This is an optimization exercise on Yosys and OpenROAD, whose aim is small area, a short achievable clock period and few clock cycles, not a production implementation.
In this exercise RTL edits were held to simulation tests only and were not proved equivalent to the original.
Not every run is shown, and edits may drop behaviour that the tests do not exercise.
Power is estimated from default activity; no workload was simulated.

<file path="design/flow/config.mk">
export PLATFORM = sky130hd
export DESIGN_NAME = core_riscv
export DESIGN_NICKNAME = core_riscv
export VERILOG_FILES = /design/flow/design.v
export SDC_FILE = /design/flow/constraint.sdc
export NUM_CORES = 4
export LEC_CHECK = 0
export CAP_MARGIN = 20
export CORE_MARGIN = 2
export CORE_UTILIZATION = 40
export PLACE_DENSITY = 0.6
export SLEW_MARGIN = 20
</file>
<file path="design/flow/constraint.sdc">
create_clock -name core_clock -period 10.0 [get_ports {clk}]
set_input_delay 2.0000 -clock core_clock [delete_from_list [all_inputs] [get_ports {clk}]]
set_output_delay 2.0000 -clock core_clock [all_outputs]
set_load 0.01 [all_outputs]
</file>
<file path="design/flow/design.v">
typedef struct packed {
    logic        valid;
    logic [31:0] pc;
    logic [31:0] pc_plus_four;
} if_id_reg_t;
typedef struct packed {
    logic          valid;
    logic [31:0]   pc_plus_four;
    logic [2:0]    func3;
    logic          ex_ma_intlk;
    logic [31:0] alu_op1;
    logic [31:0] alu_op2;
    logic [10:0] alu_fun;
    logic        dmem_rd_en;
    logic        dmem_wr_en;
    logic [31:0] dmem_data;
    logic        instr_branch;
    logic        instr_jalr;
    logic [31:0] branch_addr;
    logic        rs1_used;
    logic        rs2_used;
    logic [4:0]  rs1_addr;
    logic [4:0]  rs2_addr;
    logic       reg_wr_en;
    logic [1:0] reg_wr_sel;
    logic [4:0] reg_wr_addr;
} id_ex_reg_t;                 
typedef struct packed {
    logic valid;
    logic [31:0] pc_plus_four;
    logic        ex_ma_intlk;
    logic [31:0] alu_result;
    logic        dmem_rd_en;
    logic        dmem_wr_en;
    logic [31:0] dmem_data;
    logic [1:0]  dmem_size;
    logic        dmem_sign;
    logic        reg_wr_en;
    logic [1:0]  reg_wr_sel;
    logic [4:0]  reg_wr_addr;
} ex_ma_reg_t;                 
typedef struct packed {
    logic        valid;
    logic [31:0] pc_plus_four;
    logic [31:0] alu_result;
    logic        reg_wr_en;
    logic [1:0]  reg_wr_sel;
    logic [4:0]  reg_wr_addr;
} ma_wb_reg_t;
module instr_decoder (
        input [6:0] opcode_i,  
        input [2:0] func3_i,   
        input [0:0] func7_i,   
        output logic [10:0] alu_fun_o,        
        output logic [0:0]  alu_op1_sel_o,  
        output logic [1:0]  alu_op2_sel_o,  
        output logic       reg_wr_en_o,   
        output logic [1:0] reg_wr_sel_o,  
        output logic dmem_rd_en_o,       
        output logic dmem_wr_en_o,       
        output logic instr_jalr_o,
        output logic instr_jal_o,
        output logic instr_branch_o,
        output logic rs1_used_o,
        output logic rs2_used_o
    );
    always_comb begin : decode_instr
        alu_fun_o      = '0;
        alu_op1_sel_o  = '0;
        alu_op2_sel_o  = '0;
        reg_wr_en_o    = 1'b0;
        reg_wr_sel_o   = '0;
        dmem_rd_en_o   = 1'b0;
        dmem_wr_en_o   = 1'b0;
        instr_jalr_o   = 1'b0;
        instr_jal_o    = 1'b0;
        instr_branch_o = 1'b0;
        rs1_used_o     = 1'b0;
        rs2_used_o     = 1'b0;
        unique case (opcode_i)
            7'b0110111: begin                
                reg_wr_en_o   = 1'b1;
                reg_wr_sel_o  = 2'b00;
                alu_fun_o     = 11'b10000000000;
                alu_op1_sel_o = 1'b1;   
                alu_op2_sel_o = 2'b00;  
            end
            7'b0010111: begin                
                reg_wr_en_o   = 1'b1;
                reg_wr_sel_o  = 2'b00;
                alu_fun_o     = 11'b00000000001;
                alu_op1_sel_o = 1'b1;   
                alu_op2_sel_o = 2'b11;  
            end
            7'b1101111: begin
                instr_jal_o  = 1'b1;                
                reg_wr_en_o  = 1'b1;
                reg_wr_sel_o = 2'b10;  
            end
            7'b1100111: begin
                instr_jalr_o  = 1'b1;                
                reg_wr_en_o   = 1'b1;
                reg_wr_sel_o  = 2'b10;  
                alu_op1_sel_o = 1'b0;   
                alu_op2_sel_o = 2'b01;  
                alu_fun_o     = 11'b10000000000;  
                rs1_used_o    = 1'b1;
            end
            7'b1100011: begin
                instr_branch_o = 1'b1;
                alu_op1_sel_o  = 1'b0;
                alu_op2_sel_o  = 2'b00;
                rs1_used_o     = 1'b1;
                rs2_used_o     = 1'b1;
            end
            7'b0000011: begin                
                dmem_rd_en_o = 1'b1;  
                reg_wr_en_o  = 1'b1;
                reg_wr_sel_o = 2'b01;  
                alu_fun_o     = 11'b00000000001;
                alu_op1_sel_o = 1'b0;  
                alu_op2_sel_o = 2'b01;  
                rs1_used_o    = 1'b1;      
            end
            7'b0100011:  begin                
                dmem_wr_en_o = 1'b1;
                reg_wr_en_o  = 1'b0;
                alu_fun_o     = 11'b00000000001;
                alu_op1_sel_o = 1'b0;   
                alu_op2_sel_o = 2'b10;  
                rs1_used_o    = 1'b1;
                rs2_used_o    = 1'b1;
            end
            7'b0010011: begin
                reg_wr_en_o   =  1'b1;
                reg_wr_sel_o  = 2'b00;  
                alu_op1_sel_o = 1'b0;   
                alu_op2_sel_o = 2'b01;  
                rs1_used_o    = 1'b1;
                unique case (func3_i)
                    3'b000:  alu_fun_o = 11'b00000000001;  
                    3'b001:  alu_fun_o = 11'b00000000010;  
                    3'b010:  alu_fun_o = 11'b00000000100;  
                    3'b011: alu_fun_o = 11'b00000001000;  
                    3'b100:  alu_fun_o = 11'b00000010000;  
                    3'b110:   alu_fun_o = 11'b00001000000;  
                    3'b111:  alu_fun_o = 11'b00010000000;  
                    3'b101: begin  
                        if (func7_i) alu_fun_o = 11'b01000000000;  
                        else         alu_fun_o = 11'b00000100000;  
                    end 
                    default:
                        alu_fun_o = '0;
                endcase
            end
            7'b0110011: begin                
                reg_wr_en_o   =  1'b1;
                reg_wr_sel_o  = 2'b00;  
                alu_op1_sel_o = 1'b0;   
                alu_op2_sel_o = 2'b00;  
                rs1_used_o    = 1'b1;
                rs2_used_o    = 1'b1;
                unique case (func3_i)
                    3'b001:  alu_fun_o = 11'b00000000010;  
                    3'b010:  alu_fun_o = 11'b00000000100;  
                    3'b011: alu_fun_o = 11'b00000001000;  
                    3'b100:  alu_fun_o = 11'b00000010000;  
                    3'b110:   alu_fun_o = 11'b00001000000;  
                    3'b111:  alu_fun_o = 11'b00010000000;  
                    3'b000: begin  
                        if (func7_i) alu_fun_o = 11'b00100000000;  
                        else         alu_fun_o = 11'b00000000001;  
                    end
                    3'b101: begin  
                        if (func7_i) alu_fun_o = 11'b01000000000;  
                        else         alu_fun_o = 11'b00000100000;  
                    end 
                    default: alu_fun_o = '0;
                endcase
            end
            7'b1110011: begin
            end
            default: begin
            end
        endcase      
    end
endmodule
module alu_onehot (
        input [31:0] op1_i,
        input [31:0] op2_i,
        input [10:0] alu_fun_i,
        output logic [31:0] result_o
    );
    always @(*) begin
        case (alu_fun_i)
            11'b00000000001  : result_o = op1_i + op2_i;  
            11'b00100000000  : result_o = op1_i - op2_i;  
            11'b00001000000   : result_o = op1_i | op2_i;  
            11'b00010000000  : result_o = op1_i & op2_i;  
            11'b00000010000  : result_o = op1_i ^ op2_i;  
            11'b00000100000  : result_o = op1_i >> op2_i[4:0];  
            11'b00000000010  : result_o = op1_i << op2_i[4:0];  
            11'b01000000000  : result_o = $signed(op1_i) >>> op2_i[4:0];  
            11'b00000000100  : result_o = {31'b0, $signed(op1_i) < $signed(op2_i)};  
            11'b00000001000 : result_o = {31'b0, op1_i < op2_i};  
            11'b10000000000  : result_o = op1_i;  
            default  : result_o = 32'hdead_beef;
        endcase
    end
endmodule
module branch_cond_gen (
    input logic [31:0] data_rs1_i,
    input logic [31:0] data_rs2_i,
    input logic [2:0]  func3_i,
    input logic        instr_branch_i,
    output logic       branch_taken_o
    );
    logic br_eq;
    logic br_lt;
    logic br_ltu;
    logic branch_cond_true;
    assign br_eq  = (data_rs1_i == data_rs2_i);
    assign br_lt  = ($signed(data_rs1_i) < $signed(data_rs2_i));
    assign br_ltu = (data_rs1_i < data_rs2_i);
    always_comb begin
        case (func3_i)   
            3'b000:  branch_cond_true = br_eq;
            3'b001:  branch_cond_true = ~br_eq;
            3'b100:  branch_cond_true = br_lt;
            3'b101:  branch_cond_true = ~br_lt;
            3'b110: branch_cond_true = br_ltu;
            3'b111: branch_cond_true = ~br_ltu;
            default: branch_cond_true = 1'b0;  
        endcase
        branch_taken_o = (instr_branch_i && branch_cond_true) ? 1'b1 : 1'b0;
    end
endmodule
module reg_file (
        input               clk,
        input [4:0]         rd_addr1_i,
        input [4:0]         rd_addr2_i,
        input [4:0]         wr_addr_i,
        input [31:0]        wr_data_i,
        input               wr_en_i,
        output logic [31:0] rd_rs1_o,
        output logic [31:0] rd_rs2_o
    );
    logic [31:0] regs [31:0];
    always_ff @(negedge clk) begin
        if (wr_en_i && wr_addr_i != '0) begin
            regs[wr_addr_i] <= wr_data_i;
        end
    end
    assign rd_rs1_o = (rd_addr1_i == '0) ? 32'b0 : regs[rd_addr1_i];
    assign rd_rs2_o = (rd_addr2_i == '0) ? 32'b0 : regs[rd_addr2_i];
endmodule
`timescale 1ns / 1ps
module stage_fetch(
    input clk,
    input rst_i,
    input stall_i,
    input squash_i,
    input instr_jal_i,
    input instr_jalr_i,
    input branch_taken_i,
    input [31:0] jal_addr_i,
    input [31:0] branch_addr_i,
    input [31:0] jalr_addr_i,
    output logic [31:0] imem_addr_o,
    output logic        imem_rd_en_o,    
    output if_id_reg_t  if_id_reg_o  
    );
    if_id_reg_t if_id_r;  
    if_id_reg_t if_id_n;  
    logic [31:0] pc_r;  
    logic [31:0] pc_n;  
    logic [31:0] pc_plus_four;
    assign pc_plus_four = pc_r + 4;
    always_comb begin : next_pc_mux 
        if (instr_jalr_i)        pc_n = jalr_addr_i;
        else if (branch_taken_i) pc_n = branch_addr_i;
        else if (instr_jal_i)    pc_n = jal_addr_i;
        else                     pc_n = pc_plus_four;
    end
    always_ff @(posedge clk) begin : pc_reg
        if (rst_i) 
            pc_r <= '0;  
        else if (!stall_i) 
            pc_r <= pc_n;  
    end
    assign imem_addr_o = pc_r;
    assign imem_rd_en_o = !stall_i;  
    always_comb begin
        if_id_n.valid = (squash_i) ? 1'b0 : 1'b1;
        if_id_n.pc = pc_r;
        if_id_n.pc_plus_four = pc_plus_four;
    end
    always_ff @(posedge clk) begin
        if (rst_i) if_id_r.valid <= 1'b0;  
        else if (!stall_i) begin
            if_id_r <= if_id_n;
        end
    end
    assign if_id_reg_o = if_id_r; 
endmodule
`timescale 1ns / 1ps
module stage_decode (
        input             clk,
        input             rst_i,
        input             stall_i,
        input             squash_i, 
        input [31:0]      instr_i,
        input if_id_reg_t if_id_i,
        input [31:0]      data_rs1_i,
        input [31:0]      data_rs2_i,
        input id_ex_reg_t id_ex_fwd_i,
        output id_ex_reg_t  id_ex_reg_o,
        output logic        instr_jal_o,  
        output logic [31:0] jal_addr_o
    );
    id_ex_reg_t id_ex_r;  
    id_ex_reg_t id_ex_n;  
    logic [10:0] alu_fun;
    logic        alu_op1_sel;
    logic [1:0]  alu_op2_sel; 
    logic        dmem_rd_en;
    logic        dmem_wr_en;
    logic        reg_wr_en;
    logic [1:0]  reg_wr_sel;
    logic        rs1_used;
    logic        rs2_used;
    logic [31:0] u_type_imm;
    logic [31:0] i_type_imm;
    logic [31:0] s_type_imm;
    logic [31:0] j_type_imm;
    logic [31:0] b_type_imm;
    logic        instr_branch;
    logic        instr_jalr;
    logic        instr_jal;
    logic [31:0] branch_addr;
    instr_decoder riscv_decoder (
        .opcode_i       (instr_i[6:0]),
        .func3_i        (instr_i[14:12]),
        .func7_i        (instr_i[30]), 
        .alu_fun_o      (alu_fun),  
        .alu_op1_sel_o  (alu_op1_sel),
        .alu_op2_sel_o  (alu_op2_sel),
        .reg_wr_en_o    (reg_wr_en),
        .reg_wr_sel_o   (reg_wr_sel),
        .dmem_rd_en_o   (dmem_rd_en),
        .dmem_wr_en_o   (dmem_wr_en),
        .instr_jalr_o   (instr_jalr),
        .instr_jal_o    (instr_jal),
        .instr_branch_o (instr_branch),
        .rs1_used_o     (rs1_used),
        .rs2_used_o     (rs2_used)
    );
    assign u_type_imm = {instr_i[31:12], 12'b0};
    assign i_type_imm = {{21{instr_i[31]}}, instr_i[30:25], instr_i[24:20]};
    assign s_type_imm = {{21{instr_i[31]}}, instr_i[30:25], instr_i[11:7]};
    assign j_type_imm = {{12{instr_i[31]}}, instr_i[19:12], instr_i[20], instr_i[30:21], 1'b0};
    assign b_type_imm = {{20{instr_i[31]}}, instr_i[7], instr_i[30:25], instr_i[11:8], 1'b0};
    assign branch_addr   = if_id_i.pc + b_type_imm;
    assign jal_addr_o    = if_id_i.pc + j_type_imm;
    always_comb begin
        unique case (alu_op1_sel)
            1'b0: id_ex_n.alu_op1 = data_rs1_i;  
            1'b1: id_ex_n.alu_op1 = u_type_imm;  
        endcase
    end
    always_comb begin
        unique case (alu_op2_sel)
            2'b00: id_ex_n.alu_op2 = data_rs2_i;  
            2'b01: id_ex_n.alu_op2 = i_type_imm;  
            2'b10: id_ex_n.alu_op2 = s_type_imm;  
            2'b11: id_ex_n.alu_op2 = if_id_i.pc;  
        endcase
    end
    always_comb begin
        if (squash_i) begin
            id_ex_n.valid = 1'b0;
            id_ex_n.dmem_wr_en  = 1'b0;
        end
        else begin
            id_ex_n.valid = if_id_i.valid;
            id_ex_n.dmem_wr_en  = dmem_wr_en;
        end
        id_ex_n.pc_plus_four = if_id_i.pc_plus_four;
        id_ex_n.func3        = instr_i[14:12];  
        id_ex_n.ex_ma_intlk  = (instr_jal_o || dmem_rd_en);
        id_ex_n.alu_fun      = alu_fun;
        id_ex_n.dmem_data    = data_rs2_i;
        id_ex_n.dmem_rd_en   = dmem_rd_en;
        id_ex_n.instr_branch = instr_branch;
        id_ex_n.instr_jalr   = instr_jalr;
        id_ex_n.branch_addr  = branch_addr;
        id_ex_n.rs1_used     = rs1_used;
        id_ex_n.rs2_used     = rs2_used;
        id_ex_n.rs1_addr     = instr_i[19:15];
        id_ex_n.rs2_addr     = instr_i[24:20];
        id_ex_n.reg_wr_en    = (instr_i[11:7] == '0) ? '0 :reg_wr_en;
        id_ex_n.reg_wr_sel   = reg_wr_sel;
        id_ex_n.reg_wr_addr  = instr_i[11:7];    
    end
    always_ff @(posedge clk) begin
        if (rst_i) id_ex_r.valid <= '0;  
        else if (!stall_i) begin
            id_ex_r <= id_ex_n;
        end
        else begin
            id_ex_r.alu_op1   <= id_ex_fwd_i.alu_op1;
            id_ex_r.alu_op2   <= id_ex_fwd_i.alu_op2;
            id_ex_r.dmem_data <= id_ex_fwd_i.dmem_data;
        end
    end 
    assign instr_jal_o = (instr_jal && if_id_i.valid && !squash_i);
    assign id_ex_reg_o = id_ex_r;
endmodule
module stage_ex (
    input clk,
    input rst_i,
    input squash_i,
    input stall_i,
    input id_ex_reg_t id_ex_i,
    output ex_ma_reg_t  ex_ma_reg_o,
    output logic        instr_jalr_o,
    output logic        branch_taken_o,
    output logic [31:0] jalr_addr_o,
    output logic [31:0] branch_addr_o
    );
    ex_ma_reg_t ex_ma_r, ex_ma_n;
    logic [31:0] alu_result;
    logic [31:0] rs1_i_imm_sum;  
    logic        branch_taken;
    alu_onehot ALU (
        .op1_i        (id_ex_i.alu_op1),
        .op2_i        (id_ex_i.alu_op2),
        .alu_fun_i    (id_ex_i.alu_fun),
        .result_o (alu_result)
    );
    branch_cond_gen bcg (
        .data_rs1_i     (id_ex_i.alu_op1),
        .data_rs2_i     (id_ex_i.alu_op2),
        .func3_i        (id_ex_i.func3),
        .instr_branch_i (id_ex_i.instr_branch),
        .branch_taken_o (branch_taken)
    );
    assign branch_addr_o  = id_ex_i.branch_addr;
    assign rs1_i_imm_sum  = id_ex_i.alu_op1 + id_ex_i.alu_op2;
    assign jalr_addr_o    = {rs1_i_imm_sum[31:1], 1'b0};
    assign instr_jalr_o   = (id_ex_i.instr_jalr && id_ex_i.valid && !squash_i);
    assign branch_taken_o = (branch_taken && id_ex_i.valid && !squash_i);
    always_comb begin
        if (squash_i) begin
            ex_ma_n.valid = 1'b0;
            ex_ma_n.dmem_wr_en  = 1'b0;
        end
        else begin
            ex_ma_n.valid = id_ex_i.valid;
            ex_ma_n.dmem_wr_en  = (id_ex_i.dmem_wr_en && id_ex_i.valid);
        end
        ex_ma_n.pc_plus_four = id_ex_i.pc_plus_four;
        ex_ma_n.alu_result   = alu_result;
        ex_ma_n.ex_ma_intlk  = id_ex_i.ex_ma_intlk;
        ex_ma_n.dmem_data  = id_ex_i.dmem_data;
        ex_ma_n.dmem_rd_en = (id_ex_i.dmem_rd_en && id_ex_i.valid);
        ex_ma_n.dmem_size  = id_ex_i.func3[1:0];
        ex_ma_n.dmem_sign  = id_ex_i.func3[2];
        ex_ma_n.reg_wr_en   = id_ex_i.reg_wr_en;
        ex_ma_n.reg_wr_sel  = id_ex_i.reg_wr_sel;
        ex_ma_n.reg_wr_addr = id_ex_i.reg_wr_addr;
    end
    always_ff @(posedge clk) begin
        if (rst_i) begin
            ex_ma_r.valid      <= 1'b0;
            ex_ma_r.dmem_rd_en <= 1'b0;
            ex_ma_r.dmem_wr_en <= 1'b0;
        end
        else if (!stall_i) begin
            ex_ma_r <= ex_ma_n;
        end
    end
    assign ex_ma_reg_o = ex_ma_r;
    wire _unused = &{1'b0, rs1_i_imm_sum[0], id_ex_i.rs1_used, id_ex_i.rs2_used,
        id_ex_i.rs1_addr, id_ex_i.rs2_addr, id_ex_i.ex_ma_intlk};
endmodule
module stage_ma (
    input logic        clk,
    input logic        rst_i,
    input logic        stall_i,
    input logic        squash_i,
    input ex_ma_reg_t  ex_ma_i,  
    output ma_wb_reg_t ma_wb_reg_o
);
    ma_wb_reg_t ma_wb_r;  
    ma_wb_reg_t ma_wb_n;  
    always_comb begin
        if (squash_i) ma_wb_n.valid = 1'b0;
        else          ma_wb_n.valid = ex_ma_i.valid;
        ma_wb_n.pc_plus_four = ex_ma_i.pc_plus_four;
        ma_wb_n.alu_result   = ex_ma_i.alu_result;
        ma_wb_n.reg_wr_en    = ex_ma_i.reg_wr_en;
        ma_wb_n.reg_wr_sel   = ex_ma_i.reg_wr_sel;
        ma_wb_n.reg_wr_addr  = ex_ma_i.reg_wr_addr;
    end
    always_ff @(posedge clk) begin
        if (rst_i) ma_wb_r.valid <= 1'b0;
        else if (!stall_i) begin
            ma_wb_r <= ma_wb_n;
        end
    end
    assign ma_wb_reg_o = ma_wb_r;
    wire _unused = &{
        1'b0, 
        ex_ma_i.dmem_data, 
        ex_ma_i.dmem_rd_en,
        ex_ma_i.dmem_wr_en,
        ex_ma_i.dmem_size,
        ex_ma_i.dmem_sign,
        ex_ma_i.ex_ma_intlk};
endmodule
module core_riscv (
    input logic         clk,
    input logic         rst_i,
    input  logic [31:0] imem_data_i,
    output logic [31:0] imem_addr_o,
    output logic        imem_rd_en_o,
    input  logic [31:0] dmem_data_i,
    output logic [31:0] dmem_data_o,
    output logic [31:0] dmem_addr_o,
    output logic        dmem_rd_en_o,
    output logic        dmem_wr_en_o,
    output logic [1:0]  dmem_size_o,
    output logic        dmem_sign_o
);
    logic instr_jal;
    logic instr_jalr;
    logic branch_taken;
    logic [31:0] jal_addr;
    logic [31:0] jalr_addr;
    logic [31:0] branch_addr;
    if_id_reg_t if_id_reg;
    id_ex_reg_t id_ex_reg, id_ex_forwarded;
    ex_ma_reg_t ex_ma_reg;
    ma_wb_reg_t ma_wb_reg;
    logic        wb_reg_wr_en;
    logic [31:0] wb_data;
    logic [4:0]  wb_reg_wr_addr;
    logic [31:0] data_rs1;
    logic [31:0] data_rs2;
    logic forward_ex_ma_valid;
    logic forward_ma_wb_valid;
    logic squash_if;
    logic squash_id;
    logic squash_ex;
    logic squash_ma;
    logic squash_wb;
    logic stall_if;
    logic stall_id;
    logic stall_ex;
    logic stall_ma;
    stage_fetch fetch (
        .clk            (clk),
        .rst_i          (rst_i),
        .stall_i        (stall_if),
        .squash_i       (squash_if),
        .instr_jal_i    (instr_jal),
        .instr_jalr_i   (instr_jalr),
        .branch_taken_i (branch_taken),
        .jal_addr_i     (jal_addr),
        .jalr_addr_i    (jalr_addr),
        .branch_addr_i  (branch_addr),
        .imem_addr_o    (imem_addr_o),   
        .imem_rd_en_o   (imem_rd_en_o),  
        .if_id_reg_o    (if_id_reg)     
    );
    stage_decode decode (
        .clk            (clk),
        .rst_i          (rst_i),
        .stall_i        (stall_id),
        .squash_i       (squash_id),
        .instr_i        (imem_data_i),  
        .if_id_i        (if_id_reg),    
        .data_rs1_i     (data_rs1),
        .data_rs2_i     (data_rs2),
        .id_ex_fwd_i    (id_ex_forwarded),
        .id_ex_reg_o    (id_ex_reg),   
        .instr_jal_o    (instr_jal),
        .jal_addr_o     (jal_addr)
    );
    stage_ex ex (
        .clk            (clk),
        .rst_i          (rst_i),
        .stall_i        (stall_ex),
        .squash_i       (squash_ex),
        .id_ex_i        (id_ex_forwarded),  
        .ex_ma_reg_o    (ex_ma_reg),   
        .instr_jalr_o   (instr_jalr),
        .branch_taken_o (branch_taken),
        .jalr_addr_o    (jalr_addr),
        .branch_addr_o  (branch_addr)
    );
    stage_ma ma (
        .clk         (clk),
        .rst_i       (rst_i),
        .stall_i     (stall_ma),
        .squash_i    (squash_ma),
        .ex_ma_i     (ex_ma_reg),  
        .ma_wb_reg_o (ma_wb_reg)  
    );
    assign dmem_rd_en_o = ex_ma_reg.dmem_rd_en;  
    assign dmem_wr_en_o = ex_ma_reg.dmem_wr_en;  
    assign dmem_addr_o  = ex_ma_reg.alu_result;  
    assign dmem_data_o  = ex_ma_reg.dmem_data;   
    assign dmem_size_o  = ex_ma_reg.dmem_size;   
    assign dmem_sign_o  = ex_ma_reg.dmem_sign;   
    assign wb_reg_wr_en = (ma_wb_reg.valid && ma_wb_reg.reg_wr_en && !squash_wb) ? 1'b1 : 1'b0;
    assign wb_reg_wr_addr = ma_wb_reg.reg_wr_addr;  
    always_comb begin
        unique case (ma_wb_reg.reg_wr_sel)
        2'b00: wb_data = ma_wb_reg.alu_result;  
        2'b01: wb_data = dmem_data_i;           
        2'b10: wb_data = ma_wb_reg.pc_plus_four;  
        2'b11: wb_data = '0;  
        default: wb_data = '0;  
        endcase
    end
    reg_file core_reg_file (
        .clk        (clk),
        .rd_addr1_i (imem_data_i[19:15]),  
        .rd_addr2_i (imem_data_i[24:20]),  
        .wr_addr_i  (wb_reg_wr_addr),  
        .wr_data_i  (wb_data),
        .wr_en_i    (wb_reg_wr_en),
        .rd_rs1_o   (data_rs1),
        .rd_rs2_o   (data_rs2)
    );
    always_comb begin
        squash_if = 1'b0;
        squash_id = 1'b0;
        squash_ex = 1'b0;
        squash_ma = 1'b0;
        squash_wb = 1'b0;
        stall_if = 1'b0;
        stall_id = 1'b0;
        stall_ex = 1'b0;
        stall_ma = 1'b0;
        if (instr_jalr || branch_taken) begin
            squash_if = 1'b1;
            squash_id = 1'b1;
        end
        if (instr_jal) begin
            squash_if = 1'b1;
        end
        if (((id_ex_reg.rs1_used && ex_ma_reg.reg_wr_addr == id_ex_reg.rs1_addr)
            || (id_ex_reg.rs2_used && ex_ma_reg.reg_wr_addr == id_ex_reg.rs2_addr))
            && ex_ma_reg.valid && ex_ma_reg.reg_wr_en
            && ex_ma_reg.dmem_rd_en) begin
            stall_if  = 1'b1;
            stall_id  = 1'b1;
            squash_ex = 1'b1;
        end
    end
    logic [31:0] ex_ma_fwd_data;
    assign ex_ma_fwd_data = (ex_ma_reg.reg_wr_sel == 2'b10) ? ex_ma_reg.pc_plus_four
                                                            : ex_ma_reg.alu_result;
    always_comb begin
        id_ex_forwarded     = id_ex_reg;
        forward_ex_ma_valid = (ex_ma_reg.valid && ex_ma_reg.reg_wr_en);
        forward_ma_wb_valid = (ma_wb_reg.valid && ma_wb_reg.reg_wr_en);
        if (id_ex_reg.rs1_used && forward_ex_ma_valid 
                && (id_ex_reg.rs1_addr == ex_ma_reg.reg_wr_addr)) begin
            id_ex_forwarded.alu_op1 = ex_ma_fwd_data;
        end
        else if (id_ex_reg.rs1_used && forward_ma_wb_valid 
                && (id_ex_reg.rs1_addr == ma_wb_reg.reg_wr_addr)) begin
            id_ex_forwarded.alu_op1 = wb_data;  
        end
        else begin
            id_ex_forwarded.alu_op1 = id_ex_reg.alu_op1;
        end
        if (id_ex_reg.rs2_used && forward_ex_ma_valid
                && (id_ex_reg.rs2_addr == ex_ma_reg.reg_wr_addr)) begin
            if (id_ex_reg.dmem_wr_en) id_ex_forwarded.dmem_data = ex_ma_fwd_data;
            else                      id_ex_forwarded.alu_op2   = ex_ma_fwd_data;
        end
        else if (id_ex_reg.rs2_used && forward_ma_wb_valid 
                && (id_ex_reg.rs2_addr == ma_wb_reg.reg_wr_addr)) begin
            if (id_ex_reg.dmem_wr_en) id_ex_forwarded.dmem_data = wb_data;
            else                      id_ex_forwarded.alu_op2   = wb_data;
        end
        else begin
            id_ex_forwarded.dmem_data = id_ex_reg.dmem_data;
            id_ex_forwarded.alu_op2   = id_ex_reg.alu_op2;
        end
    end
endmodule
</file>
<file path="design/flow/run.sh">
#!/bin/bash
# synth_recipe.tcl (not shown) runs the flow's synth.tcl, then flattens the netlist and writes it again
# the make line also repeats each setting of config.mk as NAME=value (left out here)
make -C /OpenROAD-flow-scripts/flow DESIGN_CONFIG=/design/flow/config.mk WORK_HOME=/design/flow/orfs CLKGATE_MAP_FILE= SYNTH_SCRIPT=/design/flow/synth_recipe.tcl finish
</file>
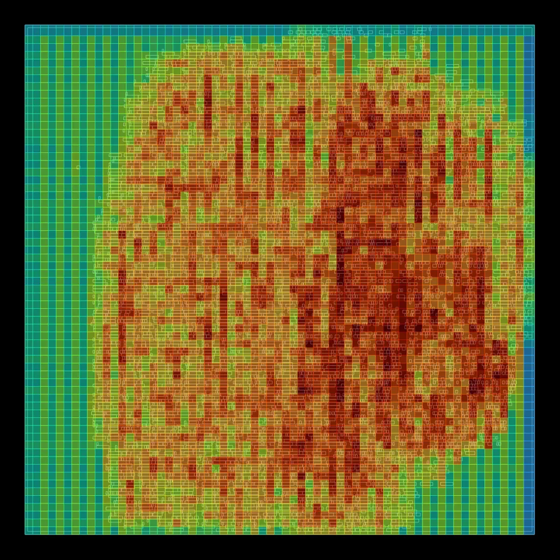
(run_1/congestion_map.png)
GR Util met2: 0.459
Layout Utilization: 0.472
mean routed wirelength per cell: 31.7 um
met1 Use GR: 0.361
most used routing layer: met2

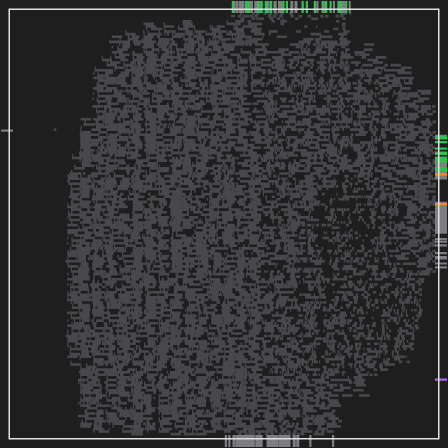
(run_1/pinout.png)
Pins as bars across the die edge, other pins in grey.
[dmem_size_o] orange | pins: 2 | direction: output | edge: right
[imem_addr_o] green | pins: 32 | direction: output | edge: 19 top, 13 right
[clk] purple | pins: 1 | direction: input | edge: right

==> results by group, run 1 <==
Hold path
  • Worst hold path cell count: 0
  • WHS Endpoint: decode.id_ex_r[170]

Clocking
  • Worst-Skew Late Latency: 0.84 ns
  • Clock sink count: 1,499
  • Worst-path clk slew: 0.07 ns
  • H-Tree Depth: 4
  • CTS Hold Bufs: 0
  • CTS tree: done
  • Clk buf depth: 3
  • Post CTS Setup Buffer Count: 0

Critical path
  • Worst R2R End: decode.id_ex_r[116]
  • Data required, critical path: 5.44 ns
  • Worst setup EP type: register
  • Worst setup SP type: primary input
  • Worst R2R Setup Slack: approximately 1.7 ns
  • Crit path DAT: between 3 and 4 ns
  • Reg2Reg Depth: 7
  • Critical path capture point: core_reg_file.regs[4][26]

Finish
  • Final instance area: 94,100 um^2
  • Inverter count: 134
  • Non-clk buf share: 0.0345
  • # fillers: 17.6k
  • Fraction of area in multi-input gates: 0.349
  • Non-CTS buffers: 354
  • Multi-input gates: around 3.7k
  • Most common cell after layout, fill and taps aside: edfxtp_1
  • Final net count: ~7.1k
  • Clock buf/inv share: 0.101
  • Highest-count cells in the layout ignoring fill and taps: 1,461 x edfxtp_1, 1,184 x inv_1, 499 x mux2i_1
  • Storage element area: 44,600 um^2
  • Layout Cells excl Fill: 9,651
  • # clk buffers: 180
  • Seq cells: 1,499
  • Seq area share: 0.474
  • Area of the multi-input gates: 32,800 um^2
  • P&R area growth vs syn: 17.6%

Timing
  • Final Slew Violations: 0
  • Final setup margin: around 1.6 ns
  • Worst-Margin Slew: 1.24 ns
  • Max-slew headroom: 0.166
  • Setup_tns: 0 ns
  • Hold Vio Cnt, Final: 0

Floorplan
  • Die X-Extent: 451 um
  • Die Footprint: 204,000 um^2
  • Die Y: 451 um
  • Tapcells: ~2.7k
  • CORE AREA: about 200,000 um^2
  • Starting Density: 0.401
  • I/O pin count: 168

Yosys
  • Cells after Synth: 5,795
  • Yosys cell types: ~100
  • Synth Area in XOR/XNOR: 0.0162
  • Post-synthesis mux area share: 0.195
  • Post-synthesis compound-gate area fraction: 0.108
  • Adder-cell share of the synthesized area: 0.0231
  • Fraction of registers with async set/reset: 0
  • Largest family of logic cells by synthesized area: multiplexers
  • Seq cells post-synth: 1,499
  • Warnings, synthesis: 9
  • Mean post-synth cell area: 13.8 um^2
  • Synth Area in Simple Gates: 0.0607
  • Cell Area, Synth: 80,000 um^2
  • Synth Flop Type: edfxtp_1
  • Number of synthesized flops with an enable pin: around 1.5k
  • Register area share after synthesis: 0.558

Drt
  • Final antenna-violating net count: 0
  • Drt first pass iters: 6
  • Starting DRT DRC Count: 7,953
  • Remaining DRCs: 0
  • Avg Vias per Cell: 6.22

Global routing
  • Initial antenna violation count: 13
  • Remaining Overflow, GRT: 0
  • First-pass GRT wire length: ~430,000 um
  • Largest net degree at the start of global routing: 140
  • Vias in the first global route: approximately 60k

Place
  • Pre-CTS setup slack: 0.821 ns
  • Final HPWL DP: slightly below 200,000 um
  • Area after DPL: 84,500 um^2
  • Inst Count DP: 8,312

Status
  • Outcome: no timing/DRC/antenna violations

Pwr
  • Worst IR drop on VDD: about 0.17 mV
  • Power per cell area: around 190 nW/um^2
Testbench counts for the RTL of run 1, summed over its fixed seeds: cycles 58,968.
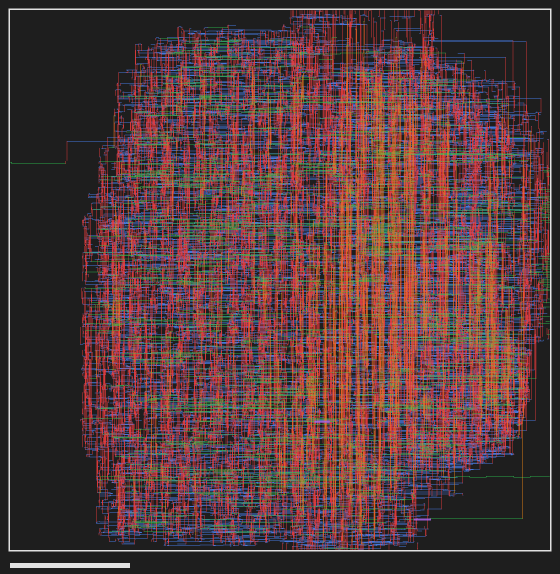
(run_1/layers.png)
The bar under the picture is 100 um long.
[M1] blue | wire length: 112 mm
[M5] purple | wire length: 23.9 um
[M4] orange | wire length: 22.9 mm
[M2] red | wire length: 142 mm
[M3] green | wire length: 29.2 mm
total track usage: 0.295
Routed Wire Length: 306,000 um
DR vias: 60.1k

==> run 1: synthesized netlist by cell type, drive strengths merged, types with 9 or more instances <==
cell type / n / area share
a2111oi: 33 / 0.0038
a211o: 11 / 0.0012
a211oi: 42 / 0.0040
a21o: 32 / 0.0030
a21oi: 350 / 0.022
a221o: 45 / 0.0056
a221oi: 46 / 0.0053
a22oi: 14 / 0.0013
a311oi: 12 / 0.0013
a31oi: 20 / 0.0016
and2: 20 / 0.0016
and3: 29 / 0.0023
buf: 241 / 0.019
clkbuf: 277 / 0.013
dfxtp: 38 / 0.0095
edfxtp: 1461 / 0.55
ha: 141 / 0.022
inv: 131 / 0.0062
mux2: 37 / 0.0052
mux2i: 499 / 0.062
mux4: 453 / 0.13
nand2: 299 / 0.014
nand2b: 25 / 0.0020
nand3: 64 / 0.0040
nand3b: 10 / 0.00094
nand4: 14 / 0.0011
nor2: 407 / 0.019
nor2b: 12 / 0.00094
nor3: 88 / 0.0055
nor3b: 37 / 0.0036
nor4: 17 / 0.0014
o2111ai: 15 / 0.0016
o211ai: 62 / 0.0059
o21a: 10 / 0.00094
o21ai: 269 / 0.017
o21bai: 25 / 0.0023
o221ai: 149 / 0.016
o22ai: 88 / 0.0069
o31ai: 16 / 0.0015
or3: 9 / 0.00070
or4: 9 / 0.00084
xnor2: 92 / 0.010
xor2: 56 / 0.0061
==> run 1: state kept, by name (all words and copies together), names as in the netlist <==
signal	flops
fetch.if_id_r	63
ex.ex_ma_r	110
core_reg_file.regs	1024
fetch.pc_r	32
decode.id_ex_r	197
ma.ma_wb_r	73
==> run 1: layer usage <==
metal | vias up | part of all wire | track usage
li1 | 25200 | - | -
met1 | 30300 | 0.37 | 0.361
met2 | 3807 | 0.46 | 0.459
met3 | 771 | 0.096 | 0.0712
met4 | 4 | 0.075 | 0.211
met5 | - | 0.000075 | 0
==> run 1: report_power, final <==
part	switching, W	internal, W
registers	0.000146	0.00720
clock network	0.00375	0.00423
logic	0.00170	0.000858
==> run 1: metrics by stage <==
stage	power [W]	hold slack [ns]
finish	0.0179	0.418
global route	0.0187	0.424
CTS	0.0179	0.418
detailed placement	0.0105	0.405
global placement	0.0105	0.401
floorplan	0.00952	0.400
==> run 1: worst max-delay path: stages <==
cell,delay (ns)
clkdlybuf4s50_1,0.79
a21oi_1,0.20
inv_1,0.78
==> run 2: a larger rewrite; changed files in full <==
==> design/flow/design.v <==
module core_riscv (
    input  logic        clk,
    input  logic        rst_i,
    input  logic [31:0] imem_data_i,
    output logic [31:0] imem_addr_o,
    output logic        imem_rd_en_o,
    input  logic [31:0] dmem_data_i,
    output logic [31:0] dmem_data_o,
    output logic [31:0] dmem_addr_o,
    output logic        dmem_rd_en_o,
    output logic        dmem_wr_en_o,
    output logic [1:0]  dmem_size_o,
    output logic        dmem_sign_o
);
    logic [31:0] pc_f;       
    logic [31:0] pc_i;       
    logic        i_valid;
    logic        stall_r;    
    logic [31:0] ir;
    logic [31:0] pc_r;
    logic        r_valid;
    logic [31:0] e_op1, e_op2, e_x;    
    logic [4:0]  e_rd;
    logic [2:0]  e_f3;
    logic        e_sub, e_s_add, e_s_slt, e_s_sltu, e_s_xor, e_s_or, e_s_and, e_s_sh, e_s_link;
    logic        e_shl, e_sra;
    logic        e_br, e_pred, e_jalr, e_ld, e_st, e_wr;
    logic        e_fwd1, e_fwd2, e_fwds;
    logic [31:0] m_res, m_sd;
    logic [4:0]  m_rd;
    logic [1:0]  m_size;
    logic        m_sign, m_ld, m_st, m_wr;
    logic [31:0] w_res;
    logic [4:0]  w_rd;
    logic        w_ld, w_wr;
    logic [31:0] rf [1:31];
    logic [31:0] wb_data;
    assign wb_data = w_ld ? dmem_data_i : w_res;
    genvar gi;
    generate
        for (gi = 1; gi < 32; gi++) begin : g_rf
            always_ff @(posedge clk) begin
                if (w_wr && w_rd == gi) rf[gi] <= wb_data;
            end
        end
    endgenerate
    logic [4:0] rs1, rs2, rd;
    assign rs1 = ir[19:15];
    assign rs2 = ir[24:20];
    assign rd  = ir[11:7];
    logic [31:0] rf1, rf2;
    always_comb begin
        rf1 = '0;
        rf2 = '0;
        for (int i = 1; i < 32; i++) begin
            rf1 = rf1 | (rf[i] & {32{rs1 == 5'(i)}});
            rf2 = rf2 | (rf[i] & {32{rs2 == 5'(i)}});
        end
    end
    logic [4:0] opc;
    assign opc = ir[6:2];
    logic is_lui, is_auipc, is_jal, is_jalr, is_br, is_ld, is_st, is_opi, is_op;
    assign is_lui   = (opc == 5'b01101);
    assign is_auipc = (opc == 5'b00101);
    assign is_jal   = (opc == 5'b11011);
    assign is_jalr  = (opc == 5'b11001);
    assign is_br    = (opc == 5'b11000);
    assign is_ld    = (opc == 5'b00000);
    assign is_st    = (opc == 5'b01000);
    assign is_opi   = (opc == 5'b00100);
    assign is_op    = (opc == 5'b01100);
    logic [2:0] f3;
    assign f3 = ir[14:12];
    logic r_wr, use1, use2, r_ldw;
    assign r_wr  = (is_lui | is_auipc | is_jal | is_jalr | is_ld | is_opi | is_op) && (rd != 5'd0);
    assign use1  = is_jalr | is_br | is_ld | is_st | is_opi | is_op;    
    assign use2  = is_br | is_op;                                       
    assign r_ldw = r_valid & is_ld & (rd != 5'd0);
    logic [31:0] imm_i, imm_s, imm_b, imm_u, imm_j;
    assign imm_i = {{21{ir[31]}}, ir[30:20]};
    assign imm_s = {{21{ir[31]}}, ir[30:25], ir[11:7]};
    assign imm_b = {{20{ir[31]}}, ir[7], ir[30:25], ir[11:8], 1'b0};
    assign imm_u = {ir[31:12], 12'b0};
    assign imm_j = {{12{ir[31]}}, ir[19:12], ir[20], ir[30:21], 1'b0};
    logic [31:0] r_tgt, r_pc4;
    assign r_tgt = pc_r + (is_jal ? imm_j : imm_b);
    assign r_pc4 = pc_r + 32'd4;
    logic r_pred;    
    assign r_pred = is_br & ir[31];
    logic r_redir;
    assign r_redir = r_valid & ~stall_r & (is_jal | r_pred);
    logic hm1, hm2, hw1, hw2, lw1, lw2;
    assign hm1 = m_wr && (m_rd == rs1);
    assign hm2 = m_wr && (m_rd == rs2);
    assign hw1 = w_wr && (w_rd == rs1);
    assign hw2 = w_wr && (w_rd == rs2);
    assign lw1 = hw1 & w_ld & ~hm1;    
    assign lw2 = hw2 & w_ld & ~hm2;
    logic [31:0] v1, v2;    
    assign v1 = hm1 ? m_res : (hw1 ? w_res : rf1);
    assign v2 = hm2 ? m_res : (hw2 ? w_res : rf2);
    logic [31:0] op1_n, op2_n, x_n;
    always_comb begin
        if (use1 & lw1)      op1_n = dmem_data_i;
        else if (is_lui)     op1_n = '0;
        else if (is_auipc)   op1_n = pc_r;
        else                 op1_n = v1;
        if (use2 & lw2)      op2_n = dmem_data_i;
        else if (use2)       op2_n = v2;
        else if (is_st)      op2_n = imm_s;
        else if (is_lui | is_auipc) op2_n = imm_u;
        else                 op2_n = imm_i;
        if (is_st & lw2)     x_n = dmem_data_i;
        else if (is_st)      x_n = v2;
        else if (is_br & ~r_pred) x_n = r_tgt;
        else                 x_n = r_pc4;
    end
    logic a_sub, a_add, a_slt, a_sltu, a_xor, a_or, a_and, a_sh, a_shl, a_sra;
    logic alu_rr;    
    assign alu_rr = is_op | is_opi;
    always_comb begin
        a_add  = is_lui | is_auipc | is_ld | is_st | (alu_rr & f3 == 3'b000);
        a_sub  = (is_op & f3 == 3'b000 & ir[30]) | (alu_rr & f3[2:1] == 2'b01) | is_br;
        a_slt  = alu_rr & f3 == 3'b010;
        a_sltu = alu_rr & f3 == 3'b011;
        a_xor  = alu_rr & f3 == 3'b100;
        a_or   = alu_rr & f3 == 3'b110;
        a_and  = alu_rr & f3 == 3'b111;
        a_sh   = alu_rr & f3[1:0] == 2'b01;
        a_shl  = ~f3[2];
        a_sra  = ir[30];
    end
    logic [4:0] q_op;
    logic q_use1, q_use2;
    assign q_op   = imem_data_i[6:2];
    assign q_use1 = ~(q_op[0] & (q_op[2] | q_op[1]));    
    assign q_use2 = q_op[3] & ~q_op[0];                   
    logic q_hit_r, q_hit_e, h_hit_e;
    assign q_hit_r = r_ldw & ((q_use1 & imem_data_i[19:15] == rd) |
                              (q_use2 & imem_data_i[24:20] == rd));
    assign q_hit_e = e_ld & e_wr & ((q_use1 & imem_data_i[19:15] == e_rd) |
                                    (q_use2 & imem_data_i[24:20] == e_rd));
    assign h_hit_e = e_ld & e_wr & ((use1 & rs1 == e_rd) |
                                    ((use2 | is_st) & rs2 == e_rd));
    logic [31:0] a, b, sd;
    assign a  = e_fwd1 ? m_res : e_op1;
    assign b  = e_fwd2 ? m_res : e_op2;
    assign sd = e_fwds ? m_res : e_x;
    logic [31:0] b_in, sum;
    logic        cout;
    assign b_in = b ^ {32{e_sub}};
    assign {cout, sum} = {1'b0, a} + {1'b0, b_in} + {32'd0, e_sub};
    logic ltu, lt, eq;
    assign ltu = ~cout;
    assign lt  = (a[31] ^ b[31]) ? a[31] : sum[31];
    assign eq  = (a == b);
    logic [31:0] sh_in, sh_r, sh_out;
    logic [32:0] sh_w;
    always_comb begin
        for (int i = 0; i < 32; i++) sh_in[i] = e_shl ? a[31-i] : a[i];
    end
    assign sh_w = $signed({e_sra & a[31], sh_in}) >>> b[4:0];
    assign sh_r = sh_w[31:0];
    always_comb begin
        for (int i = 0; i < 32; i++) sh_out[i] = e_shl ? sh_r[31-i] : sh_r[i];
    end
    logic [31:0] res;
    assign res = ({32{e_s_add}}  & sum)
               | ({32{e_s_slt}}  & {31'd0, lt})
               | ({32{e_s_sltu}} & {31'd0, ltu})
               | ({32{e_s_xor}}  & (a ^ b))
               | ({32{e_s_or}}   & (a | b))
               | ({32{e_s_and}}  & (a & b))
               | ({32{e_s_sh}}   & sh_out)
               | ({32{e_s_link}} & e_x);
    logic taken, redir_e;
    logic [31:0] e_tgt;
    assign taken   = (e_f3[2] ? (e_f3[1] ? ltu : lt) : eq) ^ e_f3[0];
    assign redir_e = e_jalr | (e_br & (taken ^ e_pred));
    assign e_tgt   = e_jalr ? {sum[31:1], 1'b0} : e_x;
    logic e_go;
    assign e_go = r_valid & ~stall_r & ~redir_e;
    always_ff @(posedge clk) begin
        if (rst_i)            pc_f <= '0;
        else if (redir_e)     pc_f <= e_tgt;
        else if (stall_r)     pc_f <= pc_f;
        else if (r_redir)     pc_f <= r_tgt;
        else                  pc_f <= pc_f + 32'd4;
        if (!stall_r) pc_i <= pc_f;
        if (rst_i || redir_e || r_redir) i_valid <= 1'b0;
        else if (!stall_r)               i_valid <= 1'b1;
        if (rst_i || redir_e || r_redir) stall_r <= 1'b0;
        else if (stall_r)                stall_r <= r_valid & h_hit_e;
        else                             stall_r <= i_valid & (q_hit_r | q_hit_e);
        if (!stall_r) begin
            ir   <= imem_data_i;
            pc_r <= pc_i;
        end
        if (rst_i || redir_e)  r_valid <= 1'b0;
        else if (!stall_r)     r_valid <= i_valid & ~r_redir;
        e_op1 <= op1_n;
        e_op2 <= op2_n;
        e_x   <= x_n;
        e_rd  <= rd;
        e_f3  <= f3;
        e_sub <= a_sub;
        e_s_add  <= a_add;
        e_s_slt  <= a_slt;
        e_s_sltu <= a_sltu;
        e_s_xor  <= a_xor;
        e_s_or   <= a_or;
        e_s_and  <= a_and;
        e_s_sh   <= a_sh;
        e_s_link <= is_jal | is_jalr;
        e_shl    <= a_shl;
        e_sra    <= a_sra;
        e_pred   <= r_pred;
        e_fwd1   <= use1 & e_wr & (e_rd == rs1);
        e_fwd2   <= use2 & e_wr & (e_rd == rs2);
        e_fwds   <= is_st & e_wr & (e_rd == rs2);
        if (rst_i || !e_go) begin
            e_br   <= 1'b0;
            e_jalr <= 1'b0;
            e_ld   <= 1'b0;
            e_st   <= 1'b0;
            e_wr   <= 1'b0;
        end else begin
            e_br   <= is_br;
            e_jalr <= is_jalr;
            e_ld   <= is_ld;
            e_st   <= is_st;
            e_wr   <= r_wr;
        end
        m_res  <= res;
        m_sd   <= sd;
        m_rd   <= e_rd;
        m_size <= e_f3[1:0];
        m_sign <= e_f3[2];
        if (rst_i) begin
            m_ld <= 1'b0;
            m_st <= 1'b0;
            m_wr <= 1'b0;
        end else begin
            m_ld <= e_ld;
            m_st <= e_st;
            m_wr <= e_wr;
        end
        w_res <= m_res;
        w_rd  <= m_rd;
        w_ld  <= m_ld;
        if (rst_i) w_wr <= 1'b0;
        else       w_wr <= m_wr;
    end
    assign imem_addr_o  = pc_f;
    assign imem_rd_en_o = ~stall_r;
    assign dmem_addr_o  = m_res;
    assign dmem_data_o  = m_sd;
    assign dmem_rd_en_o = m_ld;
    assign dmem_wr_en_o = m_st;
    assign dmem_size_o  = m_size;
    assign dmem_sign_o  = m_sign;
endmodule
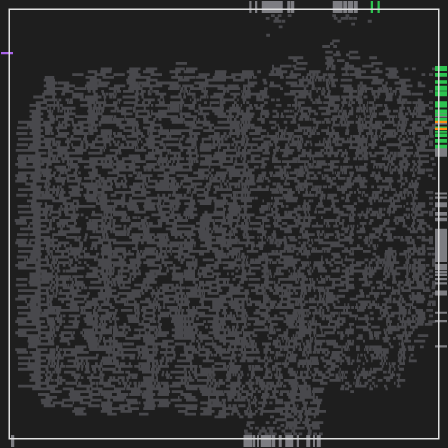
(run_2/pinout.png)
Pins as bars across the die edge, other pins in grey.
Die X-Extent: 415 um
Die Y: 415 um
port buffer count: 165

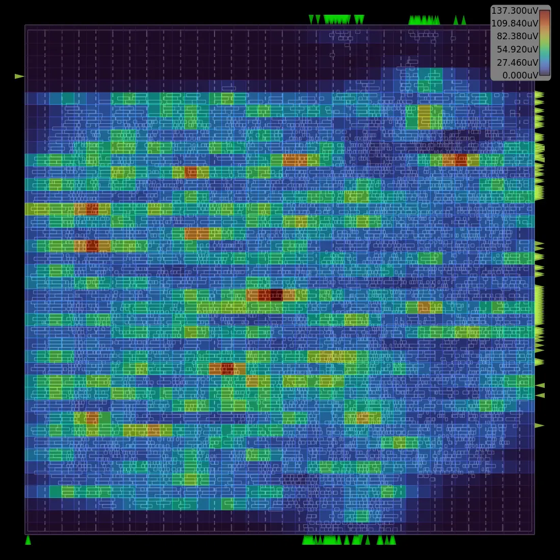
(run_2/ir_map.png)
power per cell area: 184 nW/um^2
P_int: 0.0101 W
Pwr Total: 0.0142 W

==> run 2 against run 1 <==
Sequential share of layout area is 1.9 points higher. Count of clock-buffer cells in the layout is 2 lower. Cell area is 18% lower. Synthesized cell count is 1.3% higher. Critical path type is now register to register. Critical endpoint is now pc_f[6].
==> results by group, run 2 <==
Critical path
  • Largest delay share family, worst path: compound AO/OA/AOI/OAI gates
  • Worst setup SP type: register
  • Slowest cell on the critical path: dfxtp_2
  • Data required, critical path: 10.69 ns (+5.25 ns)
  • Reg2Reg Depth: 14 (+7)
  • Worst setup EP type: register
  • Setup CP Type: register to register
  • Crit Path Max Fanout: 34
  • Crit path cell chain: buf_4 -> mux2i_1 -> inv_1 -> ha_1 -> o21a_1 -> o31a_1 -> o41ai_2 -> o211a_1 -> o21a_1 -> o311ai_1 -> a211oi_2 -> buf_4 -> o221ai_1 -> a311oi_1
  • CP Depth: 14 (+11)
  • Crit path DAT: 6.32 ns (+2.51 ns)
  • Worst path bufs/invs: 3 (+1)
  • CP max stage delay: 0.76 ns (-0.03 ns)

Yosys
  • Cell Area, Synth: 67,500 um^2 (-16%)
  • Mean post-synth cell area: 11.5 um^2 (-17%)
  • Largest area contributor in the netlist: edfxtp_1
  • Cells after Synth: 5,868 (+1.3%)
  • Share of the synthesized area in the top cell type: 0.483 (-0.0655)
  • Register area share after synthesis: 0.564 (+0.00596)
  • Top post-synthesis cells by count: 1,086 x edfxtp_1, 705 x a22oi_1, 437 x nand2_1
  • Yosys cell types: 95 (-5.9%)
  • Count leader, synth: edfxtp_1
  • Warnings, synthesis: 2 (-7)
  • Number of synthesized flops with an enable pin: 1,086 (-26%)
  • Top cells by area, synth: edfxtp_1 48%, dfxtp_1 8.1%, a22oi_1 7.8%, and3_1 3.0%, nand2_1 2.4%
  • Seq cells post-synth: 1,359 (-9.3%)
  • Fraction of registers with async set/reset: 0 (unchanged)
  • Synth Flop Type: edfxtp_1

Global routing
  • Initial antenna violation count: 29 (+16)
  • Remaining Overflow, GRT: 0 (unchanged)
  • First-pass GRT wire length: 470,000 um (+9.6%)
  • Largest net degree at the start of global routing: 70 (-50%)
  • Vias in the first global route: 56.3k (-6.5%)

Clocking
  • CTS Hold Bufs: 0 (unchanged)
  • Worst-Skew Late Latency: 0.85 ns (about the same)
  • Cts repair resizes: 0
  • Worst-path clk slew: 0.06 ns (about the same)
  • Cts bufs inserted: between 100 and 150
  • Post CTS Setup Buffer Count: 0 (unchanged)
  • Root buf cell: clkbuf_16
  • Clock sink count: 1,359 (-9.3%)
  • CTS tree: done
  • H-Tree Depth: 4 (unchanged)
  • Clk buf depth: 3 (unchanged)

Pwr
  • Leakage: roughly 29 nW
  • Worst IR drop on VDD: 0.237 mV (+43%)

Timing
  • Max Freq: roughly 0.18 GHz
  • Final setup viols: 0
  • Worst-Margin Slew: 1.25 ns (+0.00940 ns)
  • Hold WS: 0.382 ns (-0.0356 ns)
  • Hold Vio Cnt, Final: 0 (unchanged)
  • Final clock skew: approximately 0.07 ns
  • Final setup margin: 4.37 ns (+2.74 ns)
  • Max-slew headroom: 0.158 (-0.00801)
  • Final Slew Violations: 0 (unchanged)
  • Setup_tns: 0 ns (unchanged)
  • Minimum clock period: 5.63 ns
  • Setup repair after global routing missed its margin: no
  • Final worst path period share: 0.563

Drt
  • Starting DRT DRC Count: 14.8k (+86%)
  • Final antenna-violating net count: 0 (unchanged)
  • Avg Vias per Cell: 7.39 (+19%)
  • Drt first pass iters: 17 (+11)
  • Remaining DRCs: 0 (unchanged)

Finish
  • Most common cell after layout, fill and taps aside: edfxtp_1
  • Share of cells above drive strength 1: 0.118
  • Largest register by flop count: rf
  • Final net count: 6,133 (-13%)
  • Highest-count cells in the layout ignoring fill and taps: 1,086 x edfxtp_1, 705 x a22oi_1, 437 x nand2_1
  • Layout Utilization: 0.461 (-0.0111)
  • P&R area growth vs syn: 14.3%
  • Max reg flops: 992 (-3.1%)

Hold path
  • Worst hold path cell count: 0 (unchanged)
  • Worst min path class: register to register

Floorplan
  • Die Footprint: 172,000 um^2 (-15%)
  • Rows: 150
  • Starting Density: 0.403 (+0.00185)
  • CORE AREA: 167,000 um^2 (-16%)
  • I/O pin count: 168 (unchanged)

Run
  • Max-cap viol count: 0

Status
  • Outcome: no timing/DRC/antenna violations

Place
  • Pre-CTS setup slack: 4.52 ns (+3.70 ns)
  • Final HPWL DP: 210,000 um (+6.5%)
  • GPL Wtd Cong: approximately 1
Testbench counts for the RTL of run 2, summed over its fixed seeds: cycles 67,539.
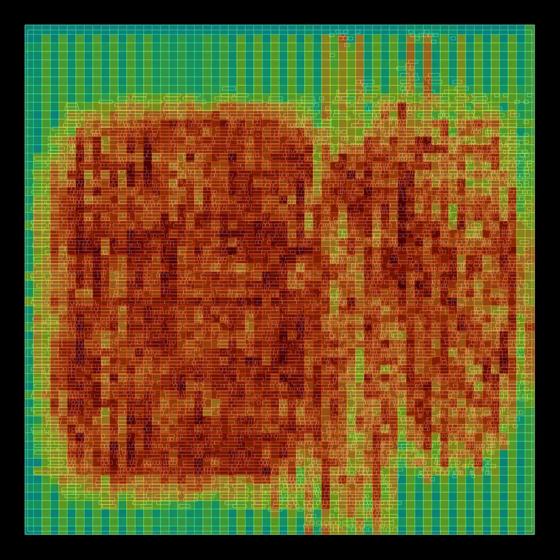
(run_2/congestion_map.png)
GR Util met3: 0.184
GR Util met2: 0.554
total track usage: 0.394
mean routed wirelength per cell: 42.7 um
met1 Use GR: 0.465

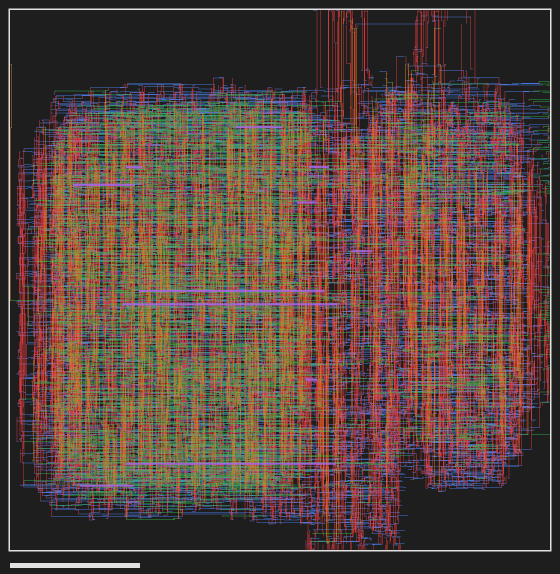
(run_2/layers.png)
The bar under the picture is 100 um long.
[M3] green | wire length: 61.1 mm
[M1] blue | wire length: 116 mm
[M2] red | wire length: 141 mm
[M4] orange | wire length: 35.0 mm
[M5] purple | wire length: 645 um
Routed Wire Length: 354,000 um
DR vias: 61.2k

run 2: cell types whose count changed after synthesis, sizes merged, moves of 138 or more:
cell,change
a22oi,+691
and3,+299
dfxtp,+235
edfxtp,-375
mux2i,-332
mux4,-416
nand2,+138
nand3,+159
o221ai,-141
run 2: through the flow:
step	instance area, um^2	instances
floorplan	67500	5868
global placement	72200	7994
detailed placement	72200	7995
CTS	77100	8259
global route	77100	8262
finish	77200	8285
run 2: final cells by class:
type	count	area, um^2
clock inverter	86	926
timing repair buffer	371	3240
antenna	26	65.1
inverter	95	362
fill	15100	90200
multi-input combinational	3966	27800
clock buffer	178	3950
tap	2204	2760
sequential	1359	38100
run 2: path summary, 6_finish.rpt:
path | startpoint | end | slack (ns)
setup / recovery | e_fwd1 | pc_f[6] | 4.37
setup reg to reg | e_fwd1 | pc_f[6] | 4.37
hold / removal | m_ld | w_ld | 0.38
hold reg to reg | m_ld | w_ld | 0.38
run 2: per-layer routing:
layer	routed length, um	up-vias	GRT usage
li1	-	23300	-
met1	116000	29200	0.465
met2	141000	6846	0.554
met3	61100	1931	0.184
met4	35000	22	0.300
met5	644	-	0.0133
run 2: where the power goes:
group / internal (W) / leakage (nW) / switching (W)
Combinational: 0.000643 / 13.7 / 0.00143
Clock: 0.00318 / 2.38 / 0.00247
Sequential: 0.00630 / 12.5 / 0.000192
run 2: cells by family after synthesis:
family / synth area share
buffers and inverters: 0.0328
XOR/XNOR: 0.0215
AND/OR/NAND/NOR: 0.124
adder cells (fa/ha/maj): 0.0241
multiplexers: 0.0504
AO/OA/AOI/OAI: 0.184
flip-flops: 0.564
## Run 3: what changed since run 2
--- a/design/flow/design.v
+++ b/design/flow/design.v
@@ -14,4 +14,4 @@
 );
-    logic [31:0] pc_f;       
-    logic [31:0] pc_i;       
+    logic [9:0]  pc_f;       
+    logic [9:0]  pc_i;       
     logic        i_valid;
@@ -19,4 +19,8 @@
     logic [31:0] ir;
-    logic [31:0] pc_r;
+    logic [31:0] pc_r;       
+    logic [31:0] npc;        
+    logic        use_npc;
     logic        r_valid;
+    logic        is_lui, is_auipc, is_jal, is_jalr, is_br, is_ld, is_st, is_opi, is_op;
+    logic        r_wr, use1, use2, r_pred;
     logic [31:0] e_op1, e_op2, e_x;    
@@ -51,29 +55,38 @@
     logic [31:0] rf1, rf2;
-    always_comb begin
-        rf1 = '0;
-        rf2 = '0;
-        for (int i = 1; i < 32; i++) begin
-            rf1 = rf1 | (rf[i] & {32{rs1 == 5'(i)}});
-            rf2 = rf2 | (rf[i] & {32{rs2 == 5'(i)}});
-        end
-    end
-    logic [4:0] opc;
-    assign opc = ir[6:2];
-    logic is_lui, is_auipc, is_jal, is_jalr, is_br, is_ld, is_st, is_opi, is_op;
-    assign is_lui   = (opc == 5'b01101);
-    assign is_auipc = (opc == 5'b00101);
-    assign is_jal   = (opc == 5'b11011);
-    assign is_jalr  = (opc == 5'b11001);
-    assign is_br    = (opc == 5'b11000);
-    assign is_ld    = (opc == 5'b00000);
-    assign is_st    = (opc == 5'b01000);
-    assign is_opi   = (opc == 5'b00100);
-    assign is_op    = (opc == 5'b01100);
+    logic [31:0] rfa [0:31];
+    always_comb begin
+        rfa[0] = '0;
+        for (int i = 1; i < 32; i++) rfa[i] = rf[i];
+    end
+    assign rf1 = rfa[rs1];
+    assign rf2 = rfa[rs2];
+    logic [4:0] q_op;
+    assign q_op = imem_data_i[6:2];
+    logic q_lui, q_auipc, q_jal, q_jalr, q_br, q_ld, q_st, q_opi, q_op_r;
+    assign q_lui   = (q_op == 5'b01101);
+    assign q_auipc = (q_op == 5'b00101);
+    assign q_jal   = (q_op == 5'b11011);
+    assign q_jalr  = (q_op == 5'b11001);
+    assign q_br    = (q_op == 5'b11000);
+    assign q_ld    = (q_op == 5'b00000);
+    assign q_st    = (q_op == 5'b01000);
+    assign q_opi   = (q_op == 5'b00100);
+    assign q_op_r  = (q_op == 5'b01100);
+    logic q_use1, q_use2, q_use2s, q_wr, q_pred;
+    assign q_use1  = q_jalr | q_br | q_ld | q_st | q_opi | q_op_r;    
+    assign q_use2  = q_br | q_op_r;                                   
+    assign q_use2s = q_br | q_op_r | q_st;                            
+    assign q_wr    = (q_lui | q_auipc | q_jal | q_jalr | q_ld | q_opi | q_op_r)
+                     && (imem_data_i[11:7] != 5'd0);
+    assign q_pred  = q_br & imem_data_i[31];
+    logic [9:0] q_off, q_tgt;
+    assign q_off = q_jal ? {imem_data_i[20], imem_data_i[30:22]}
+                         : {imem_data_i[7], imem_data_i[30:25], imem_data_i[11:9]};
+    assign q_tgt = pc_i + q_off;
+    logic i_redir;
+    assign i_redir = i_valid & ~stall_r & (q_jal | q_pred);
     logic [2:0] f3;
     assign f3 = ir[14:12];
-    logic r_wr, use1, use2, r_ldw;
-    assign r_wr  = (is_lui | is_auipc | is_jal | is_jalr | is_ld | is_opi | is_op) && (rd != 5'd0);
-    assign use1  = is_jalr | is_br | is_ld | is_st | is_opi | is_op;    
-    assign use2  = is_br | is_op;                                       
-    assign r_ldw = r_valid & is_ld & (rd != 5'd0);
+    logic r_ldw;
+    assign r_ldw = r_valid & is_ld & r_wr;
     logic [31:0] imm_i, imm_s, imm_b, imm_u, imm_j;
@@ -87,6 +100,4 @@
     assign r_pc4 = pc_r + 32'd4;
-    logic r_pred;    
-    assign r_pred = is_br & ir[31];
-    logic r_redir;
-    assign r_redir = r_valid & ~stall_r & (is_jal | r_pred);
+    logic r_fix;    
+    assign r_fix = r_valid & (is_jal | r_pred);
     logic hm1, hm2, hw1, hw2, lw1, lw2;
@@ -132,12 +143,7 @@
     end
-    logic [4:0] q_op;
-    logic q_use1, q_use2;
-    assign q_op   = imem_data_i[6:2];
-    assign q_use1 = ~(q_op[0] & (q_op[2] | q_op[1]));    
-    assign q_use2 = q_op[3] & ~q_op[0];                   
     logic q_hit_r, q_hit_e, h_hit_e;
     assign q_hit_r = r_ldw & ((q_use1 & imem_data_i[19:15] == rd) |
-                              (q_use2 & imem_data_i[24:20] == rd));
+                              (q_use2s & imem_data_i[24:20] == rd));
     assign q_hit_e = e_ld & e_wr & ((q_use1 & imem_data_i[19:15] == e_rd) |
-                                    (q_use2 & imem_data_i[24:20] == e_rd));
+                                    (q_use2s & imem_data_i[24:20] == e_rd));
     assign h_hit_e = e_ld & e_wr & ((use1 & rs1 == e_rd) |
@@ -180,14 +186,15 @@
     assign e_tgt   = e_jalr ? {sum[31:1], 1'b0} : e_x;
-    logic e_go;
+    logic e_go, r_in;
     assign e_go = r_valid & ~stall_r & ~redir_e;
+    assign r_in = i_valid & ~stall_r & ~redir_e;    
     always_ff @(posedge clk) begin
         if (rst_i)            pc_f <= '0;
-        else if (redir_e)     pc_f <= e_tgt;
+        else if (redir_e)     pc_f <= e_tgt[11:2];
         else if (stall_r)     pc_f <= pc_f;
-        else if (r_redir)     pc_f <= r_tgt;
-        else                  pc_f <= pc_f + 32'd4;
+        else if (i_redir)     pc_f <= q_tgt;
+        else                  pc_f <= pc_f + 10'd1;
         if (!stall_r) pc_i <= pc_f;
-        if (rst_i || redir_e || r_redir) i_valid <= 1'b0;
+        if (rst_i || redir_e || i_redir) i_valid <= 1'b0;
         else if (!stall_r)               i_valid <= 1'b1;
-        if (rst_i || redir_e || r_redir) stall_r <= 1'b0;
+        if (rst_i || redir_e)            stall_r <= 1'b0;
         else if (stall_r)                stall_r <= r_valid & h_hit_e;
@@ -195,7 +202,32 @@
         if (!stall_r) begin
-            ir   <= imem_data_i;
-            pc_r <= pc_i;
+            ir       <= imem_data_i;
+            is_lui   <= q_lui;
+            is_auipc <= q_auipc;
+            is_jal   <= q_jal;
+            is_jalr  <= q_jalr;
+            is_br    <= q_br;
+            is_ld    <= q_ld;
+            is_st    <= q_st;
+            is_opi   <= q_opi;
+            is_op    <= q_op_r;
+            r_wr     <= q_wr;
+            use1     <= q_use1;
+            use2     <= q_use2;
+            r_pred   <= q_pred;
         end
         if (rst_i || redir_e)  r_valid <= 1'b0;
-        else if (!stall_r)     r_valid <= i_valid & ~r_redir;
+        else if (!stall_r)     r_valid <= i_valid;
+        if (r_in) pc_r <= use_npc ? npc : r_pc4;
+        if (rst_i) begin
+            npc     <= '0;
+            use_npc <= 1'b1;
+        end else if (redir_e) begin
+            npc     <= e_tgt;
+            use_npc <= 1'b1;
+        end else if (r_fix) begin
+            npc     <= r_tgt;
+            use_npc <= 1'b1;
+        end else if (r_in) begin
+            use_npc <= 1'b0;
+        end
         e_op1 <= op1_n;
@@ -253,3 +285,3 @@
     end
-    assign imem_addr_o  = pc_f;
+    assign imem_addr_o  = {20'd0, pc_f, 2'b00};
     assign imem_rd_en_o = ~stall_r;
--- a/design/flow/config.mk
+++ b/design/flow/config.mk
@@ -11,2 +11,3 @@
 export PLACE_DENSITY = 0.6
+export SETUP_SLACK_MARGIN = 5
 export SLEW_MARGIN = 20
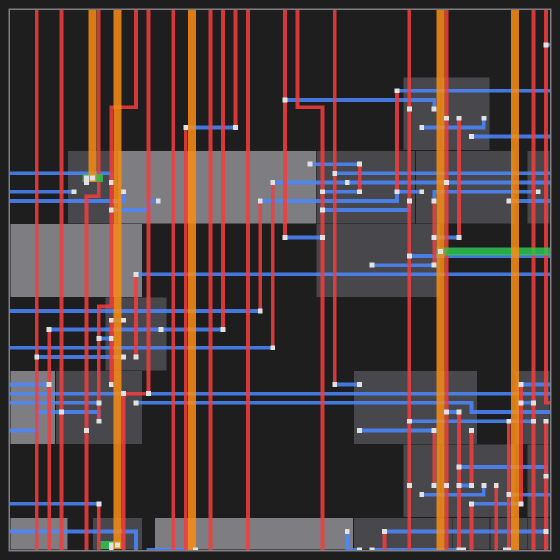
(run_3/closeup.png)
Window x 301 to 321, y 94 to 114 um. Cells in grey, sequential cells in the stronger grey; small squares are vias.
[M1] blue
[M3] green
[M2] red
[M4] orange
sequential cells in the window: 2
netlist names of flops here include: e_op2 (1), e_x (1)
cells with their middle in the window: 14

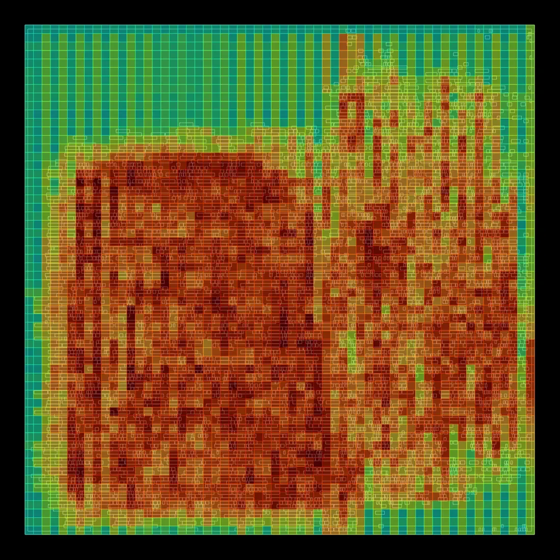
(run_3/congestion_map.png)
total track usage: 0.371
GR Util met2: 0.538
met1 Use GR: 0.443
GR Util met3: 0.153

==> run 3 against run 2 <==
Sequential power is 1% higher. Global-route usage is 2.3 points lower. Cell area is 0.28% lower. Via count is 3.0% lower. Clock skew is 0.0025 ns lower. Sequential cell count is 3 lower. Sequential share of layout area is 0.10 points lower. Combinational power is 4% higher.
==> results by group, run 3 <==
Pwr
  • Worst IR drop on VDD: 0.168 mV (-29%)
  • Leakage: 28.0 nW (-2.1%)

Floorplan
  • Die X-Extent: 414 um (-0.19%)
  • I/O pin count: 168 (unchanged)
  • Die Y: 414 um (-0.19%)
  • Rows: 150 (unchanged)
  • CORE AREA: 167,000 um^2 (-0.22%)
  • Starting Density: 0.403 (-0.000659)
  • Die Footprint: 171,000 um^2 (-0.39%)

Place
  • Final HPWL DP: 192,000 um (-8.6%)
  • Port buffer count: 143 (-13%)
  • Inst Count DP: 7,987 (-0.10%)
  • Pre-CTS setup slack: 3.96 ns (-0.556 ns)
  • GPL Wtd Cong: 0.990 (-3.0%)

Yosys
  • Yosys cell types: 85 (-11%)
  • Fraction of registers with async set/reset: 0 (unchanged)
  • Largest area contributor in the netlist: edfxtp_1
  • Count leader, synth: edfxtp_1
  • Register area share after synthesis: 0.563 (-0.000784)
  • Mean post-synth cell area: 11.4 um^2 (-1.0%)
  • Synth Flop Type: edfxtp_1
  • Top post-synthesis cells by count: 1,072 x edfxtp_1, 735 x a22oi_1, 594 x nand2_1
  • Share of the synthesized area in the top cell type: 0.479 (-0.00437)
  • Top cells by area, synth: edfxtp_1 48%, dfxtp_1 8.5%, a22oi_1 8.2%, nand2_1 3.3%, and3_1 2.5%
  • Cell Area, Synth: 67,200 um^2 (-0.39%)
  • Number of synthesized flops with an enable pin: 1,072 (-1.3%)
  • Seq cells post-synth: 1,356 (-0.22%)
  • Cells after Synth: 5,905 (+0.63%)
  • Warnings, synthesis: 3 (+1)

Timing
  • Final worst path period share: 0.518 (-0.0442)
  • Max-slew headroom: 0.174 (+0.0158)
  • Final setup viols: 0 (unchanged)
  • Worst-Margin Slew: 1.23 ns (-0.0224 ns)
  • Minimum clock period: 5.18 ns (-0.442 ns)
  • Final clock skew: 0.0680 ns (-0.00249 ns)
  • Max Freq: 0.193 GHz (+8.5%)
  • Hold Vio Cnt, Final: 0 (unchanged)
  • Setup_tns: 0 ns (unchanged)
  • Final Slew Violations: 0 (unchanged)
  • Final setup margin: 4.82 ns (+0.442 ns)
  • Setup repair after global routing missed its margin: no

Drt
  • Final antenna-violating net count: 0 (unchanged)
  • Drt first pass iters: 15 (-2)
  • Routed Wire Length: 332,000 um (-6.0%)
  • DR vias: 59.4k (-3.0%)
  • Remaining DRCs: 0 (unchanged)
  • Avg Vias per Cell: 7.17 (-2.9%)
  • Starting DRT DRC Count: 13.2k (-11%)
  • Mean routed wirelength per cell: 40.1 um (-5.9%)

Status
  • Outcome: no timing/DRC/antenna violations

Clocking
  • CTS tree: done
  • Clock sink count: 1,356 (-0.22%)
  • H-Tree Depth: 4 (unchanged)
  • Clk buf depth: 3 (unchanged)
  • Worst-Skew Late Latency: 0.83 ns (-0.02 ns)
  • Root buf cell: clkbuf_16
  • CTS Hold Bufs: 0 (unchanged)
  • Cts bufs inserted: 145 (unchanged)
  • Worst-path clk slew: 0.06 ns (about the same)

Run
  • Max-cap viol count: 0 (unchanged)

Finish
  • Highest-count cells in the layout ignoring fill and taps: 1,072 x edfxtp_1, 735 x a22oi_1, 594 x nand2_1
  • Final net count: 6,147 (+0.23%)
  • Max reg flops: 992 (unchanged)
  • Layout Cells excl Fill: 8,281 (-0.048%)
  • Layout Utilization: 0.461 (about the same)
  • Largest register by flop count: rf
  • Most common cell after layout, fill and taps aside: edfxtp_1
  • P&R area growth vs syn: 14.5%
  • Share of cells above drive strength 1: 0.121 (+0.00304)

Critical path
  • Data required, critical path: 10.73 ns (+0.04 ns)
  • Crit Path Max Fanout: 34 (unchanged)
  • Crit path DAT: 5.91 ns (-0.41 ns)
  • Worst setup EP type: register
  • Worst setup SP type: register
  • Setup CP Type: register to register

Global routing
  • Initial antenna violation count: 24 (-17%)
  • First-pass GRT wire length: 446,000 um (-5.1%)
  • Vias in the first global route: 54.7k (-2.9%)
  • Largest net degree at the start of global routing: 66 (-5.7%)
  • Remaining Overflow, GRT: 0 (unchanged)

Hold path
  • Worst min path class: register to register
Testbench counts for the RTL of run 3, summed over its fixed seeds: cycles 63,663.
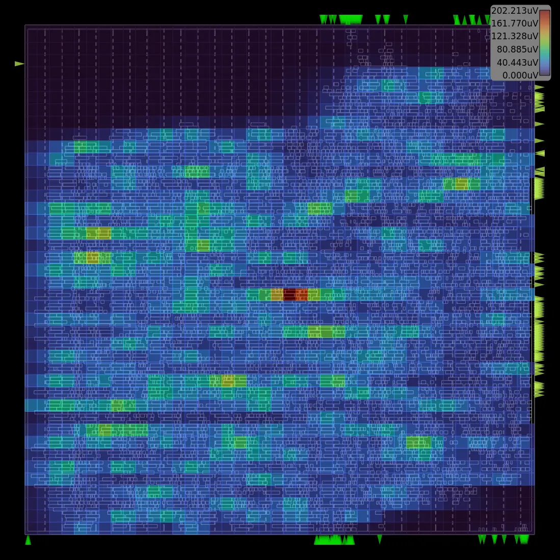
(run_3/ir_map.png)
power per cell area: 187 nW/um^2
Pwr Total: 0.0144 W

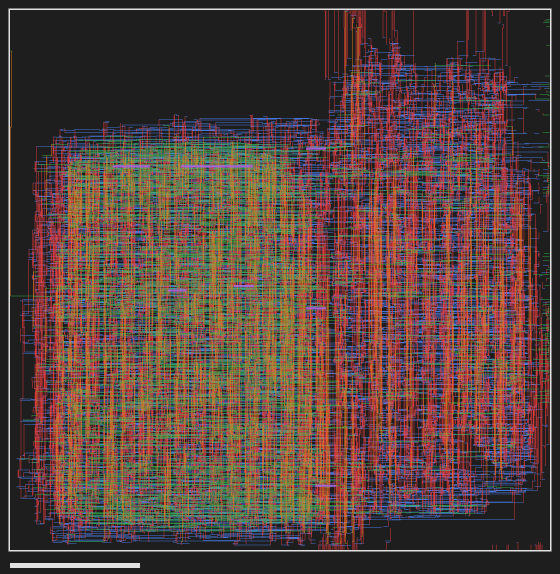
(run_3/layers.png)
The bar under the picture is 100 um long.
[M2] red | wire length: 138 mm
[M4] orange | wire length: 30.3 mm
[M5] purple | wire length: 148 um
[M3] green | wire length: 52.7 mm
[M1] blue | wire length: 112 mm

-- run 3: kinds of logic (layout without fill, tap and decap cells) --
kind of cell               count (synthesis)  count (layout)  share of synthesized area
AOI/OAI and AO/OA                       1678            1678                      0.180
xor gates and xnor gates                 181             181                     0.0236
adders and majority gates                139             139                     0.0262
buffers and inverters                    569             702                     0.0336
DFF                                     1356            1356                      0.563
muxes                                    300             300                     0.0531
other                                      1              39                  0.0000558
and+or+nand+nor                         1681            1682                      0.120
-- run 3: worst paths after layout --
kind / slack (ns) / endpoint / startpoint / depth (start not counted)
max: 4.82 / e_x[12] / ir[20] / 13
min: 0.40 / w_rd[4] / m_rd[4] / 0
max reg2reg: 4.82 / e_x[12] / ir[20] / 13
min reg2reg: 0.40 / w_rd[4] / m_rd[4] / 0
-- run 3: power breakdown --
part | total, W | switching [W] | internal (W) | leakage, nW
Combinational | 0.00216 | 0.00146 | 0.000699 | 13.3
Clock | 0.00564 | 0.00251 | 0.00314 | 2.36
Sequential | 0.00656 | 0.000250 | 0.00631 | 12.4
Total | 0.0144 | 0.00422 | 0.0101 | 28.0
-- run 3: area by class of cell --
class,count,area [um^2]
fill,15000,90100
antenna,17,42.5
tap,2204,2760
multi-input combinational,4002,28100
clock buffer,182,3920
timing repair buffer,333,2930
sequential,1356,37900
clock inverter,83,975
inverter,104,390
-- run 3: timing repair --
item                                    in CTS  in global routing
buffers inserted                             7                  4
endpoints found under the setup margin      93                 76
resized for setup                           27                 23
pin swaps                                    0                  1
cloned                                       1                  0
-- run 3: per-stage QoR --
step,area [um^2],hold slack [ns]
finish,77000,0.398
global route,76900,0.406
CTS,76800,0.399
detailed placement,71700,0.381
global placement,71700,0.386
floorplan,67400,0.329
-- run 3: worst max-delay path, stage by stage, from the launching register on --
cell and delay [ns]:
edfxtp_1 0.32, buf_4 0.35, nor2b_4 0.71, buf_4 0.61, and2_2 0.80, buf_4 0.55, a222oi_1 0.20, nand3_1 0.13
nor4_1 0.09, o211ai_1 0.16, o21ai_0 0.09, o21ai_0 0.75, nor2_1 0.08, a31oi_1 0.16
-- run 3: routing by layer --
metal	wire (um)	part of all wire	vias up	GRT usage
met1	112000	0.34	28600	0.443
met2	138000	0.41	5881	0.538
met5	148	0.00045	-	0
met3	52700	0.16	1694	0.153
li1	-	-	23100	-
met4	30300	0.091	14	0.268
## Run 4: what changed since run 3
--- a/design/flow/design.v
+++ b/design/flow/design.v
@@ -24,3 +24,3 @@
     logic        is_lui, is_auipc, is_jal, is_jalr, is_br, is_ld, is_st, is_opi, is_op;
-    logic        r_wr, use1, use2, r_pred;
+    logic        r_wr, use1, use2, r_pred, r_redi;
     logic [31:0] e_op1, e_op2, e_x;    
@@ -30,3 +30,3 @@
     logic        e_shl, e_sra;
-    logic        e_br, e_pred, e_jalr, e_ld, e_st, e_wr;
+    logic        e_br, e_pred, e_jalr, e_ld, e_st, e_wr, e_k2, e_k3;
     logic        e_fwd1, e_fwd2, e_fwds;
@@ -81,2 +81,5 @@
     assign q_pred  = q_br & imem_data_i[31];
+    logic q_jal4, q_redi;
+    assign q_jal4 = q_jal & (imem_data_i[31:12] == 20'h00400);
+    assign q_redi = (q_jal & ~q_jal4) | q_pred;
     logic [9:0] q_off, q_tgt;
@@ -86,3 +89,3 @@
     logic i_redir;
-    assign i_redir = i_valid & ~stall_r & (q_jal | q_pred);
+    assign i_redir = i_valid & ~stall_r & q_redi;
     logic [2:0] f3;
@@ -101,3 +104,7 @@
     logic r_fix;    
-    assign r_fix = r_valid & (is_jal | r_pred);
+    assign r_fix = r_valid & r_redi;
+    logic r_k1, r_k2, r_k3;
+    assign r_k1 = (imm_b == 32'd4);
+    assign r_k2 = (imm_b == 32'd8);
+    assign r_k3 = (imm_b == 32'd12);
     logic hm1, hm2, hw1, hw2, lw1, lw2;
@@ -184,6 +191,11 @@
     assign taken   = (e_f3[2] ? (e_f3[1] ? ltu : lt) : eq) ^ e_f3[0];
-    assign redir_e = e_jalr | (e_br & (taken ^ e_pred));
+    logic ok2, ok3, skip2, skip3;
+    assign ok2     = e_k2 & r_valid & ~r_fix & ~stall_r & i_valid;
+    assign ok3     = e_k3 & r_valid & ~r_fix & ~stall_r & i_valid & ~i_redir;
+    assign skip2   = e_br & taken & ok2;
+    assign skip3   = e_br & taken & ok3;
+    assign redir_e = e_jalr | (e_br & (taken ^ e_pred) & ~(ok2 | ok3));
     assign e_tgt   = e_jalr ? {sum[31:1], 1'b0} : e_x;
     logic e_go, r_in;
-    assign e_go = r_valid & ~stall_r & ~redir_e;
+    assign e_go = r_valid & ~stall_r & ~redir_e & ~skip2 & ~skip3;
     assign r_in = i_valid & ~stall_r & ~redir_e;    
@@ -216,5 +228,6 @@
             r_pred   <= q_pred;
+            r_redi   <= q_redi;
         end
         if (rst_i || redir_e)  r_valid <= 1'b0;
-        else if (!stall_r)     r_valid <= i_valid;
+        else if (!stall_r)     r_valid <= i_valid & ~skip3;
         if (r_in) pc_r <= use_npc ? npc : r_pc4;
@@ -249,2 +262,4 @@
         e_pred   <= r_pred;
+        e_k2     <= r_k2;
+        e_k3     <= r_k3;
         e_fwd1   <= use1 & e_wr & (e_rd == rs1);
@@ -259,3 +274,3 @@
         end else begin
-            e_br   <= is_br;
+            e_br   <= is_br & ~r_k1;
             e_jalr <= is_jalr;
==> design/flow/flow/run.sh (new file) <==
#!/bin/bash
set -euo pipefail
echo 'export SETUP_SLACK_MARGIN = 6.5' >> config.mk
bash standard.sh > standard.log 2>&1
==> design/flow/standard.sh (new file) <==
#!/bin/bash
# synth_recipe.tcl (not shown) runs the flow's synth.tcl, then flattens the netlist and writes it again
# the make line also repeats each setting of config.mk as NAME=value (left out here)
make -C /OpenROAD-flow-scripts/flow DESIGN_CONFIG=/design/flow/config.mk WORK_HOME=/design/flow/orfs CLKGATE_MAP_FILE= SYNTH_SCRIPT=/design/flow/synth_recipe.tcl "${@:-finish}"
--- a/design/flow/config.mk
+++ b/design/flow/config.mk
@@ -10,4 +10,7 @@
 export CORE_UTILIZATION = 40
+export CTS_BUF_LIST = sky130_fd_sc_hd__clkbuf_16
+export CTS_CLUSTER_DIAMETER = 80
+export CTS_CLUSTER_SIZE = 24
 export PLACE_DENSITY = 0.6
-export SETUP_SLACK_MARGIN = 5
 export SLEW_MARGIN = 20
+export SETUP_SLACK_MARGIN = 6.5
removed: design/flow/run.sh
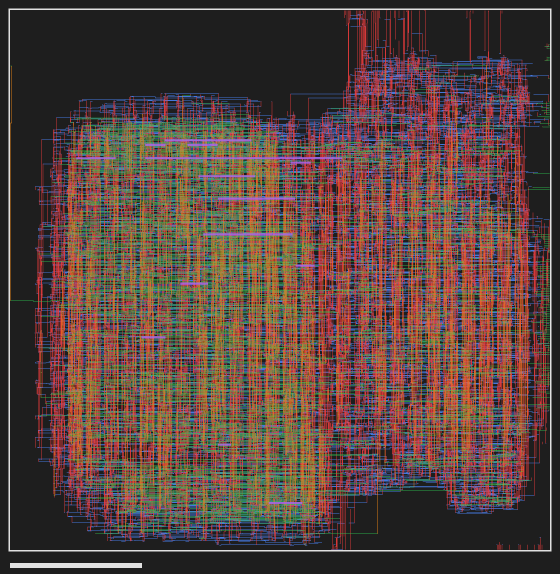
(run_4/layers.png)
The bar under the picture is 100 um long.
[M4] orange | wire length: 31.9 mm
[M3] green | wire length: 55.2 mm
[M2] red | wire length: 137 mm
[M5] purple | wire length: 535 um
[M1] blue | wire length: 111 mm

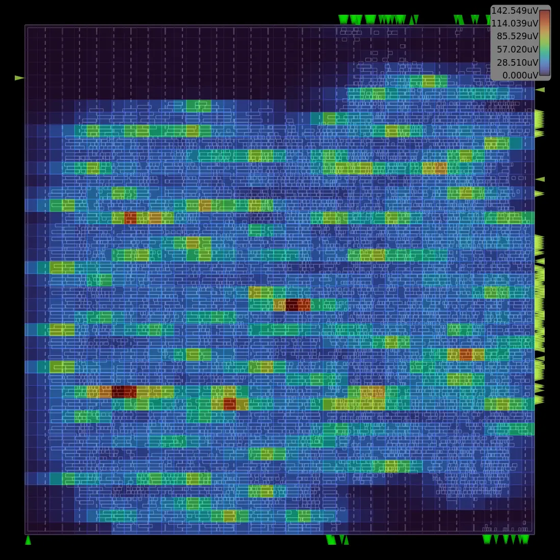
(run_4/ir_map.png)
power per cell area: 161 nW/um^2
sw power: 0.00403 W
Pwr Total: 0.0130 W

==> run 4 against run 3 <==
Setup slack gained 0.57 ns. Wire length grew 0.78%. Still clean. Critical path depth grew 5. Area after synthesis shrank 1.9%. Sequential power is essentially flat. Highest routed layer unchanged. Critical endpoint is now pc_r[3]. Die area shrank 1.9%.
==> results by group, run 4 <==
Critical path
  • CP max stage delay: 0.44 ns (-0.36 ns)
  • Worst setup SP type: register
  • Crit Path Max Fanout: 8 (-76%)
  • Worst path bufs/invs: 5 (+2)
  • Crit path cell chain: buf_6 -> buf_16 -> mux2i_4 -> xnor2_1 -> ha_2 -> buf_4 -> a21oi_2 -> o211ai_1 -> nand3_1 -> o311ai_2 -> or3_1 -> a31o_1 -> o22a_4 -> xor3_2 -> and2_4 -> nor3_4 -> buf_12 -> clkbuf_16
  • Worst setup EP type: register
  • Largest delay share family, worst path: compound AO/OA/AOI/OAI gates
  • Data required, critical path: 10.45 ns (-0.28 ns)
  • Crit path DAT: 5.07 ns (-0.84 ns)
  • Setup CP Type: register to register
  • Slowest cell on the critical path: dfxtp_4

Finish
  • Final instance area: 80,500 um^2 (+4.6%)
  • Largest register by flop count: rf
  • Storage element area: 38,100 um^2 (+0.54%)
  • Most common cell after layout, fill and taps aside: edfxtp_1
  • P&R area growth vs syn: 22.0%
  • Final net count: 6,076 (-1.2%)
  • Area of the multi-input gates: 29,700 um^2 (+5.8%)
  • Highest-count cells in the layout ignoring fill and taps: 1,073 x edfxtp_1, 387 x nand2_1, 384 x a22oi_1
  • Max reg flops: 992 (unchanged)
  • Share of cells above drive strength 1: 0.237 (+0.116)
  • # fillers: 14.4k (-4.1%)

Pwr
  • Leakage: 28.0 nW (-0.10%)
  • Worst IR drop on VDD: 0.162 mV (-3.5%)

Timing
  • Setup_tns: 0 ns (unchanged)
  • Minimum clock period: 4.62 ns (-0.567 ns)
  • Max-slew headroom: 0.171 (-0.00337)
  • Worst-Margin Slew: 1.24 ns (+0.0107 ns)
  • Setup repair after global routing missed its margin: yes
  • Final Slew Violations: 0 (unchanged)
  • Final setup viols: 0 (unchanged)
  • Final worst path period share: 0.462 (-0.0567)
  • Hold Vio Cnt, Final: 0 (unchanged)
  • Max Freq: 0.217 GHz (+12%)
  • Final clock skew: 0.0589 ns (-0.00904 ns)

Yosys
  • Register area share after synthesis: 0.575 (+0.0118)
  • Warnings, synthesis: 3 (unchanged)
  • Cell Area, Synth: 66,000 um^2 (-1.9%)
  • Top post-synthesis cells by count: 1,073 x edfxtp_1, 414 x nand2_1, 403 x a22oi_1
  • Synth Flop Type: edfxtp_1
  • Fraction of registers with async set/reset: 0 (unchanged)
  • Top cells by area, synth: edfxtp_1 49%, dfxtp_1 8.7%, a22oi_1 4.6%, a221oi_1 3.9%, a22o_1 3.8%
  • Yosys cell types: 87 (+2.4%)
  • Cells after Synth: 5,540 (-6.2%)
  • Largest area contributor in the netlist: edfxtp_1
  • Number of synthesized flops with an enable pin: 1,073 (+0.093%)
  • Share of the synthesized area in the top cell type: 0.488 (+0.00960)
  • Seq cells post-synth: 1,359 (+0.22%)
  • Count leader, synth: edfxtp_1
  • Mean post-synth cell area: 11.9 um^2 (+4.6%)

Drt
  • Avg Vias per Cell: 7.26 (+1.3%)
  • Mean routed wirelength per cell: 41.3 um (+2.8%)
  • DR vias: 59.0k (-0.70%)
  • Routed Wire Length: 335,000 um (+0.78%)
  • Starting DRT DRC Count: 12.6k (-4.1%)
  • Drt first pass iters: 10 (-5)
  • Remaining DRCs: 0 (unchanged)
  • Final antenna-violating net count: 0 (unchanged)

Clocking
  • Cts bufs inserted: 80 (-45%)
  • Clock sink count: 1,359 (+0.22%)
  • Worst-Skew Late Latency: 0.77 ns (-0.06 ns)
  • CTS tree: done
  • Worst-path clk slew: 0.10 ns (+0.04 ns)
  • H-Tree Depth: 3 (-1)
  • Clk buf depth: 3 (unchanged)
  • Root buf cell: clkbuf_16

Floorplan
  • Starting Density: 0.401 (-0.00129)
  • CORE AREA: 164,000 um^2 (-1.6%)
  • Die Footprint: 168,000 um^2 (-1.9%)
  • I/O pin count: 168 (unchanged)
  • Rows: 149 (-0.67%)

Status
  • Outcome: no timing/DRC/antenna violations

Place
  • Final HPWL DP: 192,000 um (-0.16%)
  • GPL Wtd Cong: 1.06 (+7.2%)
  • Area after DPL: 70,500 um^2 (-1.7%)

Global routing
  • Total track usage: 0.375 (+0.00428)
  • Remaining Overflow, GRT: 0 (unchanged)
  • Largest net degree at the start of global routing: 67 (+1.5%)
  • Initial antenna violation count: 13 (-46%)
  • Vias in the first global route: 53.5k (-2.1%)
  • First-pass GRT wire length: 440,000 um (-1.3%)

Run
  • Max-cap viol count: 0 (unchanged)

Hold path
  • Worst min path class: register to register
Testbench counts for the RTL of run 4, summed over its fixed seeds: cycles 59,197.
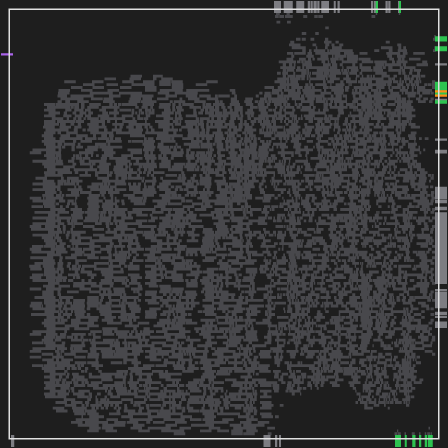
(run_4/pinout.png)
Pins as bars across the die edge, other pins in grey.
[clk] purple | pins: 1 | direction: input | edge: left
[imem_addr_o] green | pins: 32 | direction: output | edge: 16 right, 14 bottom, 2 top
[dmem_size_o] orange | pins: 2 | direction: output | edge: right
all pins by edge: 104 right, 39 top, 24 bottom, 1 left
Die X-Extent: 410 um
port buffer count: 143
Die Y: 410 um

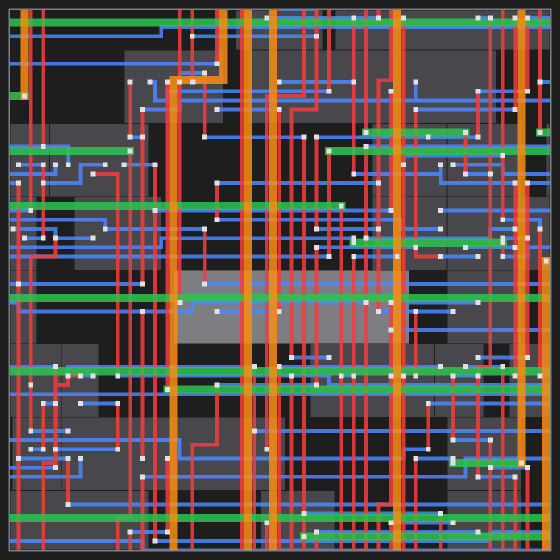
(run_4/closeup.png)
Window x 298 to 318, y 93 to 113 um. Cells in grey, sequential cells in the stronger grey; small squares are vias.
[M2] red
[M3] green
[M4] orange
[M1] blue
cells with their middle in the window: 23
most frequent: buf_4 (5)
netlist names of flops here include: m_res (1)
sequential cells in the window: 1

run 4: per-stage QoR:
stage | cells | hold slack, ns | worst slack (ns) | power (W) | utilization
6_report | 8118 | 0.363 | 5.38 | 0.0130 | 0.490
5_1_grt | 8110 | 0.379 | 5.34 | 0.0132 | 0.489
4_1_cts | 7963 | 0.384 | 5.56 | 0.0125 | 0.469
3_5_place_dp | 7608 | 0.396 | 3.80 | 0.00868 | 0.429
3_3_place_gp | 7607 | 0.390 | 3.88 | 0.00867 | 0.429
2_1_floorplan | 5561 | 0.329 | 4.96 | 0.00773 | -
run 4: final timing paths:
path,startpoint,slack (ns),depth (start not counted),to
min,m_ld,0.36,0,w_ld
min reg2reg,m_ld,0.36,0,w_ld
max reg2reg,e_fwd2,5.38,18,pc_r[3]
max,e_fwd2,5.38,18,pc_r[3]
run 4: layer usage:
metal | global-route usage | part of all wire
met2 | 0.544 | 0.41
met5 | 0.00230 | 0.0016
met3 | 0.155 | 0.16
met1 | 0.454 | 0.33
met4 | 0.253 | 0.095
run 4: cells by family after synthesis:
| family | after synthesis | synth area share |
|---|---|---|
| compound gates | 1848 | 0.209 |
| xor+xnor | 180 | 0.0241 |
| fa+ha+maj | 139 | 0.0267 |
| buf+inv | 543 | 0.0327 |
| flops | 1359 | 0.575 |
| mux | 251 | 0.0455 |
| other cells | 1 | 0.0000568 |
| simple gates | 1219 | 0.0872 |
run 4: power breakdown:
group,total (W),switching [W],internal (W)
Clock,0.00372,0.00211,0.00162
Combinational,0.00273,0.00172,0.00101
Sequential,0.00653,0.000206,0.00633
run 4: cell type report:
cell class | instances | share of cell area
diodes | 10 | 0.000311
clock buffers | 80 | 0.0249
flip-flops and latches | 1359 | 0.473
repair buffers | 664 | 0.0870
well taps | 2189 | 0.0340
clock inverters | 50 | 0.00692
inverters | 101 | 0.00477
multi-input cells | 3665 | 0.369
run 4: worst reg2reg max path, delay by kind of cell (launching register included):
kind | cells | cell delay (ns)
flops | 1 | 0.44
xor+xnor | 2 | 0.45
buf+inv | 5 | 0.86
simple gates | 4 | 0.85
mux | 1 | 0.28
fa+ha+maj | 1 | 0.35
compound gates | 5 | 1.10
run 4: timing repair:
action / CTS / global route
hold buffers: 0 / 0
hold endpoints to repair: 0 / 0
pin swaps: 106 / 131
cloned: 16 / 12
setup buffers: 209 / 132
resized for setup: 636 / 447
endpoints found under the setup margin: 293 / 221
## Run 5: what changed since run 4
==> design/flow/run.sh (new file) <==
#!/bin/bash
# synth_recipe.tcl (not shown) runs the flow's synth.tcl, then flattens the netlist and writes it again
# the make line also repeats each setting of config.mk as NAME=value (left out here)
make -C /OpenROAD-flow-scripts/flow DESIGN_CONFIG=/design/flow/config.mk WORK_HOME=/design/flow/orfs CLKGATE_MAP_FILE= SYNTH_SCRIPT=/design/flow/synth_recipe.tcl finish
--- a/design/flow/config.mk
+++ b/design/flow/config.mk
@@ -14,3 +14,3 @@
 export PLACE_DENSITY = 0.6
+export SETUP_SLACK_MARGIN = 5
 export SLEW_MARGIN = 20
-export SETUP_SLACK_MARGIN = 6.5
removed: design/flow/flow/run.sh
removed: design/flow/standard.sh
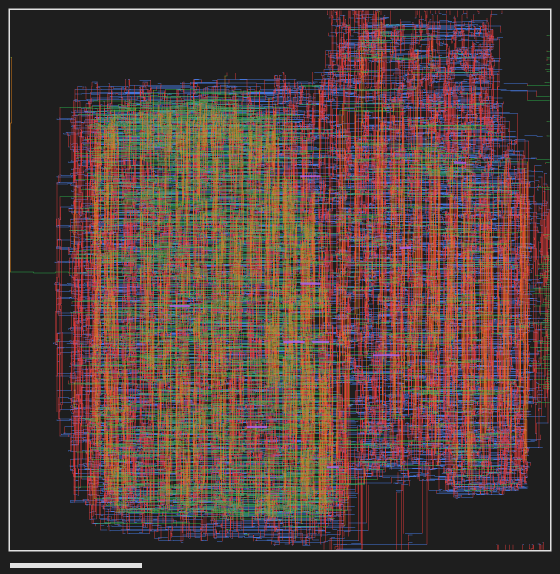
(run_5/layers.png)
The bar under the picture is 100 um long.
total track usage: 0.365
Routed Wire Length: 320,000 um
mean routed wirelength per cell: 41.1 um
DR vias: 56.7k

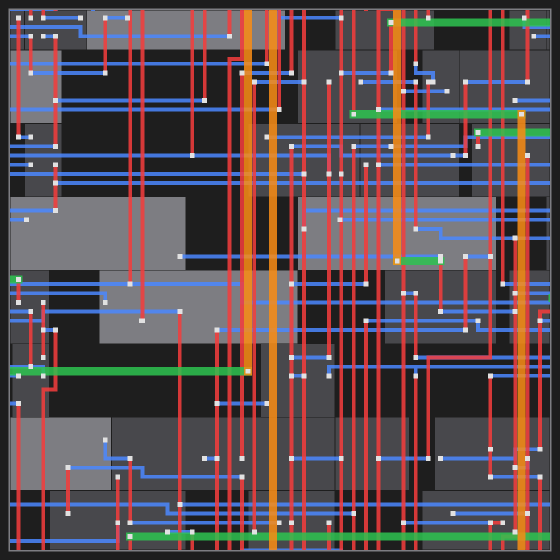
(run_5/closeup.png)
Window x 298 to 318, y 93 to 113 um. Cells in grey, sequential cells in the stronger grey; small squares are vias.

==> run 5 against run 4 <==
Non-clock buffer count decreased by 328. Still clean on timing, DRC and antenna. Synthesized cell count unchanged. Count of clock-buffer cells in the layout unchanged. Combinational power decreased by about 20%. Sequential share of layout area increased by 4.2 points. Maximum frequency decreased by 6.9%.
==> results by group, run 5 <==
Status
  • Outcome: no timing/DRC/antenna violations

Yosys
  • Cell Area, Synth: 66,000 um^2 (unchanged)
  • Seq cells post-synth: 1,359 (unchanged)
  • Cells after Synth: 5,540 (unchanged)
  • Warnings, synthesis: 3 (unchanged)
  • Top cells by area, synth: edfxtp_1 49%, dfxtp_1 8.7%, a22oi_1 4.6%, a221oi_1 3.9%, a22o_1 3.8%
  • Count leader, synth: edfxtp_1
  • Fraction of registers with async set/reset: 0 (unchanged)
  • Number of synthesized flops with an enable pin: 1,073 (unchanged)
  • Mean post-synth cell area: 11.9 um^2 (unchanged)
  • Register area share after synthesis: 0.575 (unchanged)
  • Top post-synthesis cells by count: 1,073 x edfxtp_1, 414 x nand2_1, 403 x a22oi_1
  • Largest area contributor in the netlist: edfxtp_1
  • Synth Flop Type: edfxtp_1

Critical path
  • Worst setup EP type: register
  • Worst path bufs/invs: 2 (-3)
  • Worst R2R Setup Slack: 5.04 ns (-0.34 ns)
  • Data required, critical path: 10.62 ns (+0.17 ns)
  • Largest delay share family, worst path: compound AO/OA/AOI/OAI gates
  • Crit Path Max Fanout: 12 (+4)
  • Crit path DAT: 5.58 ns (+0.51 ns)
  • Crit path cell chain: buf_12 -> buf_4 -> mux2i_1 -> xnor2_1 -> ha_1 -> nand3_1 -> a21oi_1 -> a2111oi_2 -> o311ai_2 -> or3_1 -> a31o_1 -> o22a_2 -> xor3_2 -> and2_4 -> o21ai_1 -> a221o_1
  • CP max stage delay: 0.52 ns (+0.08 ns)
  • Setup CP Type: register to register
  • Slowest cell on the critical path: a2111oi_2

Clocking
  • Cts bufs inserted: 80 (unchanged)
  • Root buf cell: clkbuf_16
  • CTS Hold Bufs: 0 (unchanged)
  • H-Tree Depth: 3 (unchanged)
  • Worst-Skew Late Latency: 0.76 ns (about the same)
  • Clk buf depth: 3 (unchanged)
  • Worst-path clk slew: 0.09 ns (about the same)
  • Clock sink count: 1,359 (unchanged)
  • CTS tree: done

Floorplan
  • Die X-Extent: 410 um (unchanged)
  • Die Y: 410 um (unchanged)
  • Starting Density: 0.401 (unchanged)
  • I/O pin count: 168 (unchanged)
  • Tapcells: 2,189 (unchanged)
  • Rows: 149 (unchanged)
  • Die Footprint: 168,000 um^2 (unchanged)
  • CORE AREA: 164,000 um^2 (unchanged)

Finish
  • Non-CTS buffers: 336 (-49%)
  • # fillers: 15.0k (+4.1%)
  • Highest-count cells in the layout ignoring fill and taps: 1,073 x edfxtp_1, 412 x nand2_1, 403 x a22oi_1
  • Largest cell class by area: sequential cells
  • Multi-input gates: 3,660 (-0.14%)
  • Non-clk buf share: 0.0413 (-0.0458)
  • Final instance area: 73,700 um^2 (-8.4%)
  • P&R area growth vs syn: 11.7%
  • Largest register by flop count: rf
  • Seq area share: 0.515 (+0.0417)
  • Fraction of area in multi-input gates: 0.365 (-0.00391)
  • Inverter count: 101 (unchanged)
  • Final net count: 5,743 (-5.5%)
  • Area of the multi-input gates: 26,900 um^2 (-9.4%)
  • Clock buf/inv share: 0.0359 (+0.00410)
  • Antenna diode count: 19 (+9)
  • # clk buffers: 80 (unchanged)
  • Seq cells: 1,359 (unchanged)
  • Max reg flops: 992 (unchanged)
  • Share of cells above drive strength 1: 0.113 (-0.125)
  • Most common cell after layout, fill and taps aside: edfxtp_1

Place
  • Area after DPL: 70,400 um^2 (-0.14%)
  • Port buffer count: 143 (unchanged)
  • Pre-CTS setup slack: 3.44 ns (-0.354 ns)
  • GPL Wtd Cong: 1.02 (-4.3%)
  • Final HPWL DP: 190,000 um (-1.1%)

Pwr
  • P_int: 0.00868 W (-3.1%)
  • Pwr top: sequential cells
  • Comb. pwr: 0.00219 W (-20%)
  • Gate power share: 0.174 (-0.036)
  • Reg power frac: 0.523 (+0.020)
  • Leakage: 25.1 nW (-10%)
  • Worst IR drop on VDD: 0.142 mV (-12%)
  • Sw Ratio: 0.308 (-0.00208)
  • Power per cell area: 170 nW/um^2 (+5.5%)
  • Clk pwr: 0.00380 W (+2%)
  • Power share of the clock group: 0.303 (+0.016)
  • Sw power: 0.00387 W (-4.0%)

Timing
  • Hold Vio Cnt, Final: 0 (unchanged)
  • Minimum clock period: 4.96 ns (+0.341 ns)
  • Setup_tns: 0 ns (unchanged)
  • Max Freq: 0.202 GHz (-6.9%)
  • Max-slew headroom: 0.175 (+0.00392)
  • Final Slew Violations: 0 (unchanged)
  • Final worst path period share: 0.496 (+0.0341)
  • Final clock skew: 0.0420 ns (-0.0169 ns)
  • Final setup margin: 5.04 ns (-0.341 ns)
  • Final setup viols: 0 (unchanged)
  • Setup repair after global routing missed its margin: no

Drt
  • Starting DRT DRC Count: 12.1k (-3.9%)
  • Drt first pass iters: 11 (+1)
  • Final antenna-violating net count: 0 (unchanged)
  • Remaining DRCs: 0 (unchanged)

Global routing
  • Initial antenna violation count: 19 (+6)
  • Remaining Overflow, GRT: 0 (unchanged)
  • Largest net degree at the start of global routing: 69 (+3.0%)
  • First-pass GRT wire length: 429,000 um (-2.5%)
  • Vias in the first global route: 52.4k (-2.2%)

Run
  • Max-cap viol count: 0 (unchanged)

Hold path
  • Worst min path class: register to register
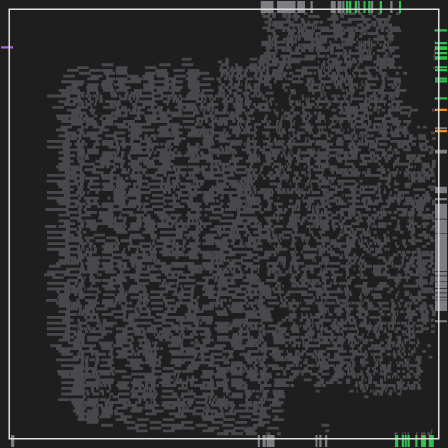
(run_5/pinout.png)
Pins as bars across the die edge, other pins in grey.
[dmem_size_o] orange | pins: 2 | direction: output | edge: right
[imem_addr_o] green | pins: 32 | direction: output | edge: 13 bottom, 12 right, 7 top
[clk] purple | pins: 1 | direction: input | edge: left
all pins by edge: 89 right, 50 top, 28 bottom, 1 left

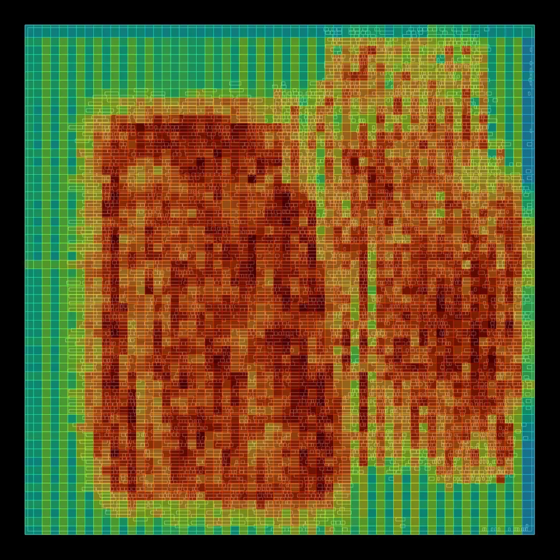
(run_5/congestion_map.png)
Layout Utilization: 0.448
GR Util met3: 0.132
met1 Use GR: 0.440
GR Util met2: 0.538

-- run 5: cell types whose count changed in the layout (fill, tap and decap cells not counted), sizes merged, moves of 3 or more --
cell           before  now
clkdlybuf4s15      19    0
diode              10   19
clkdlybuf4s50      51  140
clkbuf             97   84
clkinv             21   14
dlygate4sd2        56    1
bufbuf              3    0
inv               124  128
buf               513  189
dlymetal6s2s        5    2
-- run 5: per-layer routing --
metal,routed length [um],GRT usage,vias to the layer above
met3,48400,0.132,1536
met4,29700,0.263,20
met2,134000,0.538,5571
met1,108000,0.440,27600
li1,-,-,22000
met5,121,0,-
-- run 5: final timing paths --
path | cells after the start | endpoint | start
worst min-delay path | 0 | w_ld | m_ld
worst max-delay path | 16 | npc[30] | e_fwd2
worst max register to register | 16 | npc[30] | e_fwd2
worst min register to register | 0 | w_ld | m_ld
-- run 5: worst register-to-register path, cell delays in order (launching register included) --
cell and delay (ns):
dfxtp_4 0.42, buf_12 0.16, buf_4 0.16, mux2i_1 0.39, xnor2_1 0.12, ha_1 0.39, nand3_1 0.24, a21oi_1 0.11
a2111oi_2 0.52, o311ai_2 0.19, or3_1 0.35, a31o_1 0.22, o22a_2 0.26, xor3_2 0.33, and2_4 0.30, o21ai_1 0.27
a221o_1 0.41
-- run 5: what timing repair did --
| action | 4_1_cts | 5_1_grt |
|---|---|---|
| cloned | 1 | 4 |
| pin swaps | 4 | 3 |
| resized for setup | 27 | 35 |
| endpoints found under the setup margin | 88 | 82 |
| setup buffers | 13 | 10 |
-- run 5: cell families (layout without fill, tap and decap cells) --
group | after synthesis | in the layout | share of synthesized area
AOI/OAI and AO/OA | 1848 | 1849 | 0.209
DFF | 1359 | 1359 | 0.575
and+or+nand+nor | 1219 | 1219 | 0.0872
buffers and inverters | 543 | 566 | 0.0327
muxes | 251 | 251 | 0.0455
xor gates and xnor gates | 180 | 180 | 0.0241
adders and majority gates | 139 | 139 | 0.0267
other | 1 | 41 | 0.0000568
-- run 5: per-stage QoR --
step	utilization	instances	hold slack [ns]	power, W
2_1_floorplan	-	5561	0.329	0.00772
3_3_place_gp	0.428	7613	0.345	0.00869
3_5_place_dp	0.428	7614	0.340	0.00870
4_1_cts	0.446	7757	0.349	0.0124
5_1_grt	0.448	7783	0.367	0.0128
6_report	0.448	7793	0.348	0.0125
## Run 6: what changed since run 5
--- a/design/flow/design.v
+++ b/design/flow/design.v
@@ -22,2 +22,4 @@
     logic        use_npc;
+    logic [31:0] et_r;       
+    logic        use_et;     
     logic        r_valid;
@@ -30,4 +32,9 @@
     logic        e_shl, e_sra;
-    logic        e_br, e_pred, e_jalr, e_ld, e_st, e_wr, e_k2, e_k3;
-    logic        e_fwd1, e_fwd2, e_fwds;
+    logic        e_brq, e_jalrq, e_ldq, e_stq, e_wrq, e_kill;    
+    logic        e_br, e_jalr, e_ld, e_st, e_wr, e_pred, e_k2, e_k3;
+    assign e_br   = e_brq   & ~e_kill;
+    assign e_jalr = e_jalrq & ~e_kill;
+    assign e_ld   = e_ldq   & ~e_kill;
+    assign e_st   = e_stq   & ~e_kill;
+    assign e_wr   = e_wrq   & ~e_kill;
     logic [31:0] m_res, m_sd;
@@ -84,6 +91,8 @@
     assign q_redi = (q_jal & ~q_jal4) | q_pred;
-    logic [9:0] q_off, q_tgt;
-    assign q_off = q_jal ? {imem_data_i[20], imem_data_i[30:22]}
-                         : {imem_data_i[7], imem_data_i[30:25], imem_data_i[11:9]};
-    assign q_tgt = pc_i + q_off;
+    logic [9:0] q_tgt_j, q_tgt_b, q_tgt;
+    pfx_add #(.W(10)) u_qj (.a(pc_i), .b({imem_data_i[20], imem_data_i[30:22]}),
+                            .ci(1'b0), .s(q_tgt_j), .co());
+    pfx_add #(.W(10)) u_qb (.a(pc_i), .b({imem_data_i[7], imem_data_i[30:25], imem_data_i[11:9]}),
+                            .ci(1'b0), .s(q_tgt_b), .co());
+    assign q_tgt = q_jal ? q_tgt_j : q_tgt_b;
     logic i_redir;
@@ -101,3 +110,3 @@
     logic [31:0] r_tgt, r_pc4;
-    assign r_tgt = pc_r + (is_jal ? imm_j : imm_b);
+    pfx_add #(.W(32)) u_rt (.a(pc_r), .b(is_jal ? imm_j : imm_b), .ci(1'b0), .s(r_tgt), .co());
     assign r_pc4 = pc_r + 32'd4;
@@ -119,17 +128,25 @@
     assign v2 = hm2 ? m_res : (hw2 ? w_res : rf2);
-    logic [31:0] op1_n, op2_n, x_n;
+    logic fe1, fe2, fes;
+    assign fe1 = use1  & e_wr & (e_rd == rs1);
+    assign fe2 = use2  & e_wr & (e_rd == rs2);
+    assign fes = is_st & e_wr & (e_rd == rs2);
+    logic [31:0] res;
+    logic [31:0] op1_p, op2_p, x_p, op1_n, op2_n, x_n;
+    assign op1_n = fe1 ? res : op1_p;
+    assign op2_n = fe2 ? res : op2_p;
+    assign x_n   = fes ? res : x_p;
     always_comb begin
-        if (use1 & lw1)      op1_n = dmem_data_i;
-        else if (is_lui)     op1_n = '0;
-        else if (is_auipc)   op1_n = pc_r;
-        else                 op1_n = v1;
-        if (use2 & lw2)      op2_n = dmem_data_i;
-        else if (use2)       op2_n = v2;
-        else if (is_st)      op2_n = imm_s;
-        else if (is_lui | is_auipc) op2_n = imm_u;
-        else                 op2_n = imm_i;
-        if (is_st & lw2)     x_n = dmem_data_i;
-        else if (is_st)      x_n = v2;
-        else if (is_br & ~r_pred) x_n = r_tgt;
-        else                 x_n = r_pc4;
+        if (use1 & lw1)      op1_p = dmem_data_i;
+        else if (is_lui)     op1_p = '0;
+        else if (is_auipc)   op1_p = pc_r;
+        else                 op1_p = v1;
+        if (use2 & lw2)      op2_p = dmem_data_i;
+        else if (use2)       op2_p = v2;
+        else if (is_st)      op2_p = imm_s;
+        else if (is_lui | is_auipc) op2_p = imm_u;
+        else                 op2_p = imm_i;
+        if (is_st & lw2)     x_p = dmem_data_i;
+        else if (is_st)      x_p = v2;
+        else if (is_br & ~r_pred) x_p = r_tgt;
+        else                 x_p = r_pc4;
     end
@@ -158,5 +175,5 @@
     logic [31:0] a, b, sd;
-    assign a  = e_fwd1 ? m_res : e_op1;
-    assign b  = e_fwd2 ? m_res : e_op2;
-    assign sd = e_fwds ? m_res : e_x;
+    assign a  = e_op1;
+    assign b  = e_op2;
+    assign sd = e_x;
     logic [31:0] b_in, sum;
@@ -164,3 +181,3 @@
     assign b_in = b ^ {32{e_sub}};
-    assign {cout, sum} = {1'b0, a} + {1'b0, b_in} + {32'd0, e_sub};
+    pfx_add #(.W(32)) u_alu (.a(a), .b(b_in), .ci(e_sub), .s(sum), .co(cout));
     logic ltu, lt, eq;
@@ -179,3 +196,2 @@
     end
-    logic [31:0] res;
     assign res = ({32{e_s_add}}  & sum)
@@ -199,4 +215,4 @@
     logic e_go, r_in;
-    assign e_go = r_valid & ~stall_r & ~redir_e & ~skip2 & ~skip3;
-    assign r_in = i_valid & ~stall_r & ~redir_e;    
+    assign e_go = r_valid & ~stall_r;
+    assign r_in = i_valid & ~stall_r;    
     always_ff @(posedge clk) begin
@@ -232,14 +248,16 @@
         else if (!stall_r)     r_valid <= i_valid & ~skip3;
-        if (r_in) pc_r <= use_npc ? npc : r_pc4;
+        if (r_in) pc_r <= use_et ? et_r : (use_npc ? npc : r_pc4);
+        if (e_br | e_jalr) et_r <= e_tgt;
+        if (rst_i)      npc <= '0;
+        else if (r_fix) npc <= r_tgt;
         if (rst_i) begin
-            npc     <= '0;
+            use_et  <= 1'b0;
             use_npc <= 1'b1;
         end else if (redir_e) begin
-            npc     <= e_tgt;
-            use_npc <= 1'b1;
-        end else if (r_fix) begin
-            npc     <= r_tgt;
-            use_npc <= 1'b1;
+            use_et  <= 1'b1;
         end else if (r_in) begin
+            use_et  <= 1'b0;
             use_npc <= 1'b0;
+        end else if (r_fix) begin
+            use_npc <= 1'b1;
         end
@@ -264,18 +282,16 @@
         e_k3     <= r_k3;
-        e_fwd1   <= use1 & e_wr & (e_rd == rs1);
-        e_fwd2   <= use2 & e_wr & (e_rd == rs2);
-        e_fwds   <= is_st & e_wr & (e_rd == rs2);
         if (rst_i || !e_go) begin
-            e_br   <= 1'b0;
-            e_jalr <= 1'b0;
-            e_ld   <= 1'b0;
-            e_st   <= 1'b0;
-            e_wr   <= 1'b0;
+            e_brq   <= 1'b0;
+            e_jalrq <= 1'b0;
+            e_ldq   <= 1'b0;
+            e_stq   <= 1'b0;
+            e_wrq   <= 1'b0;
         end else begin
-            e_br   <= is_br & ~r_k1;
-            e_jalr <= is_jalr;
-            e_ld   <= is_ld;
-            e_st   <= is_st;
-            e_wr   <= r_wr;
+            e_brq   <= is_br & ~r_k1;
+            e_jalrq <= is_jalr;
+            e_ldq   <= is_ld;
+            e_stq   <= is_st;
+            e_wrq   <= r_wr;
         end
+        e_kill <= redir_e | skip2 | skip3;
         m_res  <= res;
@@ -309 +325,39 @@
 endmodule
+module pfx_add #(
+    parameter int W = 32
+) (
+    input  logic [W-1:0] a,
+    input  logic [W-1:0] b,
+    input  logic         ci,
+    output logic [W-1:0] s,
+    output logic         co
+);
+    localparam int L = (W > 32) ? 6 : (W > 16) ? 5 : (W > 8) ? 4 : (W > 4) ? 3 : (W > 2) ? 2 : 1;
+    logic [(L+1)*W-1:0] gg, pp;
+    assign gg[W-1:0] = a & b;
+    assign pp[W-1:0] = a ^ b;
+    genvar l, i;
+    generate
+        for (l = 0; l < L; l++) begin : g_lv
+            for (i = 0; i < W; i++) begin : g_bt
+                if (((i >> l) & 1) == 1) begin : g_cmb
+                    localparam int J = ((i >> l) << l) - 1;
+                    assign gg[(l+1)*W + i] = gg[l*W + i] | (pp[l*W + i] & gg[l*W + J]);
+                    assign pp[(l+1)*W + i] = pp[l*W + i] & pp[l*W + J];
+                end else begin : g_pass
+                    assign gg[(l+1)*W + i] = gg[l*W + i];
+                    assign pp[(l+1)*W + i] = pp[l*W + i];
+                end
+            end
+        end
+    endgenerate
+    logic [W:0] c;
+    assign c[0] = ci;
+    generate
+        for (i = 0; i < W; i++) begin : g_c
+            assign c[i+1] = gg[L*W + i] | (pp[L*W + i] & ci);
+        end
+    endgenerate
+    assign s  = pp[W-1:0] ^ c[W-1:0];
+    assign co = c[W];
+endmodule
--- a/design/flow/config.mk
+++ b/design/flow/config.mk
@@ -9,3 +9,3 @@
 export CORE_MARGIN = 2
-export CORE_UTILIZATION = 40
+export CORE_UTILIZATION = 60
 export CTS_BUF_LIST = sky130_fd_sc_hd__clkbuf_16
@@ -13,3 +13,3 @@
 export CTS_CLUSTER_SIZE = 24
-export PLACE_DENSITY = 0.6
+export PLACE_DENSITY = 0.75
 export SETUP_SLACK_MARGIN = 5
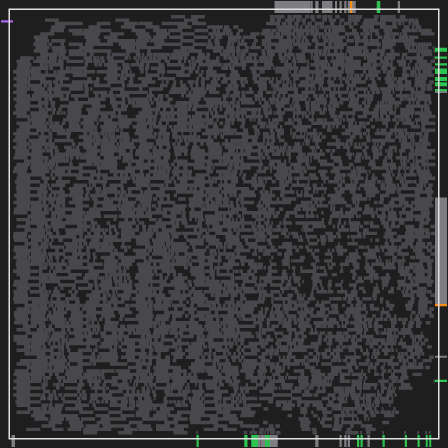
(run_6/pinout.png)
Pins as bars across the die edge, other pins in grey.
[dmem_size_o] orange | pins: 2 | direction: output | edge: 1 top, 1 right
[clk] purple | pins: 1 | direction: input | edge: left
[imem_addr_o] green | pins: 32 | direction: output | edge: 17 bottom, 13 right, 2 top
Die Y: 338 um
Die X-Extent: 338 um

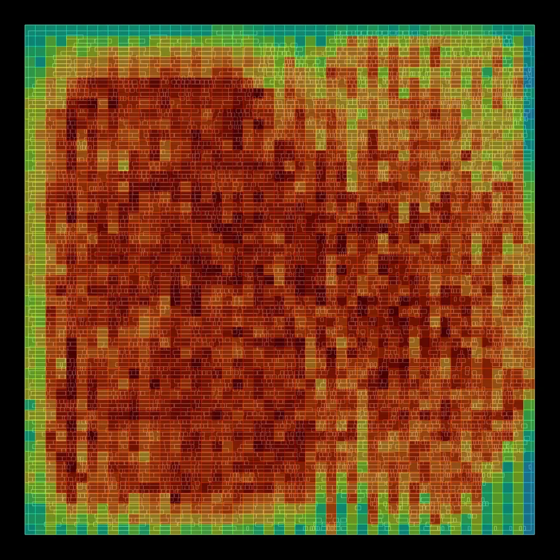
(run_6/congestion_map.png)
met1 Use GR: 0.612
Layout Utilization: 0.657
total track usage: 0.517

==> run 6 against run 5 <==
Still clean on timing, DRC and antenna. Wire length shrank 4.7%. Cell area shrank 1.3%. Synthesized cell count grew 2.0%. Non-clock buffer count shrank 28. Sequential share of layout area grew 1.9 points. Global-route usage grew 15 points. Die area shrank 32%. Cell count shrank 8.2%. Clock skew grew 0.011 ns. Core utilization grew 21 points. Critical path type unchanged. Critical endpoint is now e_x[3]. Largest cell class unchanged. Highest routed layer unchanged.
==> results by group, run 6 <==
Status
  • Outcome: no timing/DRC/antenna violations

Critical path
  • Reg-to-Reg Start: ir[23]
  • Data required, critical path: 10.65 ns (+0.03 ns)
  • Reg2Reg Depth: 12 (-4)
  • CP max stage delay: 0.88 ns (+0.36 ns)
  • Worst setup SP type: register
  • Crit path cell chain: buf_4 -> nor3b_2 -> buf_4 -> and2_2 -> buf_4 -> a22o_1 -> nor3_1 -> a31oi_1 -> o22ai_1 -> o211ai_1 -> o21a_1 -> mux2_2
  • Setup CP Type: register to register
  • Crit Path Max Fanout: 23 (+11)
  • Crit. Startpoint: ir[23]
  • Worst path bufs/invs: 3 (+1)
  • Worst setup EP type: register
  • Worst R2R Setup Slack: 4.80 ns (-0.24 ns)
  • Crit path DAT: 5.86 ns (+0.28 ns)
  • Largest delay share family, worst path: compound AO/OA/AOI/OAI gates
  • Slowest cell on the critical path: a31oi_1
  • CP Depth: 12 (-4)
  • Worst R2R End: e_x[3]
  • Crit-path most repeated cell: buf_4
  • Critical path capture point: e_x[3]

Yosys
  • Largest area contributor in the netlist: edfxtp_1
  • Cells after Synth: 5,652 (+2.0%)
  • Fraction of registers with async set/reset: 0 (unchanged)
  • Seq cells post-synth: 1,390 (+2.3%)
  • Count leader, synth: edfxtp_1
  • Share of the synthesized area in the top cell type: 0.494
  • Mean post-synth cell area: 11.9 um^2 (-0.28%)
  • Number of synthesized flops with an enable pin: 1,105 (+3.0%)
  • Cell Area, Synth: 67,100 um^2 (+1.7%)
  • Top cells by area, synth: edfxtp_1 49%, dfxtp_1 8.5%, a22oi_1 8.4%, ha_1 2.6%, nand2_1 2.5%
  • Yosys cell types: 87
  • Warnings, synthesis: 3 (unchanged)
  • Register area share after synthesis: 0.579 (+0.00421)
  • Top post-synthesis cells by count: 1,105 x edfxtp_1, 752 x a22oi_1, 454 x nand2_1
  • Synth Flop Type: edfxtp_1

Floorplan
  • Die Footprint: 115,000 um^2 (-32%)
  • CORE AREA: 111,000 um^2 (-33%)
  • Rows: 122 (-18%)
  • Starting Density: 0.606 (+0.204)
  • I/O pin count: 168 (unchanged)

Timing
  • Setup repair after global routing missed its margin: yes
  • Minimum clock period: 5.20 ns (+0.243 ns)
  • Final setup margin: 4.80 ns (-0.243 ns)
  • Max-slew headroom: 0.162 (-0.0131)
  • Final clock skew: 0.0531 ns (+0.0111 ns)
  • Final worst path period share: 0.520 (+0.0243)
  • Max Freq: 0.192 GHz (-4.7%)
  • Hold WS: 0.399 ns (+0.0514 ns)
  • Setup_tns: 0 ns (unchanged)
  • Final setup viols: 0 (unchanged)
  • Final Slew Violations: 0 (unchanged)
  • Worst-Margin Slew: 1.25 ns
  • Hold Vio Cnt, Final: 0 (unchanged)

Finish
  • Max reg flops: 992 (unchanged)
  • Share of cells above drive strength 1: 0.0965 (-0.0161)
  • # fillers: 8,426 (-44%)
  • Final instance area: 72,800 um^2 (-1.3%)
  • Largest register by flop count: rf
  • Area of the multi-input gates: 26,500 um^2 (-1.6%)
  • Most common cell after layout, fill and taps aside: edfxtp_1
  • P&R area growth vs syn: 8.41%
  • Highest-count cells in the layout ignoring fill and taps: 1,105 x edfxtp_1, 752 x a22oi_1, 451 x nand2_1
  • Storage element area: between 30,000 and 40,000 um^2
  • Final net count: 5,836 (+1.6%)
  • Layout Cells excl Fill: 7,157 (-8.2%)

Drt
  • Starting DRT DRC Count: 14.3k (+18%)
  • Routed Wire Length: 305,000 um (-4.7%)
  • Avg Vias per Cell: 8.19
  • Remaining DRCs: 0 (unchanged)
  • Drt first pass iters: 14 (+3)
  • Final antenna-violating net count: 0 (unchanged)

Pwr
  • Power share of the clock group: 0.283 (-0.020)
  • Gate power share: 0.167 (-0.007)
  • Reg power frac: 0.550 (+0.027)
  • Worst IR drop on VDD: 0.204 mV (+43%)
  • Sw Ratio: 0.297 (-0.0116)
  • Leakage: 25.7 nW (+2.4%)

Clocking
  • Root buf cell: clkbuf_16
  • Clock sink count: 1,390 (+2.3%)
  • Worst-Skew Late Latency: 0.76 ns (about the same)
  • CTS tree: done
  • Worst-path clk slew: 0.09 ns (about the same)
  • CTS Hold Bufs: 0 (unchanged)
  • Cts bufs inserted: 74 (-7.5%)
  • Clk buf depth: 3 (unchanged)
  • H-Tree Depth: 3 (unchanged)

Global routing
  • First-pass GRT wire length: 414,000 um (-3.5%)
  • Remaining Overflow, GRT: 0 (unchanged)
  • Initial antenna violation count: 19 (unchanged)
  • Largest net degree at the start of global routing: 67 (-2.9%)
  • Vias in the first global route: 53.5k (+2.1%)

Place
  • Inst Count DP: 7,030 (-7.7%)
  • Port buffer count: 143 (unchanged)
  • GPL Wtd Cong: 1.06 (+4.8%)
  • Area after DPL: 70,400 um^2 (about the same)
  • Pre-CTS setup slack: 4.69 ns (+1.25 ns)
  • Final HPWL DP: 180,000 um (-5.1%)

Hold path
  • Worst min path class: register to register
  • Worst hold path cell count: 0 (unchanged)

Run
  • Max-cap viol count: 0 (unchanged)
Testbench counts for the RTL of run 6, summed over its fixed seeds: cycles 59,197.
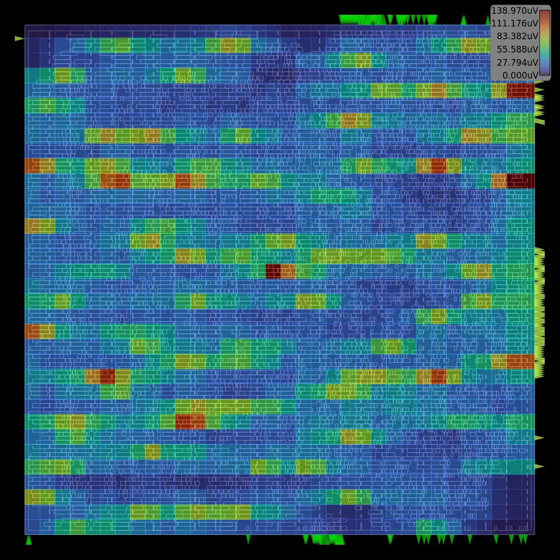
(run_6/ir_map.png)
P_int: 0.00860 W
Pwr Total: 0.0122 W
sw power: 0.00363 W
power per cell area: 168 nW/um^2

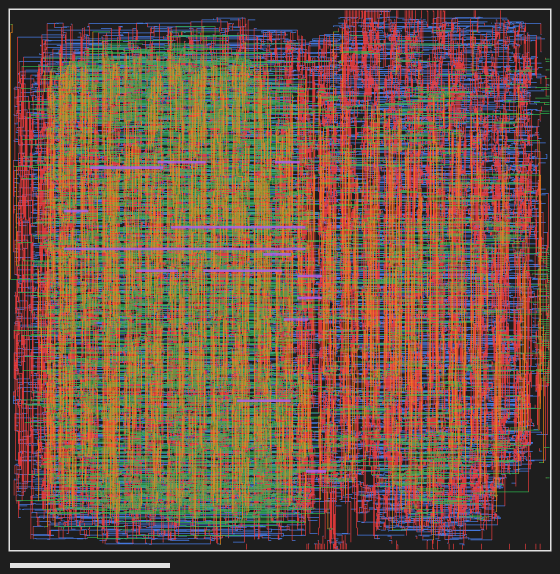
(run_6/layers.png)
The bar under the picture is 100 um long.
DR vias: 58.6k
mean routed wirelength per cell: 42.6 um

## run 6: changes by cell type in the layout (fill, tap and decap cells not counted), moves of 27 or more
cell / before / now
a22o_1: 285 / 89
a2111oi_0: 1 / 28
xnor2_1: 106 / 76
o21a_1: 17 / 47
nor3_1: 36 / 73
a22oi_1: 403 / 752
a221oi_1: 293 / 93
and2_2: 15 / 47
inv_1: 102 / 152
and3_1: 28 / 104
o21ai_0: 242 / 196
nand2b_1: 43 / 13
edfxtp_1: 1073 / 1105
nand2_1: 412 / 451
## run 6: worst min-delay path by stage
stage,from,end
5_1_grt,e_x[24],m_sd[24]
3_3_place_gp,e_x[27],m_sd[27]
3_5_place_dp,m_ld,w_ld
4_1_cts,e_x[29],m_sd[29]
6_report,m_ld,w_ld
2_1_floorplan,e_rd[2],m_rd[2]
## run 6: metal layers
metal,wire (um),track usage
met3,55100,0.257
met4,34000,0.423
met5,506,0.0154
met1,95200,0.612
met2,120000,0.704
## run 6: power by group through the flow
stage | clock [W] | sequential, W | combinational, W
2_1_floorplan | 0 | 0.00671 | 0.00115
3_3_place_gp | 0 | 0.00683 | 0.00188
3_5_place_dp | 0 | 0.00684 | 0.00190
4_1_cts | 0.00340 | 0.00671 | 0.00191
5_1_grt | 0.00360 | 0.00672 | 0.00210
6_report | 0.00346 | 0.00672 | 0.00204
## run 6: repair_timing
action	4_1_cts	5_1_grt
pin swaps	1	0
cloned	0	0
endpoints found under the setup margin	3	10
resized for setup	0	5
setup buffers	2	0
## run 6: area by class of cell
type | count | area share
clock buffer | 76 | 0.0261
clock inverter | 28 | 0.00478
tap | 1488 | 0.0256
timing repair buffer | 308 | 0.0368
inverter | 150 | 0.00774
multi-input combinational | 3697 | 0.364
antenna | 20 | 0.000688
sequential | 1390 | 0.534
## run 6: cells by family after synthesis
family / Yosys count / share of synthesized area
compound gates: 1811 / 0.194
xor+xnor: 169 / 0.0220
fa+ha+maj: 149 / 0.0291
buf+inv: 586 / 0.0350
flops: 1390 / 0.579
mux: 231 / 0.0455
other cells: 1 / 0.0000559
simple gates: 1315 / 0.0946

-- separate check: timing with driven ports --
The results above use ideal ports. As a check the final layouts listed here were re-extracted and re-timed, cells and wires unchanged.
Step 1 (the two cells are an assumption about what drives the block):
set clk [get_ports {clk}]
set_driving_cell -lib_cell sky130_fd_sc_hd__clkbuf_16 $clk
set_driving_cell -lib_cell sky130_fd_sc_hd__buf_2 [delete_from_list [all_inputs] $clk]
Step 2, shift: input delay + t, output delay - t, t = (earliest + latest rising clock arrival at the registers) / 2. This alone moves slack from input paths to output paths.
Slacks: ideal / step 1 / step 2; pairs: ideal / step 1.
| run | t, ns | setup WS [ns] | hold WS [ns] | clock arrival spread, ns | pins driven straight from the clock port |
|---|---|---|---|---|---|
| run 2 | 0.899 | 4.373 / 4.373 / 4.373 | 0.382 / 0.382 / 0.382 | 0.075 / 0.074 | 1 |
| run 3 | 0.883 | 4.815 / 4.815 / 4.462 | 0.398 / 0.398 / 0.398 | 0.071 / 0.071 | 1 |
| run 4 | 0.824 | 5.382 / 5.382 / 4.761 | 0.363 / 0.363 / 0.363 | 0.067 / 0.067 | 1 |
| run 5 | 0.820 | 5.041 / 5.041 / 4.512 | 0.348 / 0.348 / 0.348 | 0.047 / 0.048 | 1 |
| run 6 | 0.810 | 4.798 / 4.798 / 4.653 | 0.399 / 0.399 / 0.399 | 0.053 / 0.053 | 1 |
After both steps setup and hold are still met in every run listed. The setup slack of run 4, which loses most, moves by 0.000 ns with the drivers and by -0.621 ns with both steps.
